Background: an optimization exercise with open tools, aiming at small area, a short achievable clock period and few clock cycles. Do not read the settings as production practice.
In this exercise RTL edits were held to simulation tests only and were not proved equivalent to the original.
The series may have gaps, and a smaller design here may also do less where the tests do not look.

[flow/config.mk]
export PLATFORM = sky130hd
export DESIGN_NAME = fir_single_chan
export DESIGN_NICKNAME = fir_single_chan
export VERILOG_FILES = /design/flow/design.v
export SDC_FILE = /design/flow/constraint.sdc
export NUM_CORES = 4
export LEC_CHECK = 0
export CAP_MARGIN = 20
export CORE_MARGIN = 2
export CORE_UTILIZATION = 40
export CTS_BUF_LIST = sky130_fd_sc_hd__clkbuf_16
export CTS_CLUSTER_DIAMETER = 100
export CTS_CLUSTER_SIZE = 22
export PLACE_DENSITY = 0.6
export SETUP_SLACK_MARGIN = 3.2
export SLEW_MARGIN = 20
[flow/design.v]
module fir_single_chan (
  input clk,
  input rst,
  output logic [15:0] data_addr_rd_o,
  output logic [15:0] data_addr_wr_o,
  input  logic [15:0] data_din_i,
  output logic [15:0] data_dout_o,
  output logic        data_we_o,
  output logic        done_intr
);
logic [15:0] x0, x1;
logic [16:0] s0, s1;
always_ff @(posedge clk) begin
  x0 <= data_din_i;
  x1 <= x0;
  s0 <= {x0[15], x0} + {x1[15], x1};
  s1 <= s0;
end
logic [17:0] p;
logic [18:0] v[0:4];
always_ff @(posedge clk) begin
  p <= {s0[16], s0} + {s1[16], s1};
  v[0] <= {{2{s0[16]}}, s0} + {p[17], p};
  for (int i = 1; i < 5; i++) v[i] <= v[i-1];
end
logic [19:0] pa, pb;
logic [18:0] pc;
always_ff @(posedge clk) begin
  pa <= {v[0][18], v[0]} + {v[4][18], v[4]};
  pb <= {v[1][18], v[1]} + {v[3][18], v[3]};
end
assign pc = v[3];   
logic cs_s1, cs_c2;
logic cs_s3, cs_c4;
logic cs_s5, cs_c6;
logic cs_s7, cs_c8;
logic cs_s9, cs_c10;
logic cs_s11, cs_c12;
logic cs_s13, cs_c14;
logic cs_s15, cs_c16;
logic cs_s17, cs_c18;
logic cs_s19, cs_c20;
logic cs_s21, cs_c22;
logic cs_s23, cs_c24;
logic cs_s25, cs_c26;
logic cs_s27, cs_c28;
logic cs_s29, cs_c30;
logic cs_s31, cs_c32;
logic cs_s33, cs_c34;
logic cs_s35, cs_c36;
logic cs_s37, cs_c38;
logic cs_s39, cs_c40;
logic cs_s41, cs_c42;
logic cs_s43, cs_c44;
logic cs_s45, cs_c46;
logic cs_s47, cs_c48;
logic cs_s49, cs_c50;
logic cs_s51, cs_c52;
logic cs_s53, cs_c54;
logic cs_s55, cs_c56;
logic cs_s57, cs_c58;
logic cs_s59, cs_c60;
logic cs_s61, cs_c62;
logic cs_s63, cs_c64;
logic cs_s65, cs_c66;
logic cs_s67, cs_c68;
logic cs_s69, cs_c70;
logic cs_s71, cs_c72;
logic cs_s73, cs_c74;
logic cs_s75, cs_c76;
logic cs_s77, cs_c78;
logic cs_s79, cs_c80;
logic cs_s81, cs_c82;
logic cs_s83, cs_c84;
logic cs_s85, cs_c86;
logic cs_s87, cs_c88;
logic cs_s89, cs_c90;
logic cs_s91, cs_c92;
logic cs_s93, cs_c94;
logic cs_s95, cs_c96;
logic cs_s97, cs_c98;
logic cs_s99, cs_c100;
logic cs_s101, cs_c102;
logic cs_s103, cs_c104;
logic cs_s105, cs_c106;
logic cs_s107, cs_c108;
logic cs_s109, cs_c110;
logic cs_s111, cs_c112;
logic cs_s113, cs_c114;
logic cs_s115, cs_c116;
logic cs_s117, cs_c118;
logic cs_s119, cs_c120;
logic cs_s121, cs_c122;
logic cs_s123, cs_c124;
logic cs_s125, cs_c126;
logic cs_s127, cs_c128;
logic cs_s129, cs_c130;
logic cs_s131, cs_c132;
logic cs_s133, cs_c134;
logic cs_s135, cs_c136;
logic cs_s137, cs_c138;
logic cs_s139, cs_c140;
logic cs_s141, cs_c142;
logic cs_s143, cs_c144;
logic cs_s145, cs_c146;
logic cs_s147, cs_c148;
logic cs_s149, cs_c150;
logic cs_s151, cs_c152;
logic cs_s153, cs_c154;
logic cs_s155, cs_c156;
logic cs_r157;
logic cs_r158;
logic cs_r159;
logic cs_r160;
logic cs_r161;
logic cs_r162;
logic cs_r163;
logic cs_r164;
logic cs_r165;
logic cs_r166;
logic cs_r167;
logic cs_r168;
logic cs_r169;
logic cs_r170;
logic cs_r171;
logic cs_r172;
logic cs_r173;
logic cs_r174;
logic cs_r175;
logic cs_r176;
logic cs_r177;
logic cs_r178;
logic cs_r179;
logic cs_r180;
logic cs_r181;
logic cs_r182;
logic cs_r183;
logic cs_r184;
logic cs_r185;
logic cs_r186;
logic cs_r187;
logic cs_r188;
logic cs_r189;
logic cs_r190;
logic cs_r191;
logic cs_r192;
logic cs_r193;
logic cs_r194;
logic cs_r195;
logic cs_r196;
logic cs_r197;
logic cs_r198;
logic cs_r199;
logic cs_r200;
logic cs_r201;
logic cs_r202;
logic cs_r203;
assign cs_s1 = pa[15] ^ ~pa[18];
assign cs_c2 = pa[15] & ~pa[18];
assign cs_s3 = pa[0] ^ ~pa[3] ^ pb[0];
assign cs_c4 = (pa[0] & ~pa[3]) | (pa[0] & pb[0]) | (~pa[3] & pb[0]);
assign cs_s5 = pa[1] ^ ~pa[4] ^ pb[1];
assign cs_c6 = (pa[1] & ~pa[4]) | (pa[1] & pb[1]) | (~pa[4] & pb[1]);
assign cs_s7 = pb[3] ^ pc[1];
assign cs_c8 = pb[3] & pc[1];
assign cs_s9 = pa[2] ^ ~pa[5] ^ pb[2];
assign cs_c10 = (pa[2] & ~pa[5]) | (pa[2] & pb[2]) | (~pa[5] & pb[2]);
assign cs_s11 = pb[4] ^ pc[2] ^ pc[5];
assign cs_c12 = (pb[4] & pc[2]) | (pb[4] & pc[5]) | (pc[2] & pc[5]);
assign cs_s13 = pa[3] ^ ~pa[6] ^ pb[3];
assign cs_c14 = (pa[3] & ~pa[6]) | (pa[3] & pb[3]) | (~pa[6] & pb[3]);
assign cs_s15 = pb[5] ^ pc[3] ^ pc[6];
assign cs_c16 = (pb[5] & pc[3]) | (pb[5] & pc[6]) | (pc[3] & pc[6]);
assign cs_s17 = pa[4] ^ ~pa[7] ^ pb[4];
assign cs_c18 = (pa[4] & ~pa[7]) | (pa[4] & pb[4]) | (~pa[7] & pb[4]);
assign cs_s19 = pb[6] ^ pc[4] ^ pc[7];
assign cs_c20 = (pb[6] & pc[4]) | (pb[6] & pc[7]) | (pc[4] & pc[7]);
assign cs_s21 = pa[5] ^ ~pa[8] ^ pb[5];
assign cs_c22 = (pa[5] & ~pa[8]) | (pa[5] & pb[5]) | (~pa[8] & pb[5]);
assign cs_s23 = pb[7] ^ pc[5] ^ pc[8];
assign cs_c24 = (pb[7] & pc[5]) | (pb[7] & pc[8]) | (pc[5] & pc[8]);
assign cs_s25 = pa[6] ^ ~pa[9] ^ pb[6];
assign cs_c26 = (pa[6] & ~pa[9]) | (pa[6] & pb[6]) | (~pa[9] & pb[6]);
assign cs_s27 = pb[8] ^ pc[6] ^ pc[9];
assign cs_c28 = (pb[8] & pc[6]) | (pb[8] & pc[9]) | (pc[6] & pc[9]);
assign cs_s29 = pa[7] ^ ~pa[10] ^ pb[7];
assign cs_c30 = (pa[7] & ~pa[10]) | (pa[7] & pb[7]) | (~pa[10] & pb[7]);
assign cs_s31 = pb[9] ^ pc[7] ^ pc[10];
assign cs_c32 = (pb[9] & pc[7]) | (pb[9] & pc[10]) | (pc[7] & pc[10]);
assign cs_s33 = pa[8] ^ ~pa[11] ^ pb[8];
assign cs_c34 = (pa[8] & ~pa[11]) | (pa[8] & pb[8]) | (~pa[11] & pb[8]);
assign cs_s35 = pb[10] ^ pc[8] ^ pc[11];
assign cs_c36 = (pb[10] & pc[8]) | (pb[10] & pc[11]) | (pc[8] & pc[11]);
assign cs_s37 = pa[9] ^ ~pa[12] ^ pb[9];
assign cs_c38 = (pa[9] & ~pa[12]) | (pa[9] & pb[9]) | (~pa[12] & pb[9]);
assign cs_s39 = pb[11] ^ pc[9] ^ pc[12];
assign cs_c40 = (pb[11] & pc[9]) | (pb[11] & pc[12]) | (pc[9] & pc[12]);
assign cs_s41 = pa[10] ^ ~pa[13] ^ pb[10];
assign cs_c42 = (pa[10] & ~pa[13]) | (pa[10] & pb[10]) | (~pa[13] & pb[10]);
assign cs_s43 = pb[12] ^ pc[10] ^ pc[13];
assign cs_c44 = (pb[12] & pc[10]) | (pb[12] & pc[13]) | (pc[10] & pc[13]);
assign cs_s45 = pa[11] ^ ~pa[14] ^ pb[11];
assign cs_c46 = (pa[11] & ~pa[14]) | (pa[11] & pb[11]) | (~pa[14] & pb[11]);
assign cs_s47 = pb[13] ^ pc[11] ^ pc[14];
assign cs_c48 = (pb[13] & pc[11]) | (pb[13] & pc[14]) | (pc[11] & pc[14]);
assign cs_s49 = pa[12] ^ ~pa[15] ^ pb[12];
assign cs_c50 = (pa[12] & ~pa[15]) | (pa[12] & pb[12]) | (~pa[15] & pb[12]);
assign cs_s51 = pb[14] ^ pc[12] ^ pc[15];
assign cs_c52 = (pb[14] & pc[12]) | (pb[14] & pc[15]) | (pc[12] & pc[15]);
assign cs_s53 = pa[13] ^ ~pa[16] ^ pb[13];
assign cs_c54 = (pa[13] & ~pa[16]) | (pa[13] & pb[13]) | (~pa[16] & pb[13]);
assign cs_s55 = pb[15] ^ pc[13] ^ pc[16];
assign cs_c56 = (pb[15] & pc[13]) | (pb[15] & pc[16]) | (pc[13] & pc[16]);
assign cs_s57 = pa[14] ^ ~pa[17] ^ pb[14];
assign cs_c58 = (pa[14] & ~pa[17]) | (pa[14] & pb[14]) | (~pa[17] & pb[14]);
assign cs_s59 = pb[16] ^ pc[14] ^ pc[17];
assign cs_c60 = (pb[16] & pc[14]) | (pb[16] & pc[17]) | (pc[14] & pc[17]);
assign cs_s61 = cs_s1 ^ pb[15] ^ pb[17];
assign cs_c62 = (cs_s1 & pb[15]) | (cs_s1 & pb[17]) | (pb[15] & pb[17]);
assign cs_s63 = pc[15] ^ ~pc[18] ^ 1'b1;
assign cs_c64 = (pc[15] & ~pc[18]) | (pc[15] & 1'b1) | (~pc[18] & 1'b1);
assign cs_s65 = pa[16] ^ pa[19] ^ pb[16];
assign cs_c66 = (pa[16] & pa[19]) | (pa[16] & pb[16]) | (pa[19] & pb[16]);
assign cs_s67 = pb[18] ^ pc[16] ^ cs_c2;
assign cs_c68 = (pb[18] & pc[16]) | (pb[18] & cs_c2) | (pc[16] & cs_c2);
assign cs_s69 = pa[17] ^ pb[17] ^ ~pb[19];
assign cs_c70 = (pa[17] & pb[17]) | (pa[17] & ~pb[19]) | (pb[17] & ~pb[19]);
assign cs_s71 = cs_s3 ^ pb[2];
assign cs_c72 = cs_s3 & pb[2];
assign cs_s73 = cs_s5 ^ cs_s7 ^ pc[4];
assign cs_c74 = (cs_s5 & cs_s7) | (cs_s5 & pc[4]) | (cs_s7 & pc[4]);
assign cs_s75 = cs_s9 ^ cs_s11 ^ cs_c6;
assign cs_c76 = (cs_s9 & cs_s11) | (cs_s9 & cs_c6) | (cs_s11 & cs_c6);
assign cs_s77 = cs_s13 ^ cs_s15 ^ cs_c10;
assign cs_c78 = (cs_s13 & cs_s15) | (cs_s13 & cs_c10) | (cs_s15 & cs_c10);
assign cs_s79 = cs_s17 ^ cs_s19 ^ cs_c14;
assign cs_c80 = (cs_s17 & cs_s19) | (cs_s17 & cs_c14) | (cs_s19 & cs_c14);
assign cs_s81 = cs_s21 ^ cs_s23 ^ cs_c18;
assign cs_c82 = (cs_s21 & cs_s23) | (cs_s21 & cs_c18) | (cs_s23 & cs_c18);
assign cs_s83 = cs_s25 ^ cs_s27 ^ cs_c22;
assign cs_c84 = (cs_s25 & cs_s27) | (cs_s25 & cs_c22) | (cs_s27 & cs_c22);
assign cs_s85 = cs_s29 ^ cs_s31 ^ cs_c26;
assign cs_c86 = (cs_s29 & cs_s31) | (cs_s29 & cs_c26) | (cs_s31 & cs_c26);
assign cs_s87 = cs_s33 ^ cs_s35 ^ cs_c30;
assign cs_c88 = (cs_s33 & cs_s35) | (cs_s33 & cs_c30) | (cs_s35 & cs_c30);
assign cs_s89 = cs_s37 ^ cs_s39 ^ cs_c34;
assign cs_c90 = (cs_s37 & cs_s39) | (cs_s37 & cs_c34) | (cs_s39 & cs_c34);
assign cs_s91 = cs_s41 ^ cs_s43 ^ cs_c38;
assign cs_c92 = (cs_s41 & cs_s43) | (cs_s41 & cs_c38) | (cs_s43 & cs_c38);
assign cs_s93 = cs_s45 ^ cs_s47 ^ cs_c42;
assign cs_c94 = (cs_s45 & cs_s47) | (cs_s45 & cs_c42) | (cs_s47 & cs_c42);
assign cs_s95 = cs_s49 ^ cs_s51 ^ cs_c46;
assign cs_c96 = (cs_s49 & cs_s51) | (cs_s49 & cs_c46) | (cs_s51 & cs_c46);
assign cs_s97 = cs_s53 ^ cs_s55 ^ cs_c50;
assign cs_c98 = (cs_s53 & cs_s55) | (cs_s53 & cs_c50) | (cs_s55 & cs_c50);
assign cs_s99 = cs_s57 ^ cs_s59 ^ cs_c54;
assign cs_c100 = (cs_s57 & cs_s59) | (cs_s57 & cs_c54) | (cs_s59 & cs_c54);
assign cs_s101 = cs_s61 ^ cs_s63 ^ cs_c58;
assign cs_c102 = (cs_s61 & cs_s63) | (cs_s61 & cs_c58) | (cs_s63 & cs_c58);
assign cs_s103 = cs_s65 ^ cs_s67 ^ cs_c62;
assign cs_c104 = (cs_s65 & cs_s67) | (cs_s65 & cs_c62) | (cs_s67 & cs_c62);
assign cs_s105 = cs_s69 ^ pc[17] ^ cs_c66;
assign cs_c106 = (cs_s69 & pc[17]) | (cs_s69 & cs_c66) | (pc[17] & cs_c66);
assign cs_s107 = pa[18] ^ pb[18] ^ ~pc[18];
assign cs_c108 = (pa[18] & pb[18]) | (pa[18] & ~pc[18]) | (pb[18] & ~pc[18]);
assign cs_s109 = ~pa[19] ^ ~pb[19];
assign cs_c110 = ~pa[19] & ~pb[19];
assign cs_s111 = ~pa[0] ^ pc[0];
assign cs_c112 = ~pa[0] & pc[0];
assign cs_s113 = ~pa[1] ^ pb[0] ^ pc[1];
assign cs_c114 = (~pa[1] & pb[0]) | (~pa[1] & pc[1]) | (pb[0] & pc[1]);
assign cs_s115 = ~pa[2] ^ pb[1] ^ pc[2];
assign cs_c116 = (~pa[2] & pb[1]) | (~pa[2] & pc[2]) | (pb[1] & pc[2]);
assign cs_s117 = cs_s71 ^ pc[0] ^ pc[3];
assign cs_c118 = (cs_s71 & pc[0]) | (cs_s71 & pc[3]) | (pc[0] & pc[3]);
assign cs_s119 = cs_s73 ^ cs_c4 ^ cs_c72;
assign cs_c120 = (cs_s73 & cs_c4) | (cs_s73 & cs_c72) | (cs_c4 & cs_c72);
assign cs_s121 = cs_s75 ^ cs_c8 ^ cs_c74;
assign cs_c122 = (cs_s75 & cs_c8) | (cs_s75 & cs_c74) | (cs_c8 & cs_c74);
assign cs_s123 = cs_s77 ^ cs_c12 ^ cs_c76;
assign cs_c124 = (cs_s77 & cs_c12) | (cs_s77 & cs_c76) | (cs_c12 & cs_c76);
assign cs_s125 = cs_s79 ^ cs_c16 ^ cs_c78;
assign cs_c126 = (cs_s79 & cs_c16) | (cs_s79 & cs_c78) | (cs_c16 & cs_c78);
assign cs_s127 = cs_s81 ^ cs_c20 ^ cs_c80;
assign cs_c128 = (cs_s81 & cs_c20) | (cs_s81 & cs_c80) | (cs_c20 & cs_c80);
assign cs_s129 = cs_s83 ^ cs_c24 ^ cs_c82;
assign cs_c130 = (cs_s83 & cs_c24) | (cs_s83 & cs_c82) | (cs_c24 & cs_c82);
assign cs_s131 = cs_s85 ^ cs_c28 ^ cs_c84;
assign cs_c132 = (cs_s85 & cs_c28) | (cs_s85 & cs_c84) | (cs_c28 & cs_c84);
assign cs_s133 = cs_s87 ^ cs_c32 ^ cs_c86;
assign cs_c134 = (cs_s87 & cs_c32) | (cs_s87 & cs_c86) | (cs_c32 & cs_c86);
assign cs_s135 = cs_s89 ^ cs_c36 ^ cs_c88;
assign cs_c136 = (cs_s89 & cs_c36) | (cs_s89 & cs_c88) | (cs_c36 & cs_c88);
assign cs_s137 = cs_s91 ^ cs_c40 ^ cs_c90;
assign cs_c138 = (cs_s91 & cs_c40) | (cs_s91 & cs_c90) | (cs_c40 & cs_c90);
assign cs_s139 = cs_s93 ^ cs_c44 ^ cs_c92;
assign cs_c140 = (cs_s93 & cs_c44) | (cs_s93 & cs_c92) | (cs_c44 & cs_c92);
assign cs_s141 = cs_s95 ^ cs_c48 ^ cs_c94;
assign cs_c142 = (cs_s95 & cs_c48) | (cs_s95 & cs_c94) | (cs_c48 & cs_c94);
assign cs_s143 = cs_s97 ^ cs_c52 ^ cs_c96;
assign cs_c144 = (cs_s97 & cs_c52) | (cs_s97 & cs_c96) | (cs_c52 & cs_c96);
assign cs_s145 = cs_s99 ^ cs_c56 ^ cs_c98;
assign cs_c146 = (cs_s99 & cs_c56) | (cs_s99 & cs_c98) | (cs_c56 & cs_c98);
assign cs_s147 = cs_s101 ^ cs_c60 ^ cs_c100;
assign cs_c148 = (cs_s101 & cs_c60) | (cs_s101 & cs_c100) | (cs_c60 & cs_c100);
assign cs_s149 = cs_s103 ^ cs_c64 ^ cs_c102;
assign cs_c150 = (cs_s103 & cs_c64) | (cs_s103 & cs_c102) | (cs_c64 & cs_c102);
assign cs_s151 = cs_s105 ^ cs_c68 ^ cs_c104;
assign cs_c152 = (cs_s105 & cs_c68) | (cs_s105 & cs_c104) | (cs_c68 & cs_c104);
assign cs_s153 = cs_s107 ^ cs_c70 ^ cs_c106;
assign cs_c154 = (cs_s107 & cs_c70) | (cs_s107 & cs_c106) | (cs_c70 & cs_c106);
assign cs_s155 = cs_s109 ^ 1'b1 ^ cs_c108;
assign cs_c156 = (cs_s109 & 1'b1) | (cs_s109 & cs_c108) | (1'b1 & cs_c108);
always_ff @(posedge clk) begin
  cs_r157 <= cs_s111;
  cs_r158 <= cs_s113;
  cs_r159 <= cs_c112;
  cs_r160 <= cs_s115;
  cs_r161 <= cs_c114;
  cs_r162 <= cs_s117;
  cs_r163 <= cs_c116;
  cs_r164 <= cs_s119;
  cs_r165 <= cs_c118;
  cs_r166 <= cs_s121;
  cs_r167 <= cs_c120;
  cs_r168 <= cs_s123;
  cs_r169 <= cs_c122;
  cs_r170 <= cs_s125;
  cs_r171 <= cs_c124;
  cs_r172 <= cs_s127;
  cs_r173 <= cs_c126;
  cs_r174 <= cs_s129;
  cs_r175 <= cs_c128;
  cs_r176 <= cs_s131;
  cs_r177 <= cs_c130;
  cs_r178 <= cs_s133;
  cs_r179 <= cs_c132;
  cs_r180 <= cs_s135;
  cs_r181 <= cs_c134;
  cs_r182 <= cs_s137;
  cs_r183 <= cs_c136;
  cs_r184 <= cs_s139;
  cs_r185 <= cs_c138;
  cs_r186 <= cs_s141;
  cs_r187 <= cs_c140;
  cs_r188 <= cs_s143;
  cs_r189 <= cs_c142;
  cs_r190 <= cs_s145;
  cs_r191 <= cs_c144;
  cs_r192 <= cs_s147;
  cs_r193 <= cs_c146;
  cs_r194 <= cs_s149;
  cs_r195 <= cs_c148;
  cs_r196 <= cs_s151;
  cs_r197 <= cs_c150;
  cs_r198 <= cs_s153;
  cs_r199 <= cs_c152;
  cs_r200 <= cs_s155;
  cs_r201 <= cs_c154;
  cs_r202 <= cs_c110;
  cs_r203 <= cs_c156;
end
logic [23:0] sum_a, sum_b, sum;
assign sum_a = {cs_r202, cs_r200, cs_r198, cs_r196, cs_r194, cs_r192, cs_r190, cs_r188, cs_r186, cs_r184, cs_r182, cs_r180, cs_r178, cs_r176, cs_r174, cs_r172, cs_r170, cs_r168, cs_r166, cs_r164, cs_r162, cs_r160, cs_r158, cs_r157};
assign sum_b = {cs_r203, cs_r201, cs_r199, cs_r197, cs_r195, cs_r193, cs_r191, cs_r189, cs_r187, cs_r185, cs_r183, cs_r181, cs_r179, cs_r177, cs_r175, cs_r173, cs_r171, cs_r169, cs_r167, cs_r165, cs_r163, cs_r161, cs_r159, 1'b1};
assign sum = sum_a + sum_b;
always_ff @(posedge clk) data_dout_o <= sum[23:8];
logic start;
assign start = (data_addr_rd_o == 16'd14);
always_ff @(posedge clk) begin
  if (rst) begin
    data_addr_rd_o <= 16'd1;
    data_addr_wr_o <= 16'hffff;
    data_we_o <= 1'b0;
    done_intr <= 1'b0;
  end else begin
    data_addr_rd_o <= data_addr_rd_o + 16'd1;
    if (done_intr) begin
      data_we_o <= 1'b0;
    end else if (data_we_o | start) begin
      data_we_o <= 1'b1;
      data_addr_wr_o <= data_addr_wr_o + 16'd1;
      if (data_addr_wr_o == 16'hfffe) done_intr <= 1'b1;
    end
  end
end
endmodule
[flow/standard.sh]
#!/bin/bash
# synth_recipe.tcl (not shown) runs the flow's synth.tcl, then flattens the netlist and writes it again
# the make line also repeats each setting of config.mk as NAME=value (left out here)
make -C /OpenROAD-flow-scripts/flow DESIGN_CONFIG=/design/flow/config.mk WORK_HOME=/design/flow/orfs CLKGATE_MAP_FILE= SYNTH_SCRIPT=/design/flow/synth_recipe.tcl "${@:-finish}"
[flow/constraint.sdc]
create_clock -name core_clock -period 5.5 [get_ports {clk}]
set_input_delay 1.1000 -clock core_clock [delete_from_list [all_inputs] [get_ports {clk}]]
set_output_delay 1.1000 -clock core_clock [all_outputs]
set_load 0.01 [all_outputs]
[flow/flow/run.sh]
#!/bin/bash
# Own layout flow: the standard ORFS flow (standard.sh, standard synthesis), with the
# ports buffered by plain buffers instead of the delay cells buffer_ports picks by default,
# and sizing not held to the cells' footprints. Each tool's output goes to a log here.
set -uo pipefail
bash standard.sh \
  'BUFFER_PORTS_ARGS=-buffer_cell sky130_fd_sc_hd__buf_4' \
  MATCH_CELL_FOOTPRINT=0 \
  finish > flow_make.log 2>&1
status=$?
cp -r orfs/logs flow_logs 2>/dev/null || true
exit $status
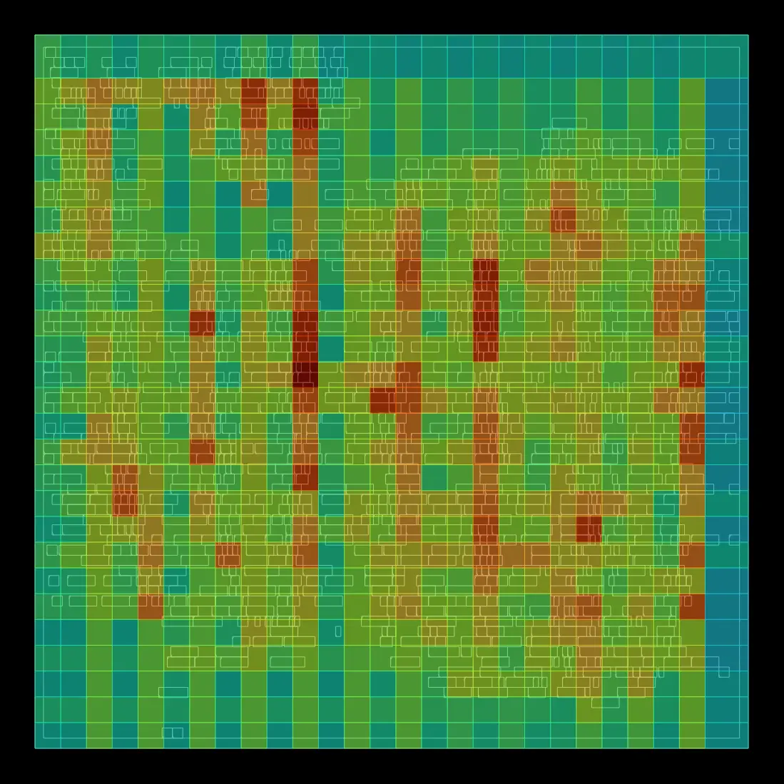
Figure 1: run 1, routing congestion.
Tot GR Track Use: 12.69%
grt met1 use: 17.11%
grt peak-use layer: met2
met2 GRT Util: 21.45%
met3 usage: 1.707%

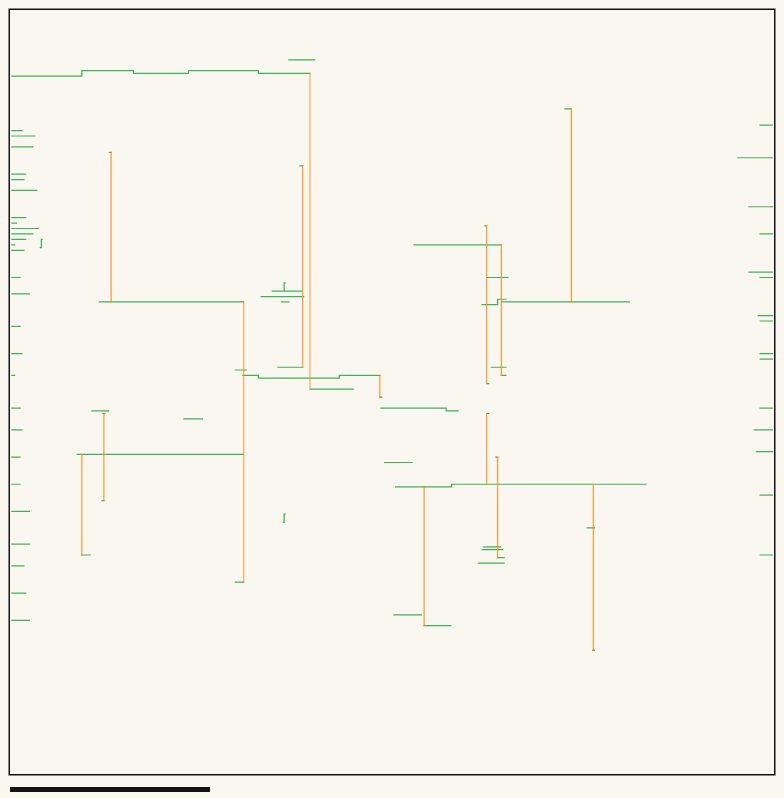
Figure 2: run 1, wiring by layer.
The bar under the picture is 50 um long. Two of the layers only.
green -> metal 3  # wire length 606 um
orange -> metal 4  # wire length 528 um

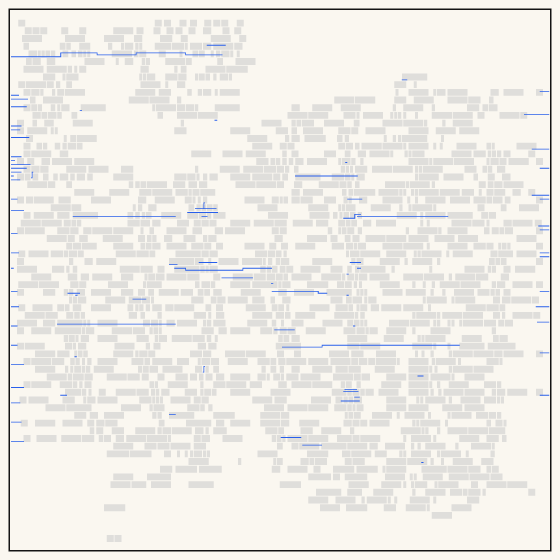
Figure 3: run 1, signal wires on met3.
wire length on this layer = 606 um
share of all routed wire = 2.6%
longest straight run = 48.5 um

[run 1: worst register-to-register path, delay by kind of cell, from the launching register on]
kind / cells / cell delay, ns
fa+ha+maj: 4 / 1.68
buf+inv: 3 / 0.13
flops: 1 / 0.35
[run 1: area by class of cell]
| class | count | area share, % |
|---|---|---|
| Inverter | 160 | 3.777 |
| Multi-Input combinational cell | 816 | 45.61 |
| Sequential cell | 316 | 39.74 |
| Timing Repair Buffer | 90 | 4.232 |
| Tap cell | 455 | 3.566 |
| Clock inverter | 1 | 0.1019 |
| Clock buffer | 19 | 2.978 |
[run 1: worst paths after layout]
| path | end | slack (ns) |
|---|---|---|
| worst max-delay path | data_addr_rd_o[4] | 3.23 |
| worst min-delay path | v[3][15] | 0.32 |
| worst max register to register | cs_r192 | 3.24 |
| worst min register to register | v[3][15] | 0.32 |
[run 1: stage by stage]
step / area, um2 / hold slack, ns
floorplan: 13990 / 0.3096
global placement: 15010 / 0.3102
detailed placement: 15010 / 0.3121
CTS: 15640 / 0.3315
global route: 15970 / 0.3339
finish: 15970 / 0.3237
[run 1: placed cells by master, fill, tap and decap left out, types with 12 or more instances in the layout]
| cell | synthesis | final |
|---|---|---|
| a21o_1 | 38 | 38 |
| a21oi_1 | 67 | 60 |
| buf_4 | 0 | 90 |
| clkbuf_16 | 0 | 19 |
| dfxtp_1 | 316 | 303 |
| dfxtp_2 | 0 | 12 |
| fa_1 | 76 | 72 |
| ha_1 | 122 | 114 |
| inv_1 | 160 | 157 |
| nand2_1 | 43 | 43 |
| nand2b_1 | 22 | 22 |
| nand3_1 | 26 | 26 |
| nor2_1 | 61 | 60 |
| nor3_1 | 24 | 20 |
| o21a_1 | 23 | 22 |
| o21ai_0 | 54 | 40 |
| xnor2_1 | 66 | 66 |
| xor2_1 | 42 | 42 |
[run 1: metal layers]
layer  wire length [um]  share of wire (%)  vias up  GRT usage [%]
met5                  0                  0        -              0
met3                605                2.6       31          1.707
met1              11610                 50     3981          17.11
li1                   -                  -     4582              -
met4                528                2.3        0          3.250
met2              10350                 45      109          21.45
[run 1: timing repair]
item                       4_1_cts  5_1_grt
resized for setup               29       62
buffers inserted                 5       18
hold buffers                     0        0
setup endpoints to repair       35       47
pin swaps                       11       43
cloned                           0        0
[run 1: cell usage after synthesis, types with 3 or more instances]
cell type	number	area [um2]
a21o_1	38	285.3
clkbuf_1	11	41.29
nor2_1	61	229.0
and3_1	11	68.82
inv_1	160	600.6
and4_1	5	43.79
a211oi_1	9	67.56
mux2i_1	3	30.03
a31oi_1	13	81.33
xor2_1	42	367.9
o21a_1	23	172.7
a21oi_1	67	335.3
o22ai_1	3	18.77
nor2b_1	14	87.58
nand2b_1	22	137.6
nand4_1	10	62.56
a21boi_0	4	30.03
o21ai_0	54	270.3
ha_1	122	1526
fa_1	76	1521
nor3_1	24	120.1
o2111ai_1	3	26.28
xnor2_1	66	578.1
dfxtp_1	316	6326
or3_1	9	56.30
o21bai_1	8	60.06
nor3b_1	3	22.52
nor4_1	3	18.77
o31ai_1	5	37.54
o211ai_1	6	45.04
nand3_1	26	130.1
nand2_1	43	161.4
[run 1: cell families (layout without fill, tap and decap cells)]
family,count (synthesis),after routing,share of synthesized area [%]
buffers and inverters,172,270,4.672
xor gates and xnor gates,108,108,6.766
and+or+nand+nor,249,249,9.236
DFF,316,316,45.25
AOI/OAI and AO/OA,258,258,12.06
adders and majority gates,198,198,21.80
muxes,3,3,0.2148
[run 1: registers in the layout (all words and copies together) (netlist names), 17 cells and up]
name  count
v        95
pa       20
p        18
s1       17
s0       17
pb       20
==> results.py, run 1 <==
metrics = {
    "setup_path": {
        "cpMaxStageDelayCell": "dfxtp_1",
        "cp_data_required_time_ns": 4.40,
        "crit_family": "flip-flops",
        "end_kind": "output pin",
        "cp.depth": 1,
        "critPathMaxFanout": 7,
        "cp.arrival_ns": 1.17,
    },
    "routing": {
        "post_drt_wl_per_cell_um": 12.44,
        "routed_wl_um": 23090,
        "firstDrtPassIters": 4,
        "drtIter0Drc": 346,
        "drc": 0,
    },
    "placement": {
        "routabilityCongestion": 0.8060,
        "pre_cts_slack_ns": 2.942,
        "place_inst": 1814,
    },
    "clock_tree": {
        "cts_max_level": 1,
        "cts_buffer_depth": 3,
        "clk_latency_ns": 0.51,
        "cts_buffers": 18,
        "cts_root_buf": "clkbuf_16",
        "cts.sinks": 316,
    },
    "finish": {
        "multi_input_area_um2": 7282,
        "fin_nets": 1618,
        "fill_cells": 3189,
        "seqCellArea_um2": 6345,
        "drive_above_1_share_pct": 13.84,
        "fin_util_pct": 46.34,
    },
    "logic_synthesis": {
        "synth_edf_count": 0,
        "netlist-cell-type-count": 63,
        "ys_async_sr_fraction_pct": 0,
        "ys.flop_type": "dfxtp_1",
        "synth_seq_cells": 316,
        "synth_nets": 1520,
        "ys_seq_area_share_pct": 45.25,
        "syn_avg_cell_area_um2": 10.72,
    },
    "run": {
        "drv_cap": 0,
    },
    "hold_path": {
        "min_path_cells": 0,
        "hold_class": "reg2reg",
        "hold_path_startpoint": "v[2][15]",
    },
    "floorplan": {
        "io_pins": 68,
        "die-area_um2": 36460,
        "initial_core_util_pct": 40.57,
    },
    "timing": {
        "period_minus_slack_ns": 2.275,
        "drv_slew": 0,
        "finalClockSkew_ns": 0.02194,
        "tightest_slew_ns": 0.3913,
        "maxSlewHeadroom_pct": 73.24,
        "setup_tns_ns": 0,
    },
    "global_routing": {
        "grt_pass1_wl_um": 38800,
        "grt_max_degree": 35,
    },
    "run_status": {
        "status": "timing/DRC/antenna clean",
    },
}
Testbench counts for the RTL of run 1, summed over its fixed seeds: cycles 262,200.
==> run 2, diff against run 1 <==
--- a/flow/config.mk
+++ b/flow/config.mk
@@ -12,4 +12,5 @@
 export CTS_CLUSTER_DIAMETER = 100
 export CTS_CLUSTER_SIZE = 22
+export GPL_TIMING_DRIVEN = 1
 export PLACE_DENSITY = 0.6
 export SETUP_SLACK_MARGIN = 3.2
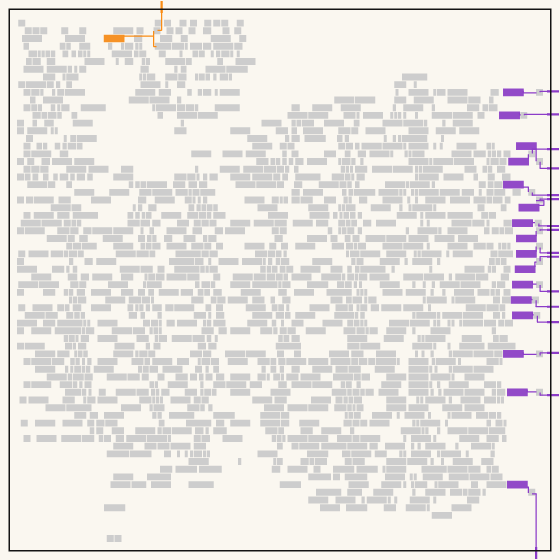
Figure 4: run 2, nets reached from selected ports.
orange -> data_we_o  # bits 1, direction output, end cells 1, buffers 1, wire 25.3 um
purple -> data_dout_o  # bits 16, direction output, end cells 16, buffers 16, wire 145 um

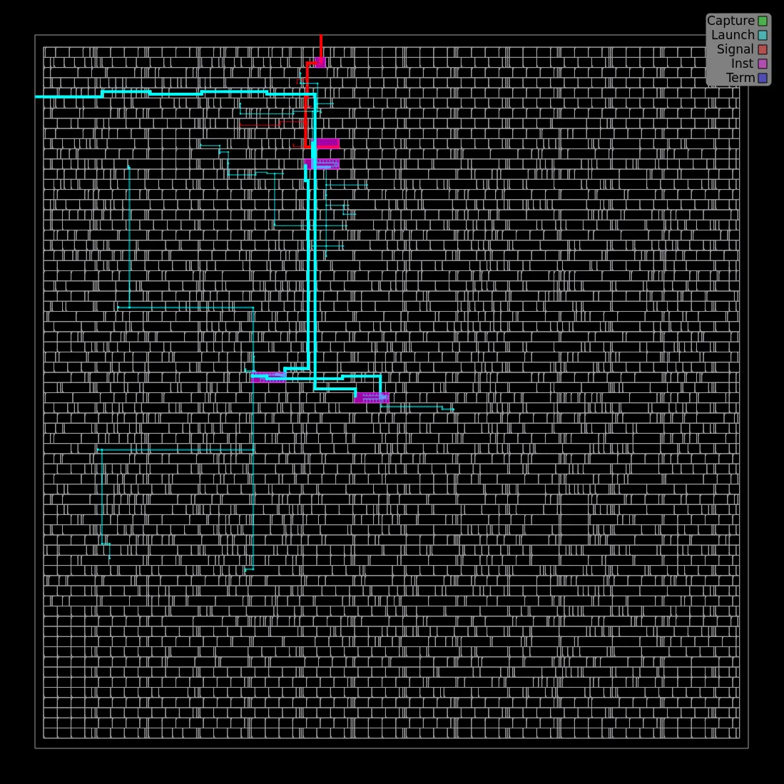
Figure 5: run 2, worst path highlighted.
fin crit period: 2.275 ns
final std cells w/o fill: 1857

==> run 2 against run 1 <==
  * Largest cell class unchanged
  * Design area is the same
  * Synthesized cell count did not move
  * Highest routed layer unchanged
  * Register-to-register slack hardly changed
  * Non-clock buffer count unchanged
  * Critical path depth unchanged
  * Utilization unchanged
==> results.py, run 2 <==
metrics = {
    "run_status": {
        "status": "timing/DRC/antenna clean",
    },
    "logic_synthesis": {
        "ys_seq_area_share_pct": 45.25,
        "synth_seq_cells": 316,
        "synth_common_cells": "dfxtp_1, inv_1, ha_1",
        "yosys_warnings": 2,
        "netlist-cell-type-count": 63,
        "synth_area_um2": 13980,
        "synth_nets": 1520,
        "ys_async_sr_fraction_pct": 0,
        "synth_edf_count": 0,
        "netlist.top_cell.by_area": "dfxtp_1",
        "ys.flop_type": "dfxtp_1",
        "syn_avg_cell_area_um2": 10.72,
        "synthCells": 1304,
        "yosys-top-cells-area": "dfxtp_1, ha_1, fa_1",
        "netlist.area_leader.share_pct": 45.25,
        "synthMostInstantiatedCell": "dfxtp_1",
    },
    "timing": {
        "hold_viol_final": 0,
        "drv_slew": 0,
        "setup_tns_ns": 0,
        "maxSlewHeadroom_pct": 73.24,
        "finalClockSkew_ns": 0.02194,
        "max_clock_freq_mhz": 439.6,
        "holdWs_ns": 0.3237,
        "tightest_slew_ns": 0.3913,
        "rsz0062_at_grt": "yes",
        "worst_slack_ns": 3.225,
        "period_share_pct": 41.36,
        "setup_viol": 0,
    },
    "setup_path": {
        "rr_startpoint": "pa[18]",
        "cpMaxStageDelayCell": "dfxtp_1",
        "max_stage_delay_ns": 0.49,
        "reg2reg_depth": 7,
        "critPathLaunchType": "register",
        "crit_type": "reg2out",
        "end_kind": "output pin",
        "regToRegEndpoint": "cs_r192",
        "ff2ff_setup_slack_ns": 3.24,
        "critPathMaxFanout": 7,
        "cp.arrival_ns": 1.17,
        "crit_family": "flip-flops",
        "cp_cell_sequence": "buf_4",
        "critPathBufInv": 1,
        "cp_data_required_time_ns": 4.40,
    },
    "clock_tree": {
        "clk_latency_ns": 0.51,
        "clkSlewWorstSetupHoldPaths_ns": 0.08,
        "cts_root_buf": "clkbuf_16",
        "cts_max_level": 1,
        "cts_buffers": 18,
        "cts.sinks": 316,
        "cts_buffer_depth": 3,
        "cts_tree": "yes",
    },
    "placement": {
        "dpl.hpwl_um": 17400,
        "routabilityCongestion": 0.8060,
        "pre_cts_slack_ns": 2.942,
        "numPortBuffers": 67,
    },
    "finish": {
        "final_common_cell": "dfxtp_1",
        "drive_above_1_share_pct": 13.84,
        "regMostFlops": "v",
        "diodes": 0,
        "syn2layout_area_growth_pct": 14.20,
        "reg_top3": "v (95), pa (20), pb (20)",
        "fin_nets": 1618,
        "largest_register_ff_count": 95,
        "final_cell_mix": "dfxtp_1, inv_1, ha_1",
    },
    "routing": {
        "vias_per_cell": 4.687,
        "vias": 8703,
        "wl_met1_um": 11610,
        "drc": 0,
        "firstDrtPassIters": 4,
        "post_drt_wl_per_cell_um": 12.44,
        "drtIter0Drc": 346,
        "routed.top_layer": "met4",
        "wl_met3_um": 605,
        "dr_wl_met2_um": 10350,
        "ant_nets": 0,
        "routed_wl_um": 23090,
    },
    "floorplan": {
        "initial_core_util_pct": 40.57,
        "die_x_um": 191.0,
        "core_um2": 34460,
        "fp.dieH_um": 191.0,
        "die-area_um2": 36460,
        "io_pins": 68,
        "num_rows": 68,
    },
    "global_routing": {
        "grt_usage_pct": 12.69,
        "grt_pass1_vias": 8580,
        "grt_max_degree": 35,
        "antenna_found_initial": 0,
        "overflow": 0,
        "grt_pass1_wl_um": 38800,
    },
    "run": {
        "drv_cap": 0,
    },
    "hold_path": {
        "hold_class": "reg2reg",
        "hold_path_startpoint": "v[2][15]",
        "hold_path_end": "v[3][15]",
        "min_path_cells": 0,
    },
}
run 2: cell counts after synthesis:
Identical to the previous run, type by type.
run 2: how the worst max path moves through the flow:
stage / from / to / slack (ns) / cells after the start
finish: data_addr_rd_o[4] / data_addr_rd_o[4] / 3.23 / 1
global route: s0[0] / v[0][18] / 3.11 / 10
CTS: v[3][1] / pb[15] / 3.16 / 8
detailed placement: v[3][1] / pb[15] / 2.94 / 8
global placement: v[3][1] / pb[15] / 3.01 / 8
floorplan: v[3][1] / pb[15] / 3.23 / 8
run 2: final cells by class:
class / instances / area, um2
multi-input cells: 816 / 7282
well taps: 455 / 569.3
flip-flops and latches: 316 / 6345
inverters: 160 / 603.1
clock inverters: 1 / 16.27
fillers: 3189 / 18490
repair buffers: 90 / 675.6
clock buffers: 19 / 475.5
run 2: worst reg2reg max path, delay by kind of cell, from the launching register on:
| kind | cells | cell delay, ns |
|---|---|---|
| buffers and inverters | 3 | 0.13 |
| adder cells (fa/ha/maj) | 4 | 1.68 |
| flip-flops | 1 | 0.35 |
run 2: layer usage:
metal  global-route usage [%]  up-vias
met1                    17.11     3981
li1                         -     4582
met3                    1.707       31
met5                        0        -
met4                    3.250        0
met2                    21.45      109
run 2: kinds of logic after synthesis:
group                      Yosys count  share of synthesized area [%]
adders and majority gates          198                          21.80
xor gates and xnor gates           108                          6.766
DFF                                316                          45.25
muxes                                3                         0.2148
AOI/OAI and AO/OA                  258                          12.06
and+or+nand+nor                    249                          9.236
buffers and inverters              172                          4.672
run 2: repair_timing:
item | CTS | global route
resized for setup | 29 | 62
buffers inserted | 5 | 18
endpoints found under the setup margin | 35 | 47
pin swaps | 11 | 43
hold buffers | 0 | 0
run 2: metrics by stage:
step | util, % | instances | instance area (um2)
after CTS | 45.38 | 1839 | 15640
after floorplan | - | 1304 | 13990
after global placement | 43.55 | 1814 | 15010
after global routing | 46.34 | 1857 | 15970
final | 46.34 | 1857 | 15970
after detailed placement | 43.55 | 1814 | 15010
Figure 6. Metal 4 (run 2).
The bar under the picture is 50 um long. Supply wires on this layer in grey.
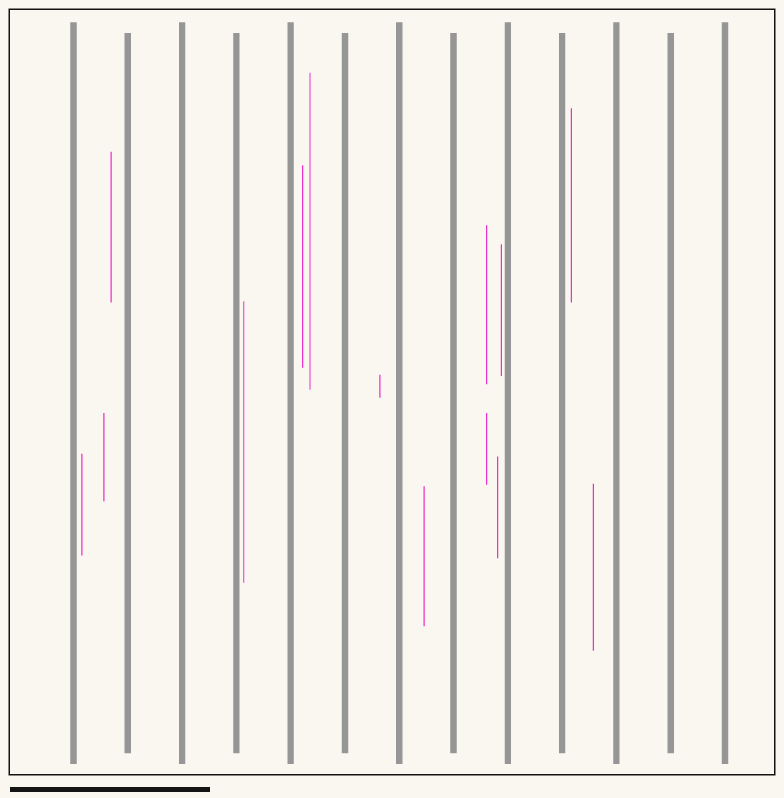

==> run 3, diff against run 2 <==
--- a/flow/config.mk
+++ b/flow/config.mk
@@ -12,6 +12,5 @@
 export CTS_CLUSTER_DIAMETER = 100
 export CTS_CLUSTER_SIZE = 22
-export GPL_TIMING_DRIVEN = 1
 export PLACE_DENSITY = 0.6
-export SETUP_SLACK_MARGIN = 3.2
+export SETUP_SLACK_MARGIN = 3.4
 export SLEW_MARGIN = 20
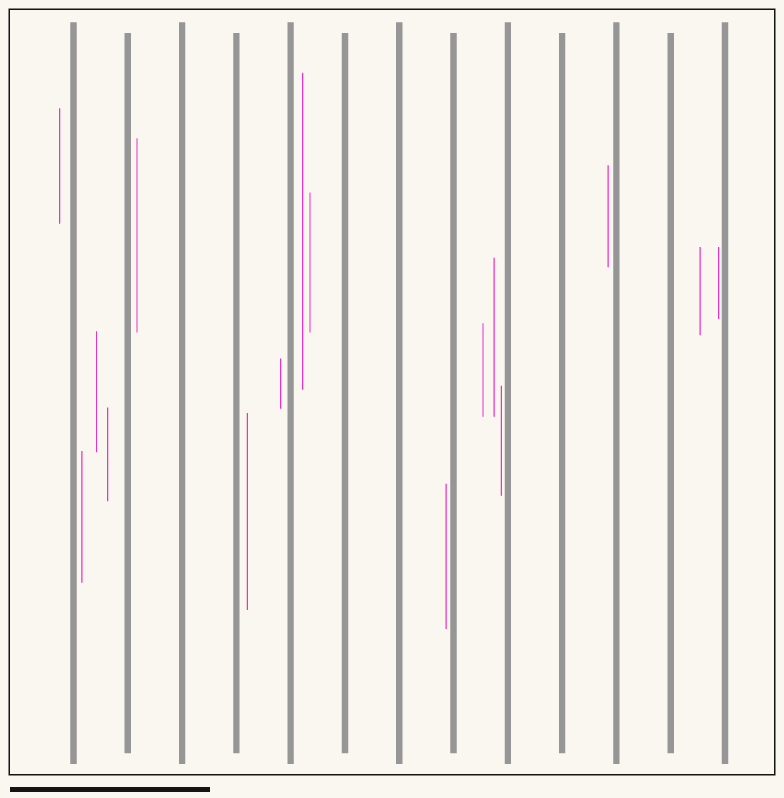
Figure 7: run 3, metal 4.
The bar under the picture is 50 um long. Supply wires on this layer in grey.
share of all routed wire = 2.1%
main direction = vertical
nets with wire on the layer = 10
longest straight run = 78.9 um

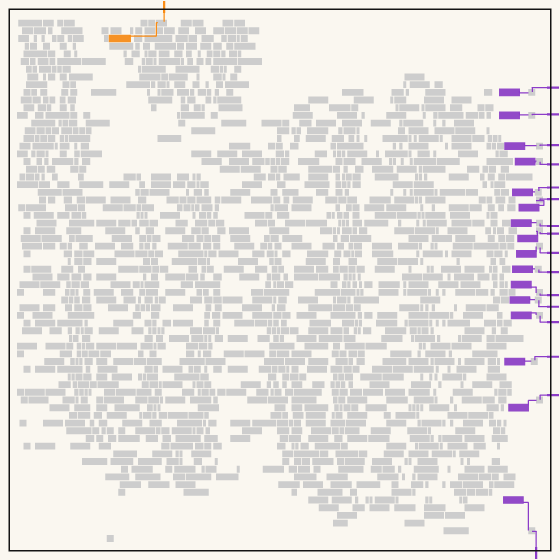
Figure 8: run 3, nets reached from selected ports.
orange -> data_we_o  # bits 1, direction output, end cells 1, buffers 1, wire 18.8 um
purple -> data_dout_o  # bits 16, direction output, end cells 16, buffers 16, wire 137 um

==> run 3 against run 2 <==
  * Worst setup slack gained 0.0094 ns
  * Global-route usage grew 1.1 points
  * Critical path type is now reg2reg
  * Worst hold slack gained 0.0043 ns
  * Final cell count grew 4.2%
  * Still clean
  * Non-clock buffer count grew 77
  * First-iteration DRC count grew 7.5%
  * Die area is the same
  * Clock skew shrank 0.0049 ns
==> results.py, run 3 <==
metrics = {
    "setup_path": {
        "cp.arrival_ns": 2.65,
        "end_kind": "register",
        "crit_type": "reg2reg",
        "reg2reg_depth": 7,
    },
    "clock_tree": {
        "cts_root_buf": "clkbuf_16",
        "cts_buffers": 18,
        "clk_latency_ns": 0.51,
        "holdBufCountCts": 0,
        "cts_tree": "yes",
    },
    "logic_synthesis": {
        "netlist-cell-type-count": 63,
        "ys.flop_type": "dfxtp_1",
        "ys_async_sr_fraction_pct": 0,
        "netlist.area_leader.share_pct": 45.25,
        "yosys_warnings": 2,
        "syn_avg_cell_area_um2": 10.72,
        "yosys-top-cells-area": "dfxtp_1, ha_1, fa_1",
        "synth_common_cells": "dfxtp_1, inv_1, ha_1",
        "synth_edf_count": 0,
        "synthCells": 1304,
    },
    "floorplan": {
        "die-area_um2": 36460,
        "die_x_um": 191.0,
        "core_um2": 34460,
        "initial_core_util_pct": 40.57,
        "io_pins": 68,
        "fp.dieH_um": 191.0,
    },
    "timing": {
        "tightest_slew_ns": 0.3867,
        "drv_slew": 0,
        "max_clock_freq_mhz": 441.5,
        "hold_viol_final": 0,
        "rsz0062_at_grt": "yes",
        "setup_viol": 0,
        "period_share_pct": 41.19,
        "period_minus_slack_ns": 2.265,
    },
    "hold_path": {
        "hold_class": "reg2reg",
    },
    "placement": {
        "routabilityCongestion": 0.7984,
        "numPortBuffers": 67,
    },
    "routing": {
        "ant_nets": 0,
        "firstDrtPassIters": 5,
        "post_drt_wl_per_cell_um": 13.00,
        "drtIter0Drc": 372,
        "vias_per_cell": 4.738,
        "drc": 0,
        "routed_wl_um": 25160,
    },
    "finish": {
        "final_cell_mix": "dfxtp_1, inv_1, buf_4",
        "syn2layout_area_growth_pct": 24.63,
        "regMostFlops": "v",
        "multi_input_area_um2": 7791,
        "drive_above_1_share_pct": 29.73,
        "fin_nets": 1695,
        "largest_register_ff_count": 95,
        "final_common_cell": "dfxtp_1",
    },
    "run_status": {
        "status": "timing/DRC/antenna clean",
    },
    "global_routing": {
        "grt_usage_pct": 13.79,
        "grt_pass1_vias": 9088,
    },
    "run": {
        "drv_cap": 0,
    },
}
-- run 3: cell types whose count changed in the layout (fill, tap and decap cells not counted), sizes merged --
| cell | delta |
|---|---|
| inv | -1 |
| clkinv | +2 |
| buf | +77 |
-- run 3: cell type report --
type	instances	area share [%]
well taps	455	3.267
multi-input cells	816	44.71
clock buffers	19	2.729
inverters	160	3.447
repair buffers	167	8.251
flip-flops and latches	316	37.47
clock inverters	2	0.1221
-- run 3: cells by family (layout without fill, tap and decap cells) --
logic type                 after synthesis  in the layout  share of synthesized area, %
muxes                                    3              3                        0.2148
xor gates and xnor gates               108            108                         6.766
AOI/OAI and AO/OA                      258            258                         12.06
DFF                                    316            316                         45.25
and+or+nand+nor                        249            249                         9.236
adders and majority gates              198            198                         21.80
buffers and inverters                  172            348                         4.672
-- run 3: final timing paths --
path | startpoint | end | slack [ns]
max | pa[18] | cs_r192 | 3.23
min | v[2][2] | v[3][2] | 0.33
max reg2reg | pa[18] | cs_r192 | 3.23
min reg2reg | v[2][2] | v[3][2] | 0.33
-- run 3: worst max-delay path: stages, from the launching register on --
cell and delay, ns:
dfxtp_2 0.33, inv_2 0.05, ha_4 0.25, inv_2 0.03
fa_2 0.52, inv_2 0.04, fa_2 0.52, fa_2 0.42
-- run 3: stage by stage --
step                setup slack [ns]  hold WS (ns)  instances
floorplan                      3.334        0.3095       1304
global placement               2.980        0.3100       1814
detailed placement             2.953        0.3121       1814
CTS                            3.285        0.3277       1910
global route                   3.184        0.3249       1935
finish                         3.235        0.3280       1935
-- run 3: routing by layer --
metal | vias to the layer above | wire [um] | GRT usage, %
met5 | - | 0 | 0
met1 | 4276 | 11910 | 18.38
met3 | 34 | 754 | 1.891
met4 | 0 | 527 | 3.339
li1 | 4740 | - | -
met2 | 118 | 11960 | 23.62
-- run 3: timing repair --
action | 4_1_cts | 5_1_grt
buffers inserted | 75 | 25
pin swaps | 77 | 93
gates resized for setup | 221 | 128
setup endpoints to repair | 111 | 101
Figure 9. Worst path highlighted (run 3).
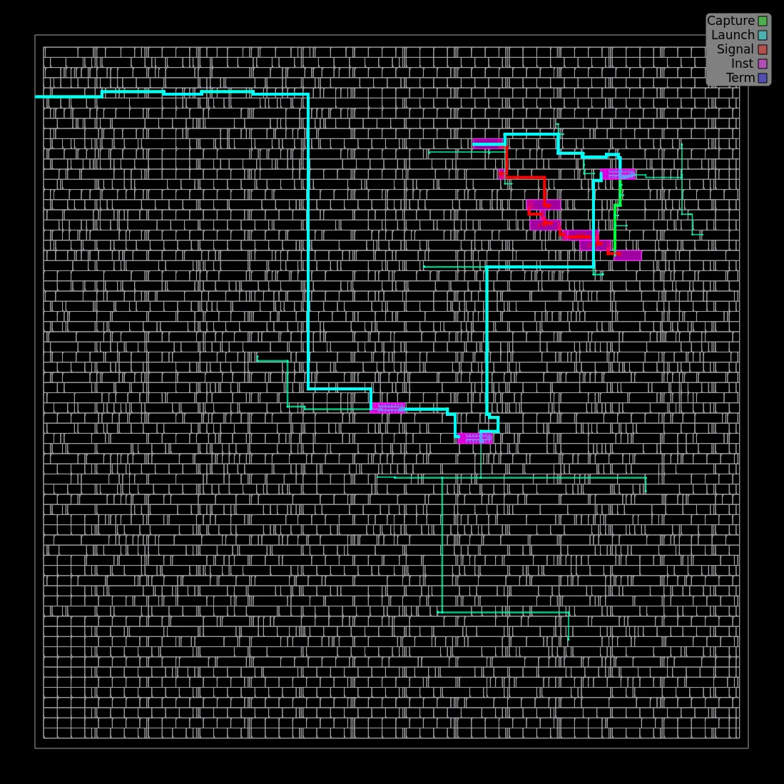

==> run 4, diff against run 3 <==
--- a/flow/config.mk
+++ b/flow/config.mk
@@ -13,4 +13,4 @@
 export CTS_CLUSTER_SIZE = 22
 export PLACE_DENSITY = 0.6
-export SETUP_SLACK_MARGIN = 3.4
+export SETUP_SLACK_MARGIN = 3.6
 export SLEW_MARGIN = 20
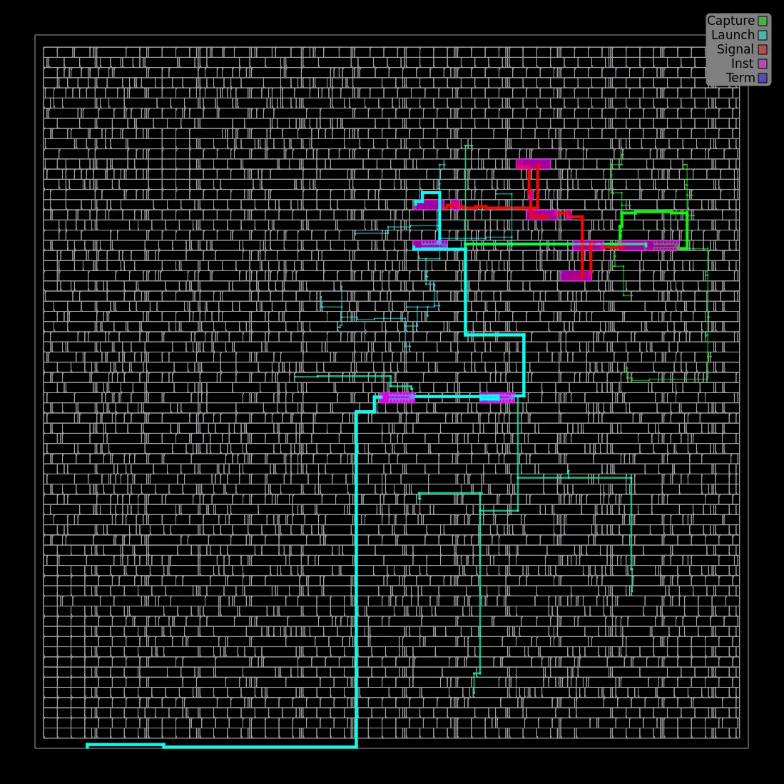
Figure 10: run 4, worst path highlighted.
setup_tns: 0 ns
final std cells w/o fill: 1977
fin crit period: 2.288 ns

==> run 4 against run 3 <==
  * Clock skew shrank 0.0048 ns
  * Register-to-register slack lost 0.02 ns
  * Global-route usage grew 0.47 points
  * Sequential share of layout area shrank 1.8 points
  * Clock-buffer cell count is the same
  * Non-clock buffer count grew 41
  * Still clean on timing, DRC and antenna
  * Design area grew 6.3%
  * Die area is the same
==> results.py, run 4 <==
metrics = {
    "clock_tree": {
        "cts.sinks": 316,
        "cts_root_buf": "clkbuf_16",
        "clkSlewWorstSetupHoldPaths_ns": 0.09,
        "cts_tree": "yes",
    },
    "logic_synthesis": {
        "synth_edf_count": 0,
        "synth_area_um2": 13980,
        "netlist.top_cell.by_area": "dfxtp_1",
        "ys_seq_area_share_pct": 45.25,
        "netlist-cell-type-count": 63,
    },
    "placement": {
        "routabilityCongestion": 0.7841,
    },
    "setup_path": {
        "critPathBufInv": 3,
        "cp_cell_sequence": "inv_4 -> ha_4 -> inv_2 -> fa_2 -> inv_2 -> fa_2 -> fa_2",
        "critPathLaunchType": "register",
        "rr_startpoint": "pa[18]",
        "crit_family": "adder cells",
        "cp.arrival_ns": 2.68,
        "critPathMaxFanout": 2,
    },
    "run_status": {
        "status": "timing/DRC/antenna clean",
    },
    "global_routing": {
        "grt_pass1_wl_um": 43160,
        "grt_max_degree": 35,
        "overflow": 0,
        "grt_pass1_vias": 9401,
    },
    "floorplan": {
        "initial_core_util_pct": 40.57,
        "fp.dieH_um": 191.0,
        "num_rows": 68,
    },
    "finish": {
        "seqCellArea_um2": 6603,
        "fin_nets": 1736,
        "final_cell_mix": "dfxtp_1, inv_1, buf_4",
        "multi_input_area_um2": 8318,
        "syn2layout_area_growth_pct": 32.43,
        "final_common_cell": "dfxtp_1",
    },
    "timing": {
        "setup_viol": 0,
        "hold_viol_final": 0,
        "rsz0062_at_grt": "yes",
        "holdWs_ns": 0.3224,
    },
    "routing": {
        "ant_nets": 0,
        "drtIter0Drc": 334,
    },
    "run": {
        "drv_cap": 0,
    },
}
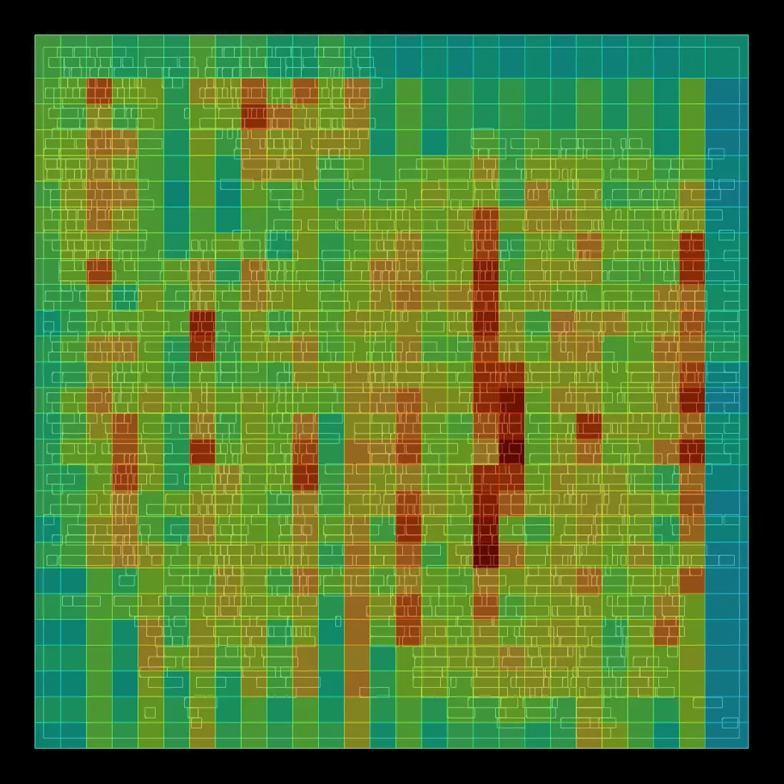
Figure 11: run 4, routing congestion.
grt met1 use: 18.91%
met2 GRT Util: 24.62%
DR WL/cell: 13.31 um
Tot GR Track Use: 14.26%

-- run 4: changes by cell type in the layout (fill, tap and decap cells not counted), moves of 7 or more --
cell / change
dfxtp_4: +13
fa_2: +16
dfxtp_1: -33
buf_6: +40
ha_1: -16
dfxtp_2: +20
ha_4: +11
fa_1: -16
a21oi_1: -9
xnor2_2: +7
-- run 4: layout make-up --
| type | count | area share (%) |
|---|---|---|
| multi-input combinational | 816 | 44.92 |
| inverter | 160 | 3.271 |
| sequential | 316 | 35.66 |
| clock buffer | 19 | 2.568 |
| tap | 455 | 3.075 |
| timing repair buffer | 208 | 10.37 |
| clock inverter | 3 | 0.1284 |
-- run 4: worst paths after layout --
check | slack [ns] | depth (start not counted) | to
worst max-delay path | 3.21 | 7 | cs_r192
worst min-delay path | 0.32 | 0 | v[3][18]
worst max register to register | 3.21 | 7 | cs_r192
worst min register to register | 0.32 | 0 | v[3][18]
-- run 4: stage by stage --
step                      area, um2  setup WS, ns  util (%)
after CTS                     17540         3.255     50.91
after floorplan               14330         3.334         -
after global routing          18520         3.144     53.73
final                         18520         3.212     53.73
after detailed placement      15350         3.132     44.55
after global placement        15350         3.136     44.55
-- run 4: metal layers --
layer	global-route usage (%)	share of wire (%)	vias to the layer above	wire length [um]
met2	24.62	49	116	12770
li1	-	-	4806	-
met4	3.429	2.2	2	573
met1	18.91	47	4409	12260
met3	1.836	2.6	40	691
met5	0	0.046	-	12
-- run 4: what timing repair did --
item                       4_1_cts  5_1_grt
hold buffers                     0        0
pin swaps                      117      107
cloned                           0        0
setup buffers                  105       36
setup endpoints to repair      147      161
gates resized for setup        259      168
-- run 4: cells by family (layout without fill, tap and decap cells) --
group / after synthesis / in the layout / synth area share, %
AOI/OAI and AO/OA: 258 / 258 / 12.06
xor gates and xnor gates: 108 / 108 / 6.766
adders and majority gates: 198 / 198 / 21.80
buffers and inverters: 172 / 390 / 4.672
DFF: 316 / 316 / 45.25
muxes: 3 / 3 / 0.2148
and+or+nand+nor: 249 / 249 / 9.236
Figure 12. Metal 4 (run 4).
The bar under the picture is 50 um long. Supply wires on this layer in grey.
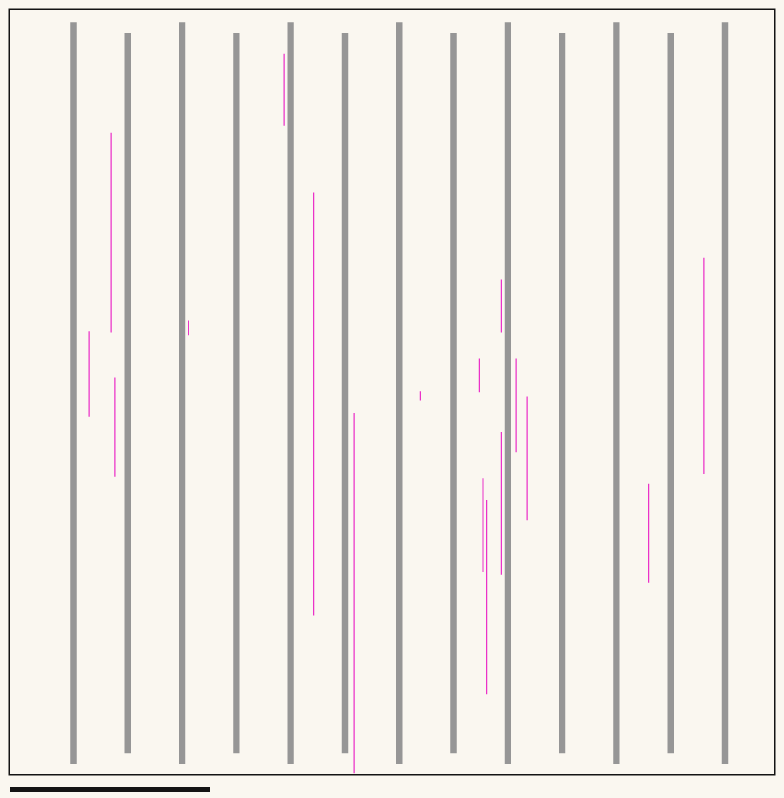

==> run 5, diff against run 4 <==
--- a/flow/config.mk
+++ b/flow/config.mk
@@ -13,4 +13,5 @@
 export CTS_CLUSTER_SIZE = 22
 export PLACE_DENSITY = 0.6
-export SETUP_SLACK_MARGIN = 3.6
+export SETUP_SLACK_MARGIN = 3.3
 export SLEW_MARGIN = 20
+export TNS_END_PERCENT = 0
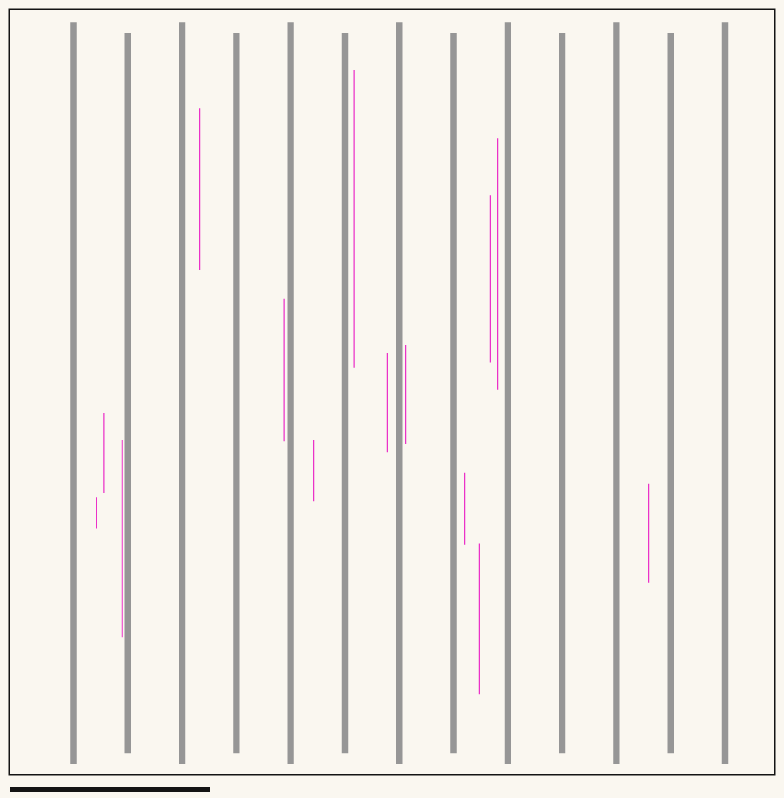
Figure 13: run 5, metal 4.
The bar under the picture is 50 um long. Supply wires on this layer in grey.
longest straight run = 74.1 um
nets with wire on the layer = 8
share of all routed wire = 2.1%
wire length on this layer = 473 um

==> run 5 against run 4 <==
  * Synthesized cell count is the same
  * Clock skew rose by 0.0025 ns
  * Non-clock buffer count decreased by 126
  * Global-route usage shrank 1.3 points
  * Worst hold slack improved by 0.0057 ns
  * Still clean on timing, DRC and antenna
  * Fmax is 1.9% higher
  * Critical endpoint is now cs_r180
  * Register-to-register slack improved by 0.04 ns
  * Utilization decreased by 7.7 points
  * Worst setup slack gained 0.042 ns
==> results.py, run 5 <==
metrics = {
    "hold_path": {
        "hold_path_end": "v[3][8]",
        "hold_path_startpoint": "v[2][8]",
    },
    "routing": {
        "firstDrtPassIters": 4,
        "post_drt_wl_per_cell_um": 12.46,
        "drtIter0Drc": 355,
        "vias": 8745,
        "routed_wl_um": 23030,
    },
    "setup_path": {
        "cp_data_required_time_ns": 5.89,
        "ff2ff_setup_slack_ns": 3.25,
        "rr_startpoint": "pa[12]",
        "end_kind": "register",
        "critPathLaunchType": "register",
        "crit_type": "reg2reg",
        "cp.arrival_ns": 2.64,
        "cpMaxStageDelayCell": "fa_1",
        "max_stage_delay_ns": 0.53,
        "cp_cell_sequence": "inv_1 -> fa_1 -> inv_1 -> fa_1 -> inv_1 -> fa_1",
    },
    "logic_synthesis": {
        "synth_seq_cells": 316,
        "synth_area_um2": 13980,
        "ys_seq_area_share_pct": 45.25,
        "netlist.top_cell.by_area": "dfxtp_1",
        "ys.flop_type": "dfxtp_1",
        "netlist-cell-type-count": 63,
        "synth_common_cells": "dfxtp_1, inv_1, ha_1",
        "syn_avg_cell_area_um2": 10.72,
    },
    "timing": {
        "maxSlewHeadroom_pct": 62.77,
        "tightest_slew_ns": 0.5444,
        "period_minus_slack_ns": 2.245,
        "max_clock_freq_mhz": 445.4,
    },
    "clock_tree": {
        "cts_root_buf": "clkbuf_16",
        "holdBufCountCts": 0,
        "clkSlewWorstSetupHoldPaths_ns": 0.09,
        "cts_buffers": 18,
        "cts_buffer_depth": 3,
        "cts_tree": "yes",
    },
    "global_routing": {
        "grt_pass1_vias": 8584,
        "antenna_found_initial": 0,
    },
    "floorplan": {
        "initial_core_util_pct": 40.57,
        "die_x_um": 191.0,
        "num_rows": 68,
    },
    "run": {
        "drv_cap": 0,
    },
    "placement": {
        "place_inst": 1814,
        "routabilityCongestion": 0.8000,
        "place_area_um2": 15010,
        "dpl.hpwl_um": 17670,
    },
    "finish": {
        "final_common_cell": "dfxtp_1",
        "final_cell_mix": "dfxtp_1, inv_1, ha_1",
    },
    "run_status": {
        "status": "timing/DRC/antenna clean",
    },
}
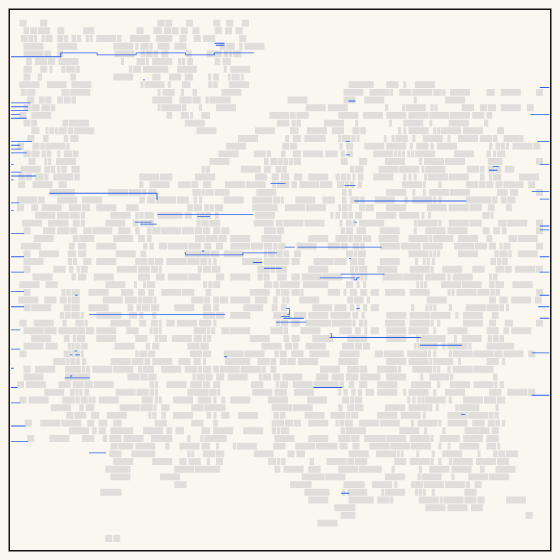
Figure 14: run 5, signal wires on met3.
wire length on this layer = 665 um
nets with wire on the layer = 67

-- run 5: cell families after synthesis --
group / Yosys count / share of synthesized area (%)
buf+inv: 172 / 4.672
flops: 316 / 45.25
compound gates: 258 / 12.06
mux: 3 / 0.2148
xor+xnor: 108 / 6.766
fa+ha+maj: 198 / 21.80
simple gates: 249 / 9.236
-- run 5: area by class of cell --
cell class                 instances  area (um2)
fill                            3261       18600
multi-input combinational        816        7243
sequential                       316        6342
timing repair buffer              82       615.6
inverter                         160       600.6
tap                              455       569.3
clock buffer                      19       475.5
clock inverter                     1       16.27
-- run 5: critical path: cells and delay by family, from the launching register on --
family | cells | cell delay, ns
adder cells (fa/ha/maj) | 3 | 1.50
flip-flops | 1 | 0.42
buffers and inverters | 3 | 0.20
-- run 5: timing repair --
action                                  4_1_cts  5_1_grt
pin swaps                                     9       33
setup buffers                                 4       11
gates resized for setup                      23       52
endpoints found under the setup margin       64       99
-- run 5: metrics by stage --
| stage | hold WS [ns] | setup slack [ns] |
|---|---|---|
| 2_1_floorplan | 0.3095 | 3.281 |
| 3_3_place_gp | 0.3102 | 3.023 |
| 3_5_place_dp | 0.3121 | 2.982 |
| 4_1_cts | 0.3322 | 3.195 |
| 5_1_grt | 0.3390 | 3.149 |
| 6_report | 0.3281 | 3.255 |
-- run 5: how the worst max path moves through the flow --
stage | start | end | slack (ns) | depth (start not counted)
final | pa[12] | cs_r180 | 3.25 | 6
after global placement | cs_r160 | data_dout_o[9] | 3.02 | 8
after detailed placement | cs_r159 | data_dout_o[9] | 2.98 | 8
after CTS | cs_r164 | data_dout_o[11] | 3.19 | 8
after global routing | v[3][10] | pb[15] | 3.15 | 7
after floorplan | x0[0] | s0[14] | 3.28 | 9
-- run 5: per-layer routing --
layer,track usage [%],wire [um],up-vias
met5,0,0,-
met4,3.280,473,0
met3,1.836,665,33
met2,21.73,10550,111
met1,17.47,11340,4034
li1,-,-,4567
Figure 15. Routing congestion (run 5).
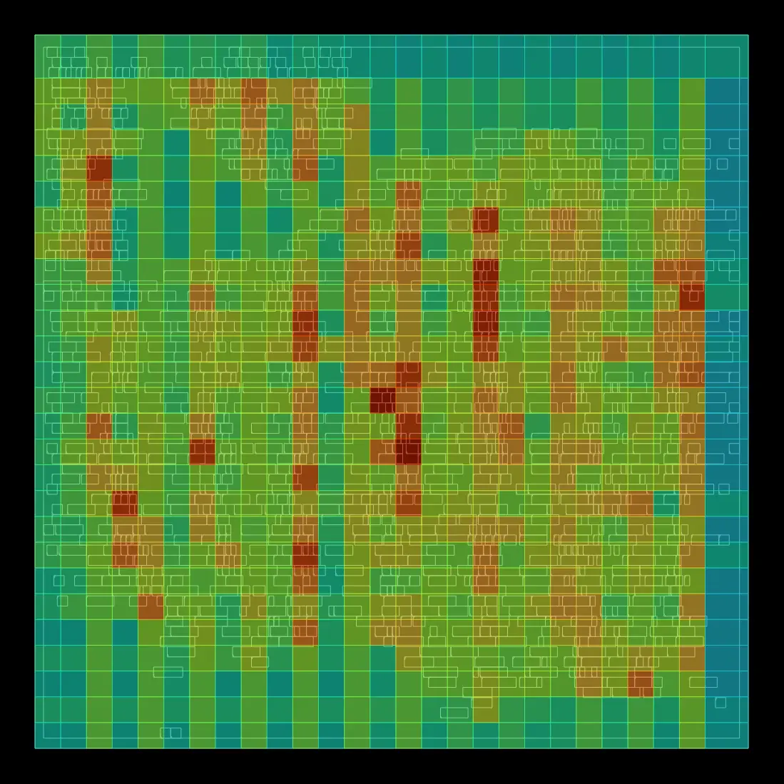

==> run 6, diff against run 5 <==
--- a/flow/config.mk
+++ b/flow/config.mk
@@ -13,5 +13,5 @@
 export CTS_CLUSTER_SIZE = 22
 export PLACE_DENSITY = 0.6
-export SETUP_SLACK_MARGIN = 3.3
+export SETUP_SLACK_MARGIN = 3.5
 export SLEW_MARGIN = 20
 export TNS_END_PERCENT = 0
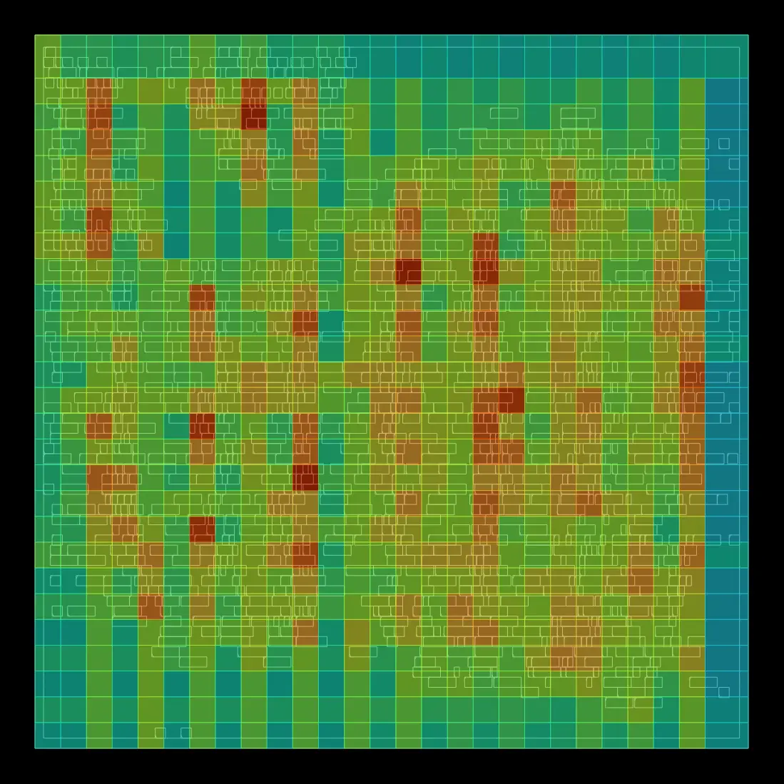
Figure 16: run 6, routing congestion.
DR WL/cell: 12.61 um
Tot GR Track Use: 12.96%

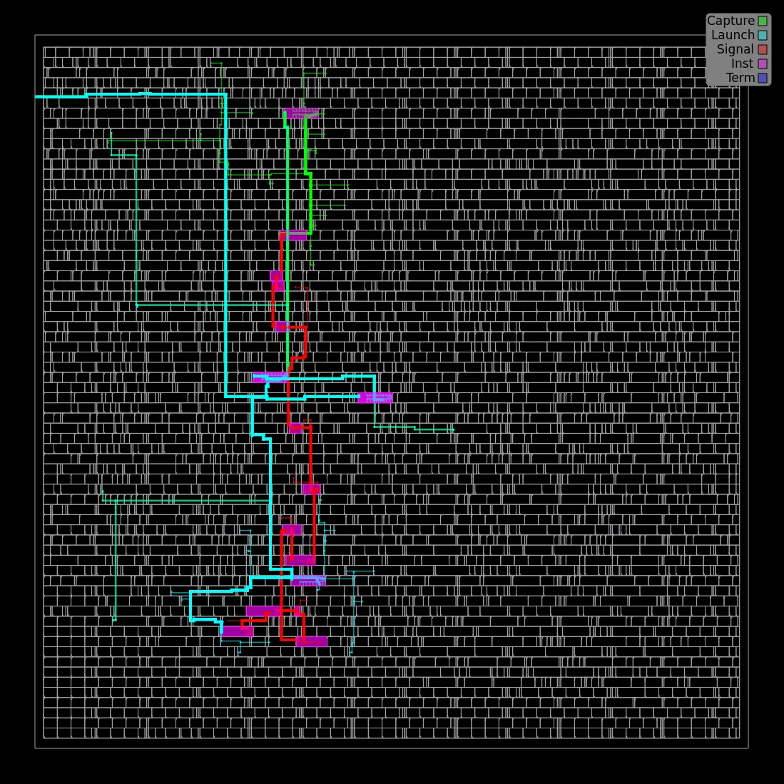
Figure 17: run 6, worst path highlighted.
Finished Core Util: 46.24%
fin crit period: 2.251 ns
final std cells w/o fill: 1855

==> run 6 against run 5 <==
  * Still clean
  * First-iteration DRC count is 1.1% higher
  * Worst setup slack lost 0.0061 ns
  * Flip-flop and latch count stayed put
==> results.py, run 6 <==
metrics = {
    "timing": {
        "period_share_pct": 40.93,
        "finalClockSkew_ns": 0.01889,
        "drv_slew": 0,
        "setup_tns_ns": 0,
        "maxSlewHeadroom_pct": 70.77,
        "max_clock_freq_mhz": 444.2,
        "hold_viol_final": 0,
        "tightest_slew_ns": 0.4339,
        "setup_viol": 0,
    },
    "global_routing": {
        "grt_pass1_wl_um": 39450,
        "overflow": 0,
        "grt_max_degree": 35,
        "antenna_found_initial": 0,
    },
    "logic_synthesis": {
        "synthCells": 1304,
        "netlist.area_leader.share_pct": 45.25,
        "synth_area_um2": 13980,
        "synth_seq_cells": 316,
        "yosys.area_share.simple_pct": 9.236,
        "netlist-cell-type-count": 63,
        "synth_xor_area_share_pct": 6.766,
        "syn_avg_cell_area_um2": 10.72,
        "synthAdderAreaFrac_pct": 21.80,
        "synth_nets": 1520,
        "synth_top_family_by_area": "adder cells",
        "ys_seq_area_share_pct": 45.25,
        "netlist.top_cell.by_area": "dfxtp_1",
        "yosys_warnings": 2,
        "synth_compound_area_share_pct": 12.06,
        "synth_edf_count": 0,
        "ys.flop_type": "dfxtp_1",
        "synth.mux.area_fraction_pct": 0.2148,
        "synth_common_cells": "dfxtp_1, inv_1, ha_1",
    },
    "finish": {
        "reg_top3": "v (95), pa (20), pb (20)",
        "final_cell_mix": "dfxtp_1, inv_1, ha_1",
        "fin_nets": 1616,
        "largest_register_ff_count": 95,
        "syn2layout_area_growth_pct": 13.96,
        "final_common_cell": "dfxtp_1",
        "fill_cells": 3229,
        "drive_above_1_share_pct": 13.64,
        "diodes": 0,
        "regMostFlops": "v",
    },
    "clock_tree": {
        "cts_max_level": 1,
        "cts_root_buf": "clkbuf_16",
        "cts_buffer_depth": 3,
        "clkSlewWorstSetupHoldPaths_ns": 0.09,
        "cts_tree": "yes",
        "cts.sinks": 316,
        "cts_buffers": 18,
        "clk_latency_ns": 0.51,
    },
    "run_status": {
        "status": "timing/DRC/antenna clean",
    },
    "setup_path": {
        "critPathMaxFanout": 4,
        "cp.arrival_ns": 2.65,
        "critPathLaunchType": "register",
        "end_kind": "register",
        "cp_data_required_time_ns": 5.90,
        "rr_startpoint": "s0[0]",
        "ff2ff_setup_slack_ns": 3.25,
        "regToRegEndpoint": "v[0][16]",
        "crit_type": "reg2reg",
    },
    "floorplan": {
        "io_pins": 68,
        "num_rows": 68,
        "fp.dieH_um": 191.0,
        "core_um2": 34460,
        "die-area_um2": 36460,
        "die_x_um": 191.0,
    },
    "hold_path": {
        "hold_path_end": "v[3][5]",
        "hold_class": "reg2reg",
        "hold_path_startpoint": "v[2][5]",
    },
    "routing": {
        "firstDrtPassIters": 4,
        "ant_nets": 0,
        "vias": 8733,
        "drtIter0Drc": 359,
        "drc": 0,
        "vias_per_cell": 4.708,
    },
    "placement": {
        "pre_cts_slack_ns": 2.985,
        "routabilityCongestion": 0.8008,
        "numPortBuffers": 67,
        "dpl.hpwl_um": 17490,
    },
    "run": {
        "drv_cap": 0,
    },
}
==> run 6: cells by family after synthesis <==
group	count (synthesis)
simple gates	249
mux	3
flops	316
buf+inv	172
xor+xnor	108
compound gates	258
fa+ha+maj	198
==> run 6: final cells by class <==
cell class,instances,area [um2],share of cell area [%]
tap,455,569.3,3.573
inverter,160,600.6,3.769
multi-input combinational,816,7254,45.53
clock inverter,1,16.27,0.1021
sequential,316,6356,39.89
timing repair buffer,88,660.6,4.146
clock buffer,19,475.5,2.984
==> run 6: routing by layer <==
layer / up-vias / global-route usage [%] / part of all wire (%)
met4: 0 / 3.548 / 2.3
met2: 113 / 21.29 / 45
li1: 4577 / - / -
met1: 4010 / 17.83 / 49
met3: 33 / 1.873 / 3.0
met5: - / 0 / 0
==> run 6: worst max-delay path by stage <==
stage | from | to | slack (ns) | cells after the start
floorplan | pa[18] | cs_r192 | 3.33 | 7
global placement | cs_r162 | data_dout_o[9] | 3.00 | 8
detailed placement | cs_r160 | data_dout_o[9] | 2.99 | 8
CTS | pa[18] | cs_r192 | 3.26 | 7
global route | s0[0] | v[0][18] | 3.15 | 10
finish | s0[0] | v[0][16] | 3.25 | 10
==> run 6: metrics by stage <==
step	hold WS [ns]	std cells	area, um2	utilization [%]
after global placement	0.3100	1814	15040	43.63
after floorplan	0.3095	1304	14020	-
after CTS	0.3318	1849	15790	45.82
after detailed placement	0.3121	1814	15040	43.63
final	0.3278	1855	15930	46.24
after global routing	0.3362	1855	15930	46.24
==> run 6: worst max-delay path, stage by stage (launching register included) <==
cell	delay [ns]
dfxtp_4	0.37
ha_4	0.13
inv_2	0.04
fa_2	0.39
nor2b_4	0.16
o31ai_4	0.09
a211oi_2	0.28
o31a_1	0.29
a41o_1	0.21
a21oi_2	0.06
xnor2_1	0.12
==> run 6: repair_timing <==
action | in CTS | in global routing
gates resized for setup | 40 | 35
pin swaps | 17 | 26
buffers inserted | 15 | 6
hold buffers | 0 | 0
hold endpoints to repair | 0 | 0
endpoints found under the setup margin | 150 | 160
Figure 18. Wiring by layer (run 6).
The bar under the picture is 50 um long. Two of the layers only.
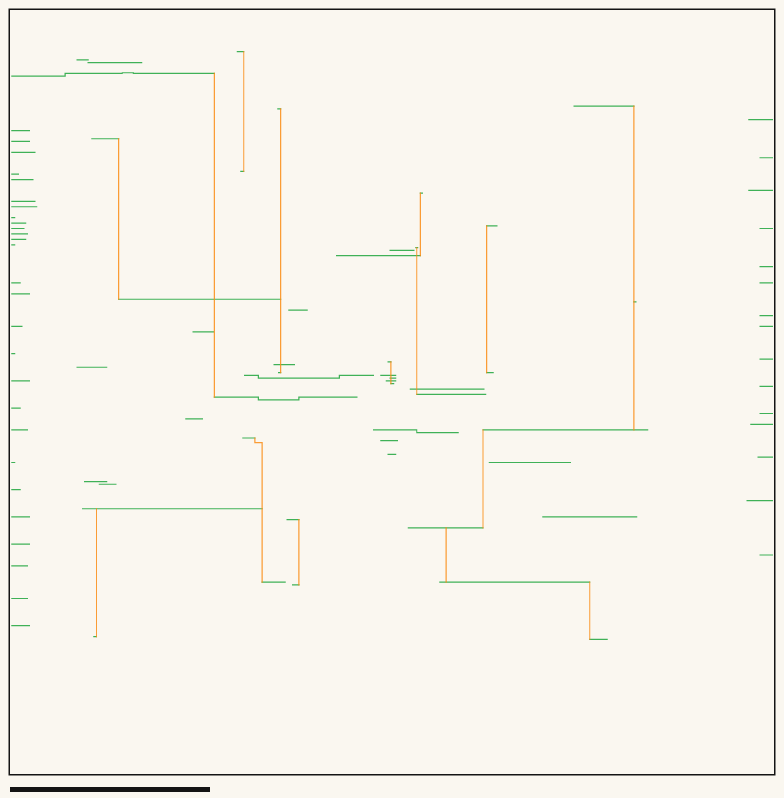

==> run 7, diff against run 6 <==
--- a/flow/config.mk
+++ b/flow/config.mk
@@ -9,9 +9,5 @@
 export CORE_MARGIN = 2
 export CORE_UTILIZATION = 40
-export CTS_BUF_LIST = sky130_fd_sc_hd__clkbuf_16
-export CTS_CLUSTER_DIAMETER = 100
-export CTS_CLUSTER_SIZE = 22
 export PLACE_DENSITY = 0.6
-export SETUP_SLACK_MARGIN = 3.5
+export SETUP_SLACK_MARGIN = 3.0
 export SLEW_MARGIN = 20
-export TNS_END_PERCENT = 0
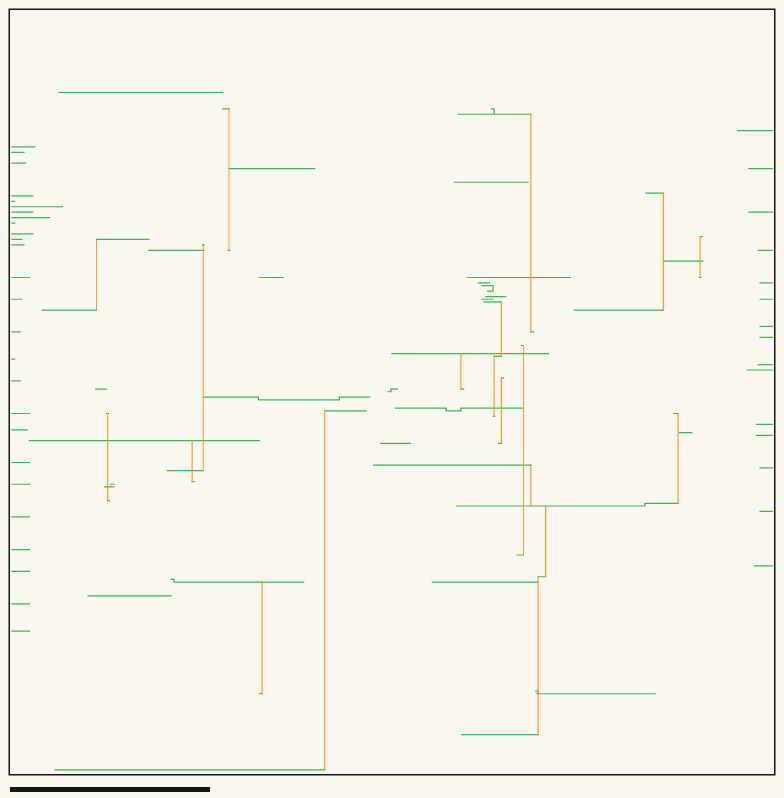
Figure 19: run 7, wiring by layer.
The bar under the picture is 50 um long. Two of the layers only.
green -> metal 3  # wire length 921 um
orange -> metal 4  # wire length 549 um

==> run 7 against run 6 <==
  * Still clean
  * Worst setup slack lost 0.21 ns
  * Register-to-register slack lost 0.21 ns
  * Utilization grew 1.2 points
  * Final cell count grew 1.4%
  * Via count grew 0.72%
  * Critical endpoint is now pb[15]
  * Highest routed layer unchanged
==> results.py, run 7 <==
metrics = {
    "routing": {
        "firstDrtPassIters": 4,
        "post_drt_wl_per_cell_um": 12.34,
        "drtIter0Drc": 288,
        "vias_per_cell": 4.676,
        "routed_wl_um": 23220,
        "vias": 8796,
    },
    "clock_tree": {
        "cts_tree": "yes",
        "cts_root_buf": "clkbuf_16",
        "clkSlewWorstSetupHoldPaths_ns": 0.06,
        "cts.sinks": 316,
        "cts_max_level": 2,
    },
    "timing": {
        "maxSlewHeadroom_pct": 61.58,
        "drv_slew": 0,
        "setup_tns_ns": 0,
        "finalClockSkew_ns": 0.02012,
        "tightest_slew_ns": 0.5703,
        "max_clock_freq_mhz": 406.6,
    },
    "placement": {
        "routabilityCongestion": 0.7882,
        "dpl.hpwl_um": 17380,
        "place_inst": 1814,
    },
    "finish": {
        "regMostFlops": "v",
        "largest_register_ff_count": 95,
        "fin_nets": 1616,
        "final_common_cell": "dfxtp_1",
        "drive_above_1_share_pct": 11.64,
    },
    "global_routing": {
        "antenna_found_initial": 0,
        "grt_usage_pct": 13.09,
        "grt_max_degree": 35,
        "overflow": 0,
    },
    "setup_path": {
        "critPathLaunchType": "register",
        "regToRegEndpoint": "pb[15]",
        "rr_startpoint": "v[3][1]",
        "cp.arrival_ns": 2.85,
        "end_kind": "register",
    },
    "logic_synthesis": {
        "synth_edf_count": 0,
        "synth_seq_cells": 316,
        "yosys.area_share.simple_pct": 9.236,
        "synth_top_family_by_area": "adder cells",
        "yosys_warnings": 2,
        "synthCells": 1304,
        "netlist.area_leader.share_pct": 45.25,
        "synth_compound_area_share_pct": 12.06,
        "syn_avg_cell_area_um2": 10.72,
        "ys_seq_area_share_pct": 45.25,
        "synth_xor_area_share_pct": 6.766,
        "ys.flop_type": "dfxtp_1",
        "ys_async_sr_fraction_pct": 0,
        "synth_nets": 1520,
        "synth.mux.area_fraction_pct": 0.2148,
    },
    "hold_path": {
        "hold_path_end": "v[3][5]",
        "hold_class": "reg2reg",
    },
    "floorplan": {
        "io_pins": 68,
        "die_x_um": 191.0,
        "initial_core_util_pct": 40.57,
        "core_um2": 34460,
        "fp.dieH_um": 191.0,
        "die-area_um2": 36460,
    },
    "run_status": {
        "status": "timing/DRC/antenna clean",
    },
    "run": {
        "drv_cap": 0,
    },
}
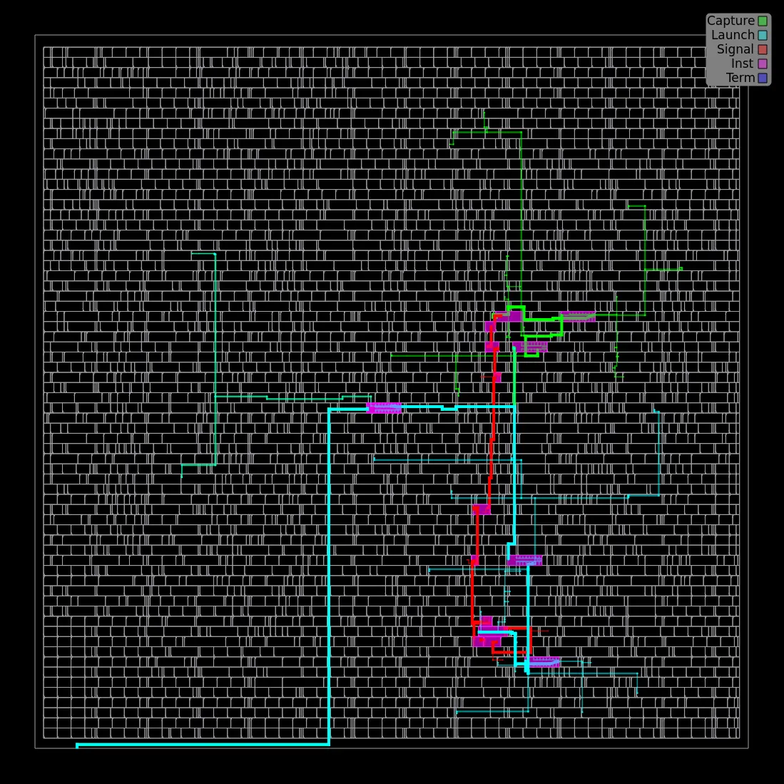
Figure 20: run 7, worst path highlighted.
Finished Core Util: 47.45%
final std cells w/o fill: 1881
fin crit period: 2.459 ns
Final WS setup: 3.041 ns

## run 7: cells by family (layout without fill, tap and decap cells)
family                     count (synthesis)  in the layout
DFF                                      316            316
AOI/OAI and AO/OA                        258            258
and+or+nand+nor                          249            249
adders and majority gates                198            198
buffers and inverters                    172            294
xor gates and xnor gates                 108            108
muxes                                      3              3
## run 7: cell type report
| cell class | count | area, um2 |
|---|---|---|
| clock buffer | 49 | 1054 |
| timing repair buffer | 69 | 518.0 |
| fill | 3192 | 18110 |
| sequential | 316 | 6327 |
| inverter | 160 | 600.6 |
| tap | 455 | 569.3 |
| multi-input combinational | 816 | 7092 |
| clock inverter | 16 | 190.2 |
## run 7: how the worst max path moves through the flow
stage / startpoint / endpoint / slack, ns / cells past startpoint
2_1_floorplan: v[3][1] / pb[15] / 3.15 / 8
3_3_place_gp: v[3][1] / pb[15] / 2.85 / 8
3_5_place_dp: v[3][1] / pb[15] / 2.80 / 8
4_1_cts: v[3][1] / pb[15] / 2.93 / 8
5_1_grt: v[3][1] / pb[15] / 2.90 / 8
6_report: v[3][1] / pb[15] / 3.04 / 8
## run 7: stage by stage
| step | hold slack, ns | worst slack (ns) | cell area [um2] |
|---|---|---|---|
| floorplan | 0.3096 | 3.149 | 13980 |
| global placement | 0.3103 | 2.847 | 15000 |
| detailed placement | 0.3121 | 2.804 | 15000 |
| CTS | 0.3254 | 2.933 | 16260 |
| global route | 0.3267 | 2.905 | 16350 |
| finish | 0.3252 | 3.041 | 16350 |
## run 7: per-layer routing
| metal | up-vias | track usage [%] | wire, um | part of all wire [%] |
|---|---|---|---|---|
| li1 | 4599 | - | - | - |
| met1 | 4028 | 17.23 | 11420 | 49 |
| met2 | 125 | 21.20 | 10330 | 44 |
| met3 | 44 | 2.717 | 921 | 4.0 |
| met4 | 0 | 4.830 | 548 | 2.4 |
| met5 | - | 0 | 0 | 0 |
## run 7: critical path: stages (launching register included)
cell and delay, ns:
dfxtp_2 0.35, ha_1 0.29, a21o_1 0.17, a21oi_2 0.20
o21ai_0 0.14, a31oi_2 0.35, o21ai_0 0.18, mux2i_1 0.14
or4_1 0.51
## run 7: what timing repair did
action,in CTS,in global routing
gates resized for setup,2,25
endpoints found under the hold margin,0,0
setup endpoints to repair,3,29
setup buffers,0,2
pin swaps,0,6
Figure 21. Routing congestion (run 7).
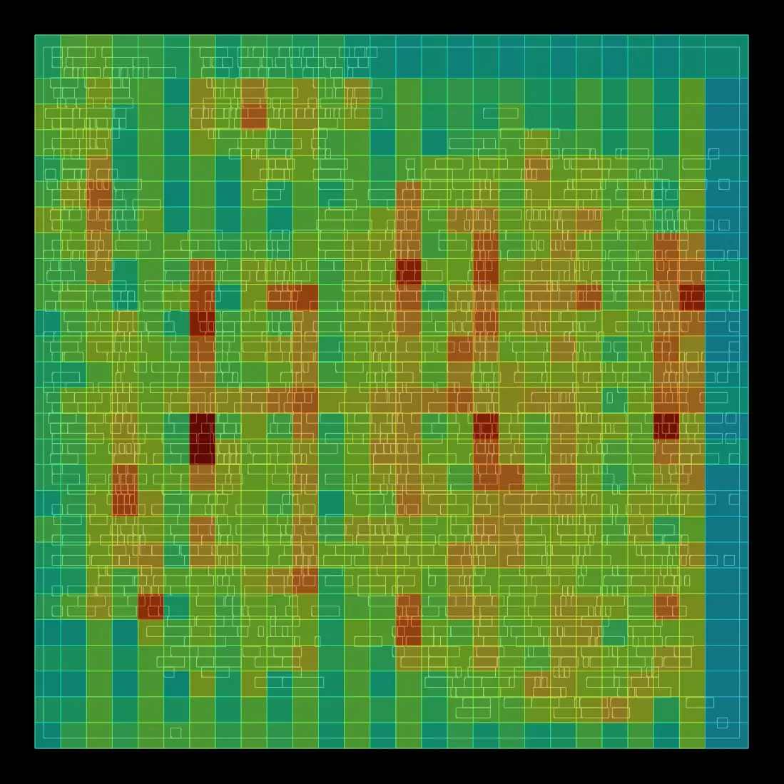

==> run 8, diff against run 7 <==
--- a/flow/config.mk
+++ b/flow/config.mk
@@ -10,4 +10,4 @@
 export CORE_UTILIZATION = 40
 export PLACE_DENSITY = 0.6
-export SETUP_SLACK_MARGIN = 3.0
+export SETUP_SLACK_MARGIN = 3.2
 export SLEW_MARGIN = 20
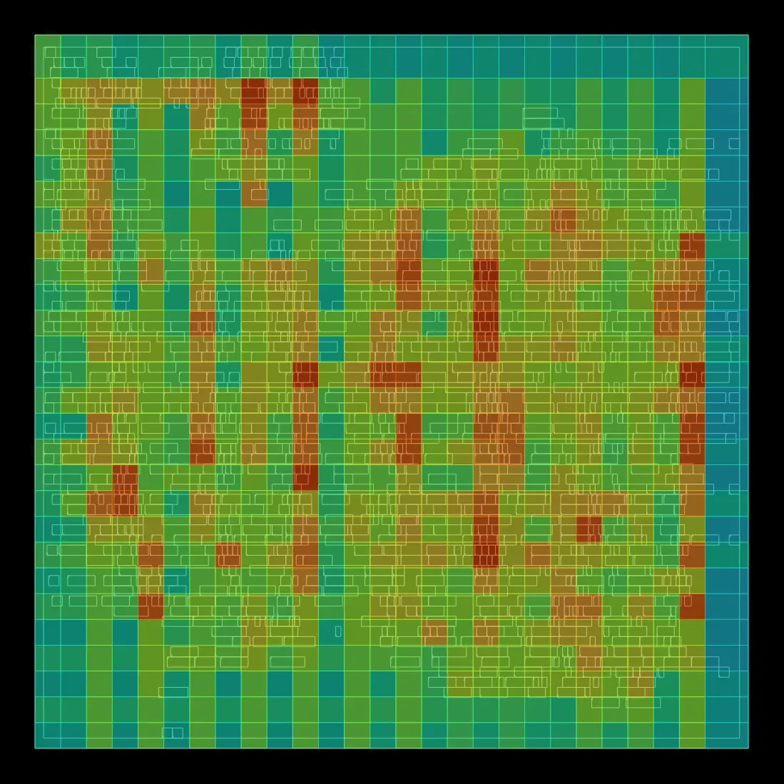
Figure 22: run 8, routing congestion.
met3 usage: 2.350%
Finished Core Util: 48.25%
met2 GRT Util: 21.47%

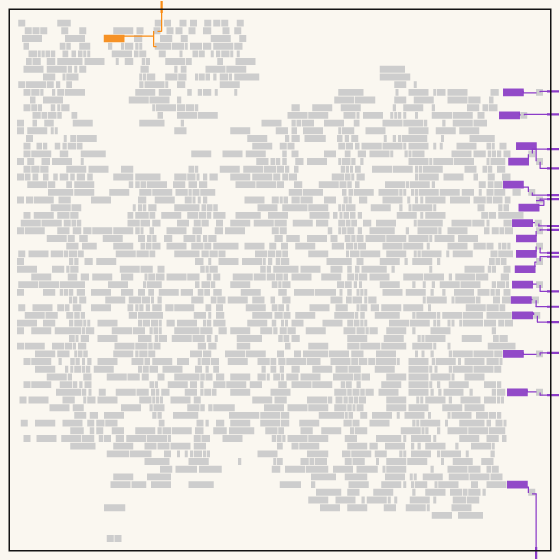
Figure 23: run 8, nets reached from selected ports.
purple -> data_dout_o  # bits 16, direction output, end cells 16, buffers 16, wire 145 um
orange -> data_we_o  # bits 1, direction output, end cells 1, buffers 1, wire 25.6 um

==> run 8 against run 7 <==
  * Still clean
  * Synthesized cell count unchanged
  * Worst setup slack gained 0.19 ns
  * Via count is 0.82% higher
  * Global-route usage hardly changed
  * Utilization is 0.80 points higher
  * Flip-flop and latch count unchanged
  * Worst hold slack got worse by 0.00062 ns
  * Clock skew is 0.012 ns lower
==> results.py, run 8 <==
metrics = {
    "run_status": {
        "status": "timing/DRC/antenna clean",
    },
    "setup_path": {
        "critPathBufInv": 3,
        "path_common_cell": "fa_1",
        "cpMaxStageDelayCell": "fa_1",
        "crit_type": "reg2reg",
        "critPathMaxFanout": 2,
        "max_stage_delay_ns": 0.54,
        "critPathLaunchType": "register",
    },
    "routing": {
        "routed_wl_um": 23510,
        "ant_nets": 0,
        "firstDrtPassIters": 4,
    },
    "finish": {
        "syn2layout_area_growth_pct": 18.92,
        "drive_above_1_share_pct": 15.27,
        "reg_top3": "v (95), pa (20), pb (20)",
        "regMostFlops": "v",
    },
    "placement": {
        "routabilityCongestion": 0.8060,
        "numPortBuffers": 67,
    },
    "timing": {
        "setup_tns_ns": 0,
        "tightest_slew_ns": 0.3894,
        "drv_slew": 0,
        "period_minus_slack_ns": 2.267,
        "max_clock_freq_mhz": 441.1,
        "worst_slack_ns": 3.233,
    },
    "logic_synthesis": {
        "netlist.area_leader.share_pct": 45.25,
        "synth.mux.area_fraction_pct": 0.2148,
        "ys.flop_type": "dfxtp_1",
        "netlist-cell-type-count": 63,
        "yosys-top-cells-area": "dfxtp_1, ha_1, fa_1",
        "netlist.top_cell.by_area": "dfxtp_1",
        "synth_area_um2": 13980,
        "yosys.area_share.simple_pct": 9.236,
        "synth_edf_count": 0,
        "synthAdderAreaFrac_pct": 21.80,
    },
    "clock_tree": {
        "clk_latency_ns": 0.50,
        "clkSlewWorstSetupHoldPaths_ns": 0.06,
    },
    "global_routing": {
        "antenna_found_initial": 0,
        "grt_max_degree": 35,
        "overflow": 0,
        "grt_pass1_vias": 8787,
    },
    "floorplan": {
        "fp.dieH_um": 191.0,
        "num_rows": 68,
        "die-area_um2": 36460,
        "io_pins": 68,
    },
}
-- run 8: cell counts after synthesis --
No cell type changed its count.
-- run 8: kinds of logic (layout without fill, tap and decap cells) --
family	count (synthesis)	in the layout
flip-flops	316	316
AO/OA/AOI/OAI	258	258
AND/OR/NAND/NOR	249	249
adder cells (fa/ha/maj)	198	198
buffers and inverters	172	309
XOR/XNOR	108	108
multiplexers	3	3
-- run 8: worst reg2reg max path, delay by kind of cell, from the launching register on --
family / cells / cell delay (ns)
adder cells (fa/ha/maj): 4 / 1.68
flip-flops: 1 / 0.34
buffers and inverters: 3 / 0.13
-- run 8: timing repair --
action / CTS / global route
buffers inserted: 5 / 15
pin swaps: 11 / 37
endpoints found under the setup margin: 35 / 45
resized for setup: 27 / 55
endpoints found under the hold margin: 0 / 0
-- run 8: through the flow --
stage | cells | hold slack [ns] | cell area (um2)
global placement | 1814 | 0.3102 | 15010
floorplan | 1304 | 0.3096 | 13990
global route | 1896 | 0.3288 | 16630
detailed placement | 1814 | 0.3121 | 15010
finish | 1896 | 0.3246 | 16630
CTS | 1881 | 0.3255 | 16300
-- run 8: path summary, 6_finish.rpt --
kind | startpoint | endpoint | slack, ns | depth (start not counted)
worst min register to register | v[2][13] | v[3][13] | 0.32 | 0
worst max-delay path | pa[18] | cs_r192 | 3.23 | 7
worst max register to register | pa[18] | cs_r192 | 3.23 | 7
worst min-delay path | v[2][13] | v[3][13] | 0.32 | 0
-- run 8: routing by layer --
layer  wire length [um]  GRT usage [%]  share of wire (%)
met1              11530          17.25                 49
met4                619          4.442                2.6
met3                876          2.350                3.7
met2              10490          21.47                 45
met5                  0              0                  0
-- run 8: area by class of cell --
| class | count | area [um2] |
|---|---|---|
| clock buffers | 54 | 1080 |
| clock inverters | 8 | 90.09 |
| fillers | 3132 | 17830 |
| inverters | 160 | 603.1 |
| multi-input cells | 816 | 7291 |
| flip-flops and latches | 316 | 6340 |
| well taps | 455 | 569.3 |
| repair buffers | 87 | 653.1 |
Figure 24. Metal 4 (run 8).
The bar under the picture is 50 um long. Supply wires on this layer in grey.
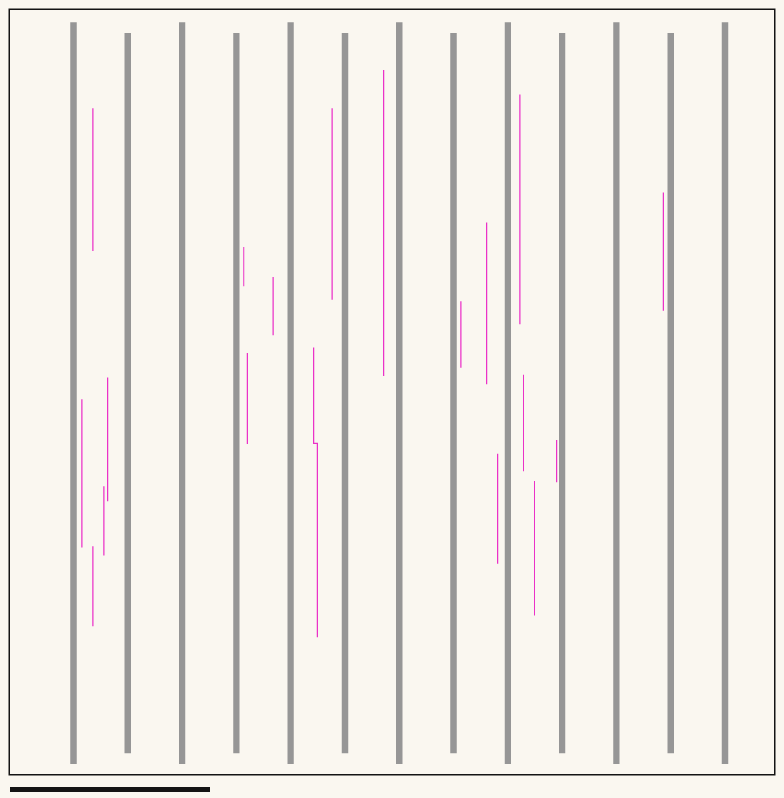

==> run 9, diff against run 8 <==
--- a/flow/config.mk
+++ b/flow/config.mk
@@ -9,4 +9,7 @@
 export CORE_MARGIN = 2
 export CORE_UTILIZATION = 40
+export CTS_BUF_LIST = sky130_fd_sc_hd__clkbuf_16
+export CTS_CLUSTER_DIAMETER = 120
+export CTS_CLUSTER_SIZE = 30
 export PLACE_DENSITY = 0.6
 export SETUP_SLACK_MARGIN = 3.2
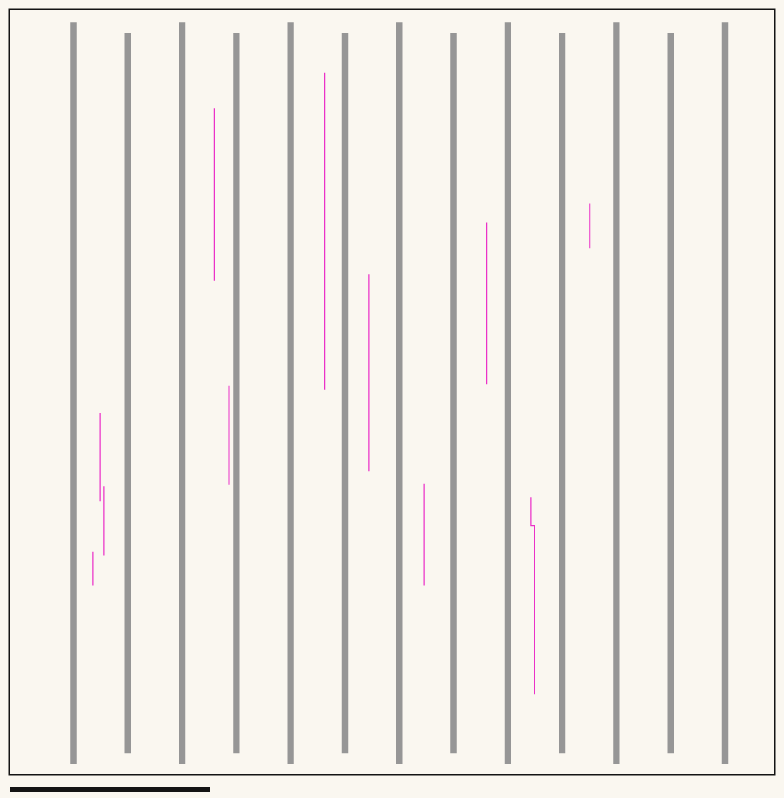
Figure 25: run 9, metal 4.
The bar under the picture is 50 um long. Supply wires on this layer in grey.
main direction = vertical
nets with wire on the layer = 7
longest straight run = 78.9 um

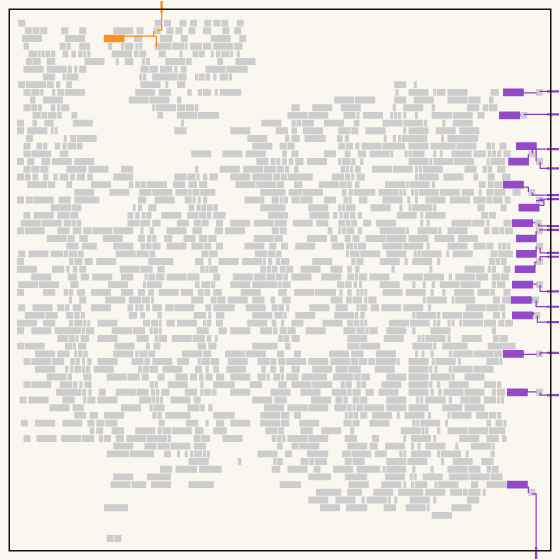
Figure 26: run 9, nets reached from selected ports.
orange -> data_we_o  # bits 1, direction output, end cells 1, buffers 1, wire 25.3 um
purple -> data_dout_o  # bits 16, direction output, end cells 16, buffers 16, wire 145 um

==> run 9 against run 8 <==
  * Still clean on timing, DRC and antenna
  * Via count down 2.1%
  * Die area stayed put
  * Flip-flop and latch count stayed put
  * Synthesized cell count is the same
  * Register-to-register slack worse by 0.04 ns
  * Global-route usage shrank 0.34 points
  * Clock-buffer cell count is 39 lower
  * Non-clock buffer count is 4 higher
  * Critical path depth did not move
  * Sequential share of layout area is 1.7 points higher
  * Critical endpoint unchanged
==> results.py, run 9 <==
metrics = {
    "global_routing": {
        "grt_max_degree": 35,
        "grt_usage_pct": 12.70,
        "grt_pass1_wl_um": 38790,
        "overflow": 0,
        "antenna_found_initial": 0,
        "grt_pass1_vias": 8556,
    },
    "hold_path": {
        "hold_path_end": "v[3][12]",
        "hold_path_startpoint": "v[2][12]",
        "hold_class": "reg2reg",
        "min_path_cells": 0,
    },
    "clock_tree": {
        "clk_latency_ns": 0.51,
        "cts_buffer_depth": 3,
        "cts.sinks": 316,
        "clkSlewWorstSetupHoldPaths_ns": 0.11,
        "cts_tree": "yes",
        "cts_max_level": 1,
        "holdBufCountCts": 0,
        "cts_root_buf": "clkbuf_16",
    },
    "setup_path": {
        "critPathMaxFanout": 2,
        "rr_startpoint": "pa[18]",
        "regToRegEndpoint": "cs_r192",
        "cp_data_required_time_ns": 5.88,
        "end_kind": "register",
        "reg2reg_depth": 7,
        "critPathLaunchType": "register",
        "crit_type": "reg2reg",
        "cp.arrival_ns": 2.68,
    },
    "logic_synthesis": {
        "synth_seq_cells": 316,
        "syn_avg_cell_area_um2": 10.72,
        "yosys_warnings": 2,
        "synth_edf_count": 0,
        "synth_nets": 1520,
        "netlist.top_cell.by_area": "dfxtp_1",
        "ys_seq_area_share_pct": 45.25,
        "netlist.area_leader.share_pct": 45.25,
        "ys_async_sr_fraction_pct": 0,
        "ys.flop_type": "dfxtp_1",
        "synth_common_cells": "dfxtp_1, inv_1, ha_1",
        "synthMostInstantiatedCell": "dfxtp_1",
        "netlist-cell-type-count": 63,
    },
    "routing": {
        "post_drt_wl_per_cell_um": 12.40,
        "drtIter0Drc": 303,
        "vias_per_cell": 4.678,
        "firstDrtPassIters": 4,
        "vias": 8678,
        "ant_nets": 0,
        "drc": 0,
    },
    "timing": {
        "hold_viol_final": 0,
        "maxSlewHeadroom_pct": 73.23,
        "setup_viol": 0,
        "period_share_pct": 41.87,
        "finalClockSkew_ns": 0.02002,
        "rsz0062_at_grt": "yes",
        "drv_slew": 0,
        "setup_tns_ns": 0,
        "holdWs_ns": 0.3329,
        "period_minus_slack_ns": 2.303,
        "tightest_slew_ns": 0.3914,
    },
    "finish": {
        "final_common_cell": "dfxtp_1",
        "syn2layout_area_growth_pct": 14.03,
        "multi_input_area_um2": 7317,
        "largest_register_ff_count": 95,
        "reg_top3": "v (95), pa (20), pb (20)",
        "regMostFlops": "v",
        "seqCellArea_um2": 6354,
        "fill_cells": 3205,
        "drive_above_1_share_pct": 14.00,
    },
    "placement": {
        "dpl.hpwl_um": 17400,
        "numPortBuffers": 67,
        "routabilityCongestion": 0.8060,
    },
    "floorplan": {
        "die-area_um2": 36460,
        "initial_core_util_pct": 40.57,
        "num_rows": 68,
        "core_um2": 34460,
        "fp.dieH_um": 191.0,
        "die_x_um": 191.0,
        "io_pins": 68,
    },
    "run_status": {
        "status": "timing/DRC/antenna clean",
    },
    "run": {
        "drv_cap": 0,
    },
}
## run 9: cell counts after synthesis
No cell type changed its count.
## run 9: per-layer routing
layer,up-vias,GRT usage [%],routed length [um],part of all wire (%)
met5,-,0,0,0
met4,0,3.041,368,1.6
met3,24,1.891,692,3.0
met2,109,21.27,10320,45
met1,3965,17.25,11610,50
li1,4580,-,-,-
## run 9: worst max-delay path, stage by stage, from the launching register on
cell and delay [ns]:
dfxtp_2 0.35, inv_4 0.05, ha_4 0.25, inv_1 0.04, fa_2 0.52, inv_2 0.04, fa_1 0.54, fa_1 0.40
## run 9: area by class of cell
type / count / share of cell area (%)
clock buffers: 15 / 2.354
clock inverters: 2 / 0.2590
inverters: 160 / 3.783
multi-input cells: 816 / 45.90
flip-flops and latches: 316 / 39.85
well taps: 455 / 3.571
repair buffers: 91 / 4.285
## run 9: cell families after synthesis
family | count (synthesis) | share of synthesized area (%)
simple gates | 249 | 9.236
xor+xnor | 108 | 6.766
buf+inv | 172 | 4.672
mux | 3 | 0.2148
fa+ha+maj | 198 | 21.80
compound gates | 258 | 12.06
flops | 316 | 45.25
## run 9: per-stage QoR
| stage | util, % | instance area, um2 | cells |
|---|---|---|---|
| final | 46.27 | 15940 | 1855 |
| after CTS | 45.18 | 15570 | 1837 |
| after floorplan | - | 13990 | 1304 |
| after global placement | 43.55 | 15010 | 1814 |
| after global routing | 46.27 | 15940 | 1855 |
| after detailed placement | 43.55 | 15010 | 1814 |
## run 9: how the worst max path moves through the flow
stage	startpoint	to	slack [ns]	cells after the start
6_report	pa[18]	cs_r192	3.20	7
5_1_grt	s0[0]	v[0][18]	3.12	10
4_1_cts	v[3][1]	pb[15]	3.16	8
3_5_place_dp	v[3][1]	pb[15]	2.94	8
2_1_floorplan	v[3][1]	pb[15]	3.23	8
3_3_place_gp	v[3][1]	pb[15]	3.01	8
## run 9: timing repair
action | CTS | global route
buffers inserted | 6 | 18
resized for setup | 30 | 71
setup endpoints to repair | 36 | 48
gates cloned | 0 | 0
pin swaps | 11 | 41
Figure 27. Wiring by layer (run 9).
The bar under the picture is 50 um long. Two of the layers only.
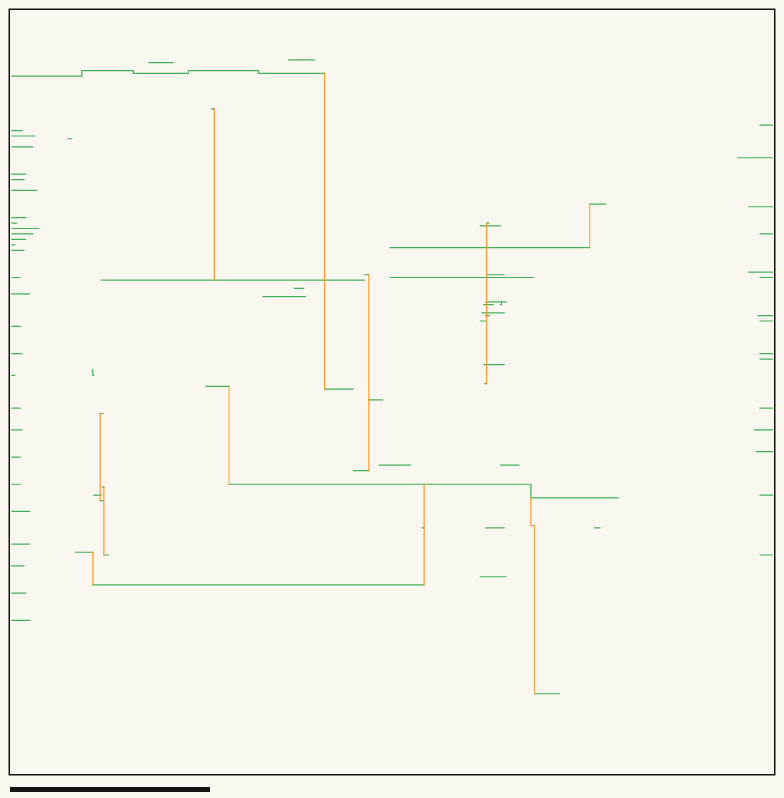

==> run 10, diff against run 9 <==
--- a/flow/config.mk
+++ b/flow/config.mk
@@ -8,9 +8,9 @@
 export CAP_MARGIN = 20
 export CORE_MARGIN = 2
-export CORE_UTILIZATION = 40
+export CORE_UTILIZATION = 60
 export CTS_BUF_LIST = sky130_fd_sc_hd__clkbuf_16
-export CTS_CLUSTER_DIAMETER = 120
-export CTS_CLUSTER_SIZE = 30
-export PLACE_DENSITY = 0.6
+export CTS_CLUSTER_DIAMETER = 100
+export CTS_CLUSTER_SIZE = 22
+export PLACE_DENSITY = 0.75
 export SETUP_SLACK_MARGIN = 3.2
 export SLEW_MARGIN = 20
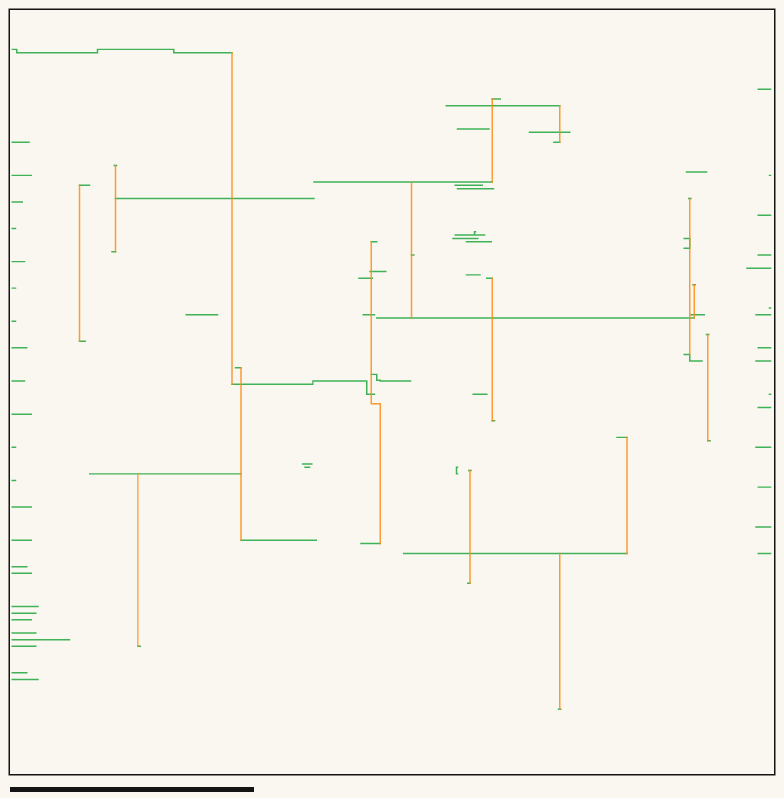
Figure 28: run 10, wiring by layer.
The bar under the picture is 50 um long. Two of the layers only.
orange -> metal 4  # wire length 473 um
green -> metal 3  # wire length 570 um

==> run 10 against run 9 <==
  * Worst hold slack got worse by 0.0035 ns
  * Register-to-register slack improved by 0.02 ns
  * Final cell count fell by 7.5%
  * Global-route usage rose by 6.1 points
  * Sequential share of layout area rose by 0.34 points
  * Die area fell by 33%
  * Still clean on timing, DRC and antenna
  * Design area fell by 0.97%
  * Routed wire length rose by 0.20%
==> results.py, run 10 <==
metrics = {
    "run_status": {
        "status": "timing/DRC/antenna clean",
    },
    "timing": {
        "max_clock_freq_mhz": 437.7,
        "setup_viol": 0,
        "drv_slew": 0,
        "holdWs_ns": 0.3294,
        "rsz0062_at_grt": "yes",
        "hold_viol_final": 0,
        "period_minus_slack_ns": 2.285,
    },
    "clock_tree": {
        "cts_root_buf": "clkbuf_16",
        "cts_buffer_depth": 3,
        "cts_max_level": 1,
        "cts.sinks": 316,
        "cts_buffers": 18,
        "holdBufCountCts": 0,
    },
    "logic_synthesis": {
        "netlist.area_leader.share_pct": 45.25,
        "synth_edf_count": 0,
        "synth_seq_cells": 316,
        "ys_seq_area_share_pct": 45.25,
        "netlist.top_cell.by_area": "dfxtp_1",
        "ys_async_sr_fraction_pct": 0,
        "syn_avg_cell_area_um2": 10.72,
        "synthMostInstantiatedCell": "dfxtp_1",
        "synth_nets": 1520,
    },
    "global_routing": {
        "grt_pass1_vias": 8803,
        "grt_pass1_wl_um": 38340,
        "overflow": 0,
        "grt_usage_pct": 18.78,
    },
    "finish": {
        "diodes": 0,
        "final_cell_mix": "dfxtp_1, inv_1, ha_1",
        "finish.instance_area_um2": 15790,
        "syn2layout_area_growth_pct": 12.92,
        "regMostFlops": "v",
        "fill_cells": 1643,
        "fin_cells": 1716,
        "largest_register_ff_count": 95,
    },
    "floorplan": {
        "die_x_um": 156.7,
        "die-area_um2": 24540,
        "fp.dieH_um": 156.7,
    },
    "hold_path": {
        "hold_class": "reg2reg",
    },
    "routing": {
        "drtIter0Drc": 423,
        "firstDrtPassIters": 4,
        "post_drt_wl_per_cell_um": 13.43,
        "vias_per_cell": 5.240,
        "routed_wl_um": 23040,
    },
    "setup_path": {
        "end_kind": "register",
        "critPathLaunchType": "register",
        "crit_family": "compound AO/OA/AOI/OAI gates",
        "max_stage_delay_ns": 0.50,
        "cp.arrival_ns": 2.71,
        "critPathMaxFanout": 4,
        "cp_data_required_time_ns": 5.93,
    },
    "placement": {
        "dpl.hpwl_um": 16960,
        "numPortBuffers": 67,
        "place_area_um2": 14830,
        "routabilityCongestion": 0.8602,
    },
}
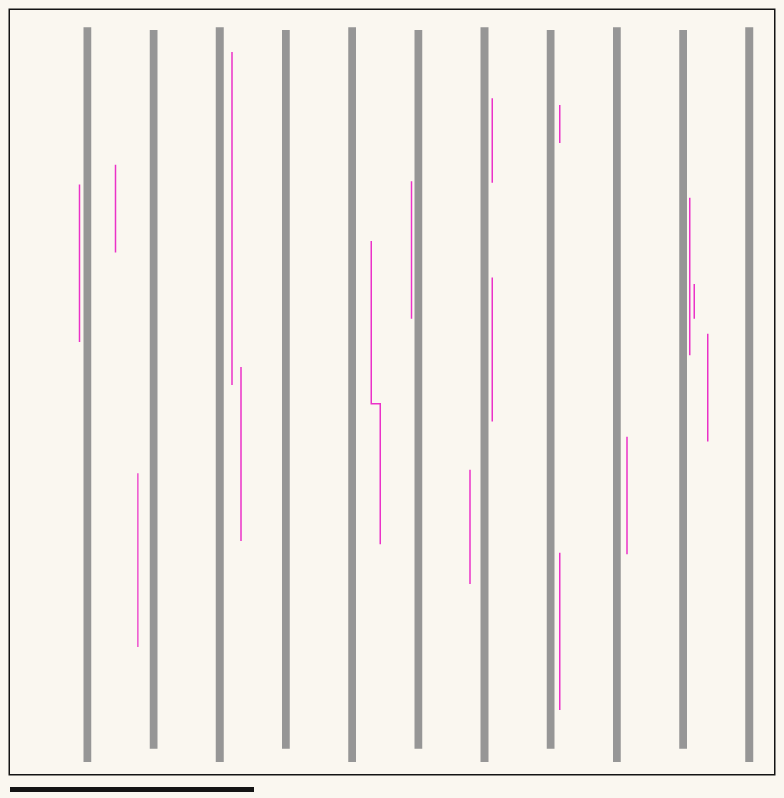
Figure 29: run 10, metal 4.
The bar under the picture is 50 um long. Supply wires on this layer in grey.
longest straight run = 68.0 um
nets with wire on the layer = 10

-- run 10: metal layers --
layer / up-vias / track usage (%) / wire length, um
met4: 0 / 4.937 / 473
met2: 114 / 34.34 / 11420
met5: - / 0 / 0
met1: 4255 / 23.54 / 10580
li1: 4586 / - / -
met3: 36 / 2.188 / 569
-- run 10: cell type report --
class                           count  area [um2]  area share [%]
Inverter                          160       600.6           3.804
Multi-Input combinational cell    816        7274           46.08
Tap cell                          313       391.6           2.481
Sequential cell                   316        6346           40.20
Clock buffer                       19       475.5           3.012
Timing Repair Buffer               91       683.2           4.327
Clock inverter                      1       16.27          0.1030
-- run 10: cells by family (layout without fill, tap and decap cells) --
family	count (synthesis)	count (layout)	synth area share [%]
compound gates	258	258	12.06
xor+xnor	108	108	6.766
fa+ha+maj	198	198	21.80
buf+inv	172	271	4.672
flops	316	316	45.25
mux	3	3	0.2148
simple gates	249	249	9.236
-- run 10: stage by stage --
stage	worst slack, ns
global route	3.127
detailed placement	2.899
CTS	3.146
global placement	3.005
finish	3.215
floorplan	3.225
-- run 10: worst register-to-register path, stage by stage (launching register included) --
cell	delay (ns)
dfxtp_1	0.31
ha_1	0.29
a211oi_2	0.23
o21a_1	0.22
nor3_4	0.09
o41ai_4	0.50
o221ai_2	0.23
a31oi_2	0.19
xnor2_1	0.15
-- run 10: worst paths after layout --
check / start / to / slack [ns] / cells past startpoint
worst max-delay path: cs_r158 / data_dout_o[15] / 3.22 / 8
worst min-delay path: v[2][14] / v[3][14] / 0.33 / 0
worst max register to register: cs_r158 / data_dout_o[15] / 3.22 / 8
worst min register to register: v[2][14] / v[3][14] / 0.33 / 0
-- run 10: timing repair --
item / CTS / global route
resized for setup: 29 / 59
pin swaps: 14 / 36
setup buffers: 8 / 16
endpoints found under the setup margin: 34 / 46

-- afterwards: timing with drivers on the ports --
How much do the figures lean on ideal ports? The routed layouts below were timed once more, with nothing changed but the port constraints. Step 1, drivers: a clkbuf_16 drives clk and a buf_2 each remaining input, both assumed. Step 2 moves the port delays by t, midway between the first and last clock arrival at a register: inputs arrive t later, outputs are due t later. That takes back most of the time a late clock gives input paths. a / b / c = ideal / step 1 / step 2; a / b = the first two.
run	t, ns	setup WS [ns]	worst register clock-pin slew, ns	worst slew at a driven data input, ns	cell pins on the clock port's net
run 1	0.550	3.225 / 3.175 / 3.238	0.09 / 0.09	0.03	1
run 2	0.550	3.225 / 3.175 / 3.238	0.09 / 0.09	0.03	1
run 3	0.557	3.235 / 3.235 / 3.235	0.09 / 0.09	0.03	1
run 4	0.552	3.212 / 3.212 / 3.212	0.09 / 0.09	0.03	1
run 5	0.550	3.255 / 3.219 / 3.255	0.09 / 0.09	0.03	1
run 6	0.550	3.249 / 3.249 / 3.249	0.09 / 0.09	0.03	1
run 7	0.559	3.041 / 3.041 / 3.041	0.06 / 0.06	0.04	1
run 8	0.545	3.233 / 3.188 / 3.233	0.06 / 0.06	0.03	1
run 9	0.544	3.197 / 3.197 / 3.197	0.11 / 0.11	0.03	1
run 10	0.544	3.215 / 3.215 / 3.215	0.09 / 0.09	0.03	1
After both steps setup and hold are still met in every run listed.
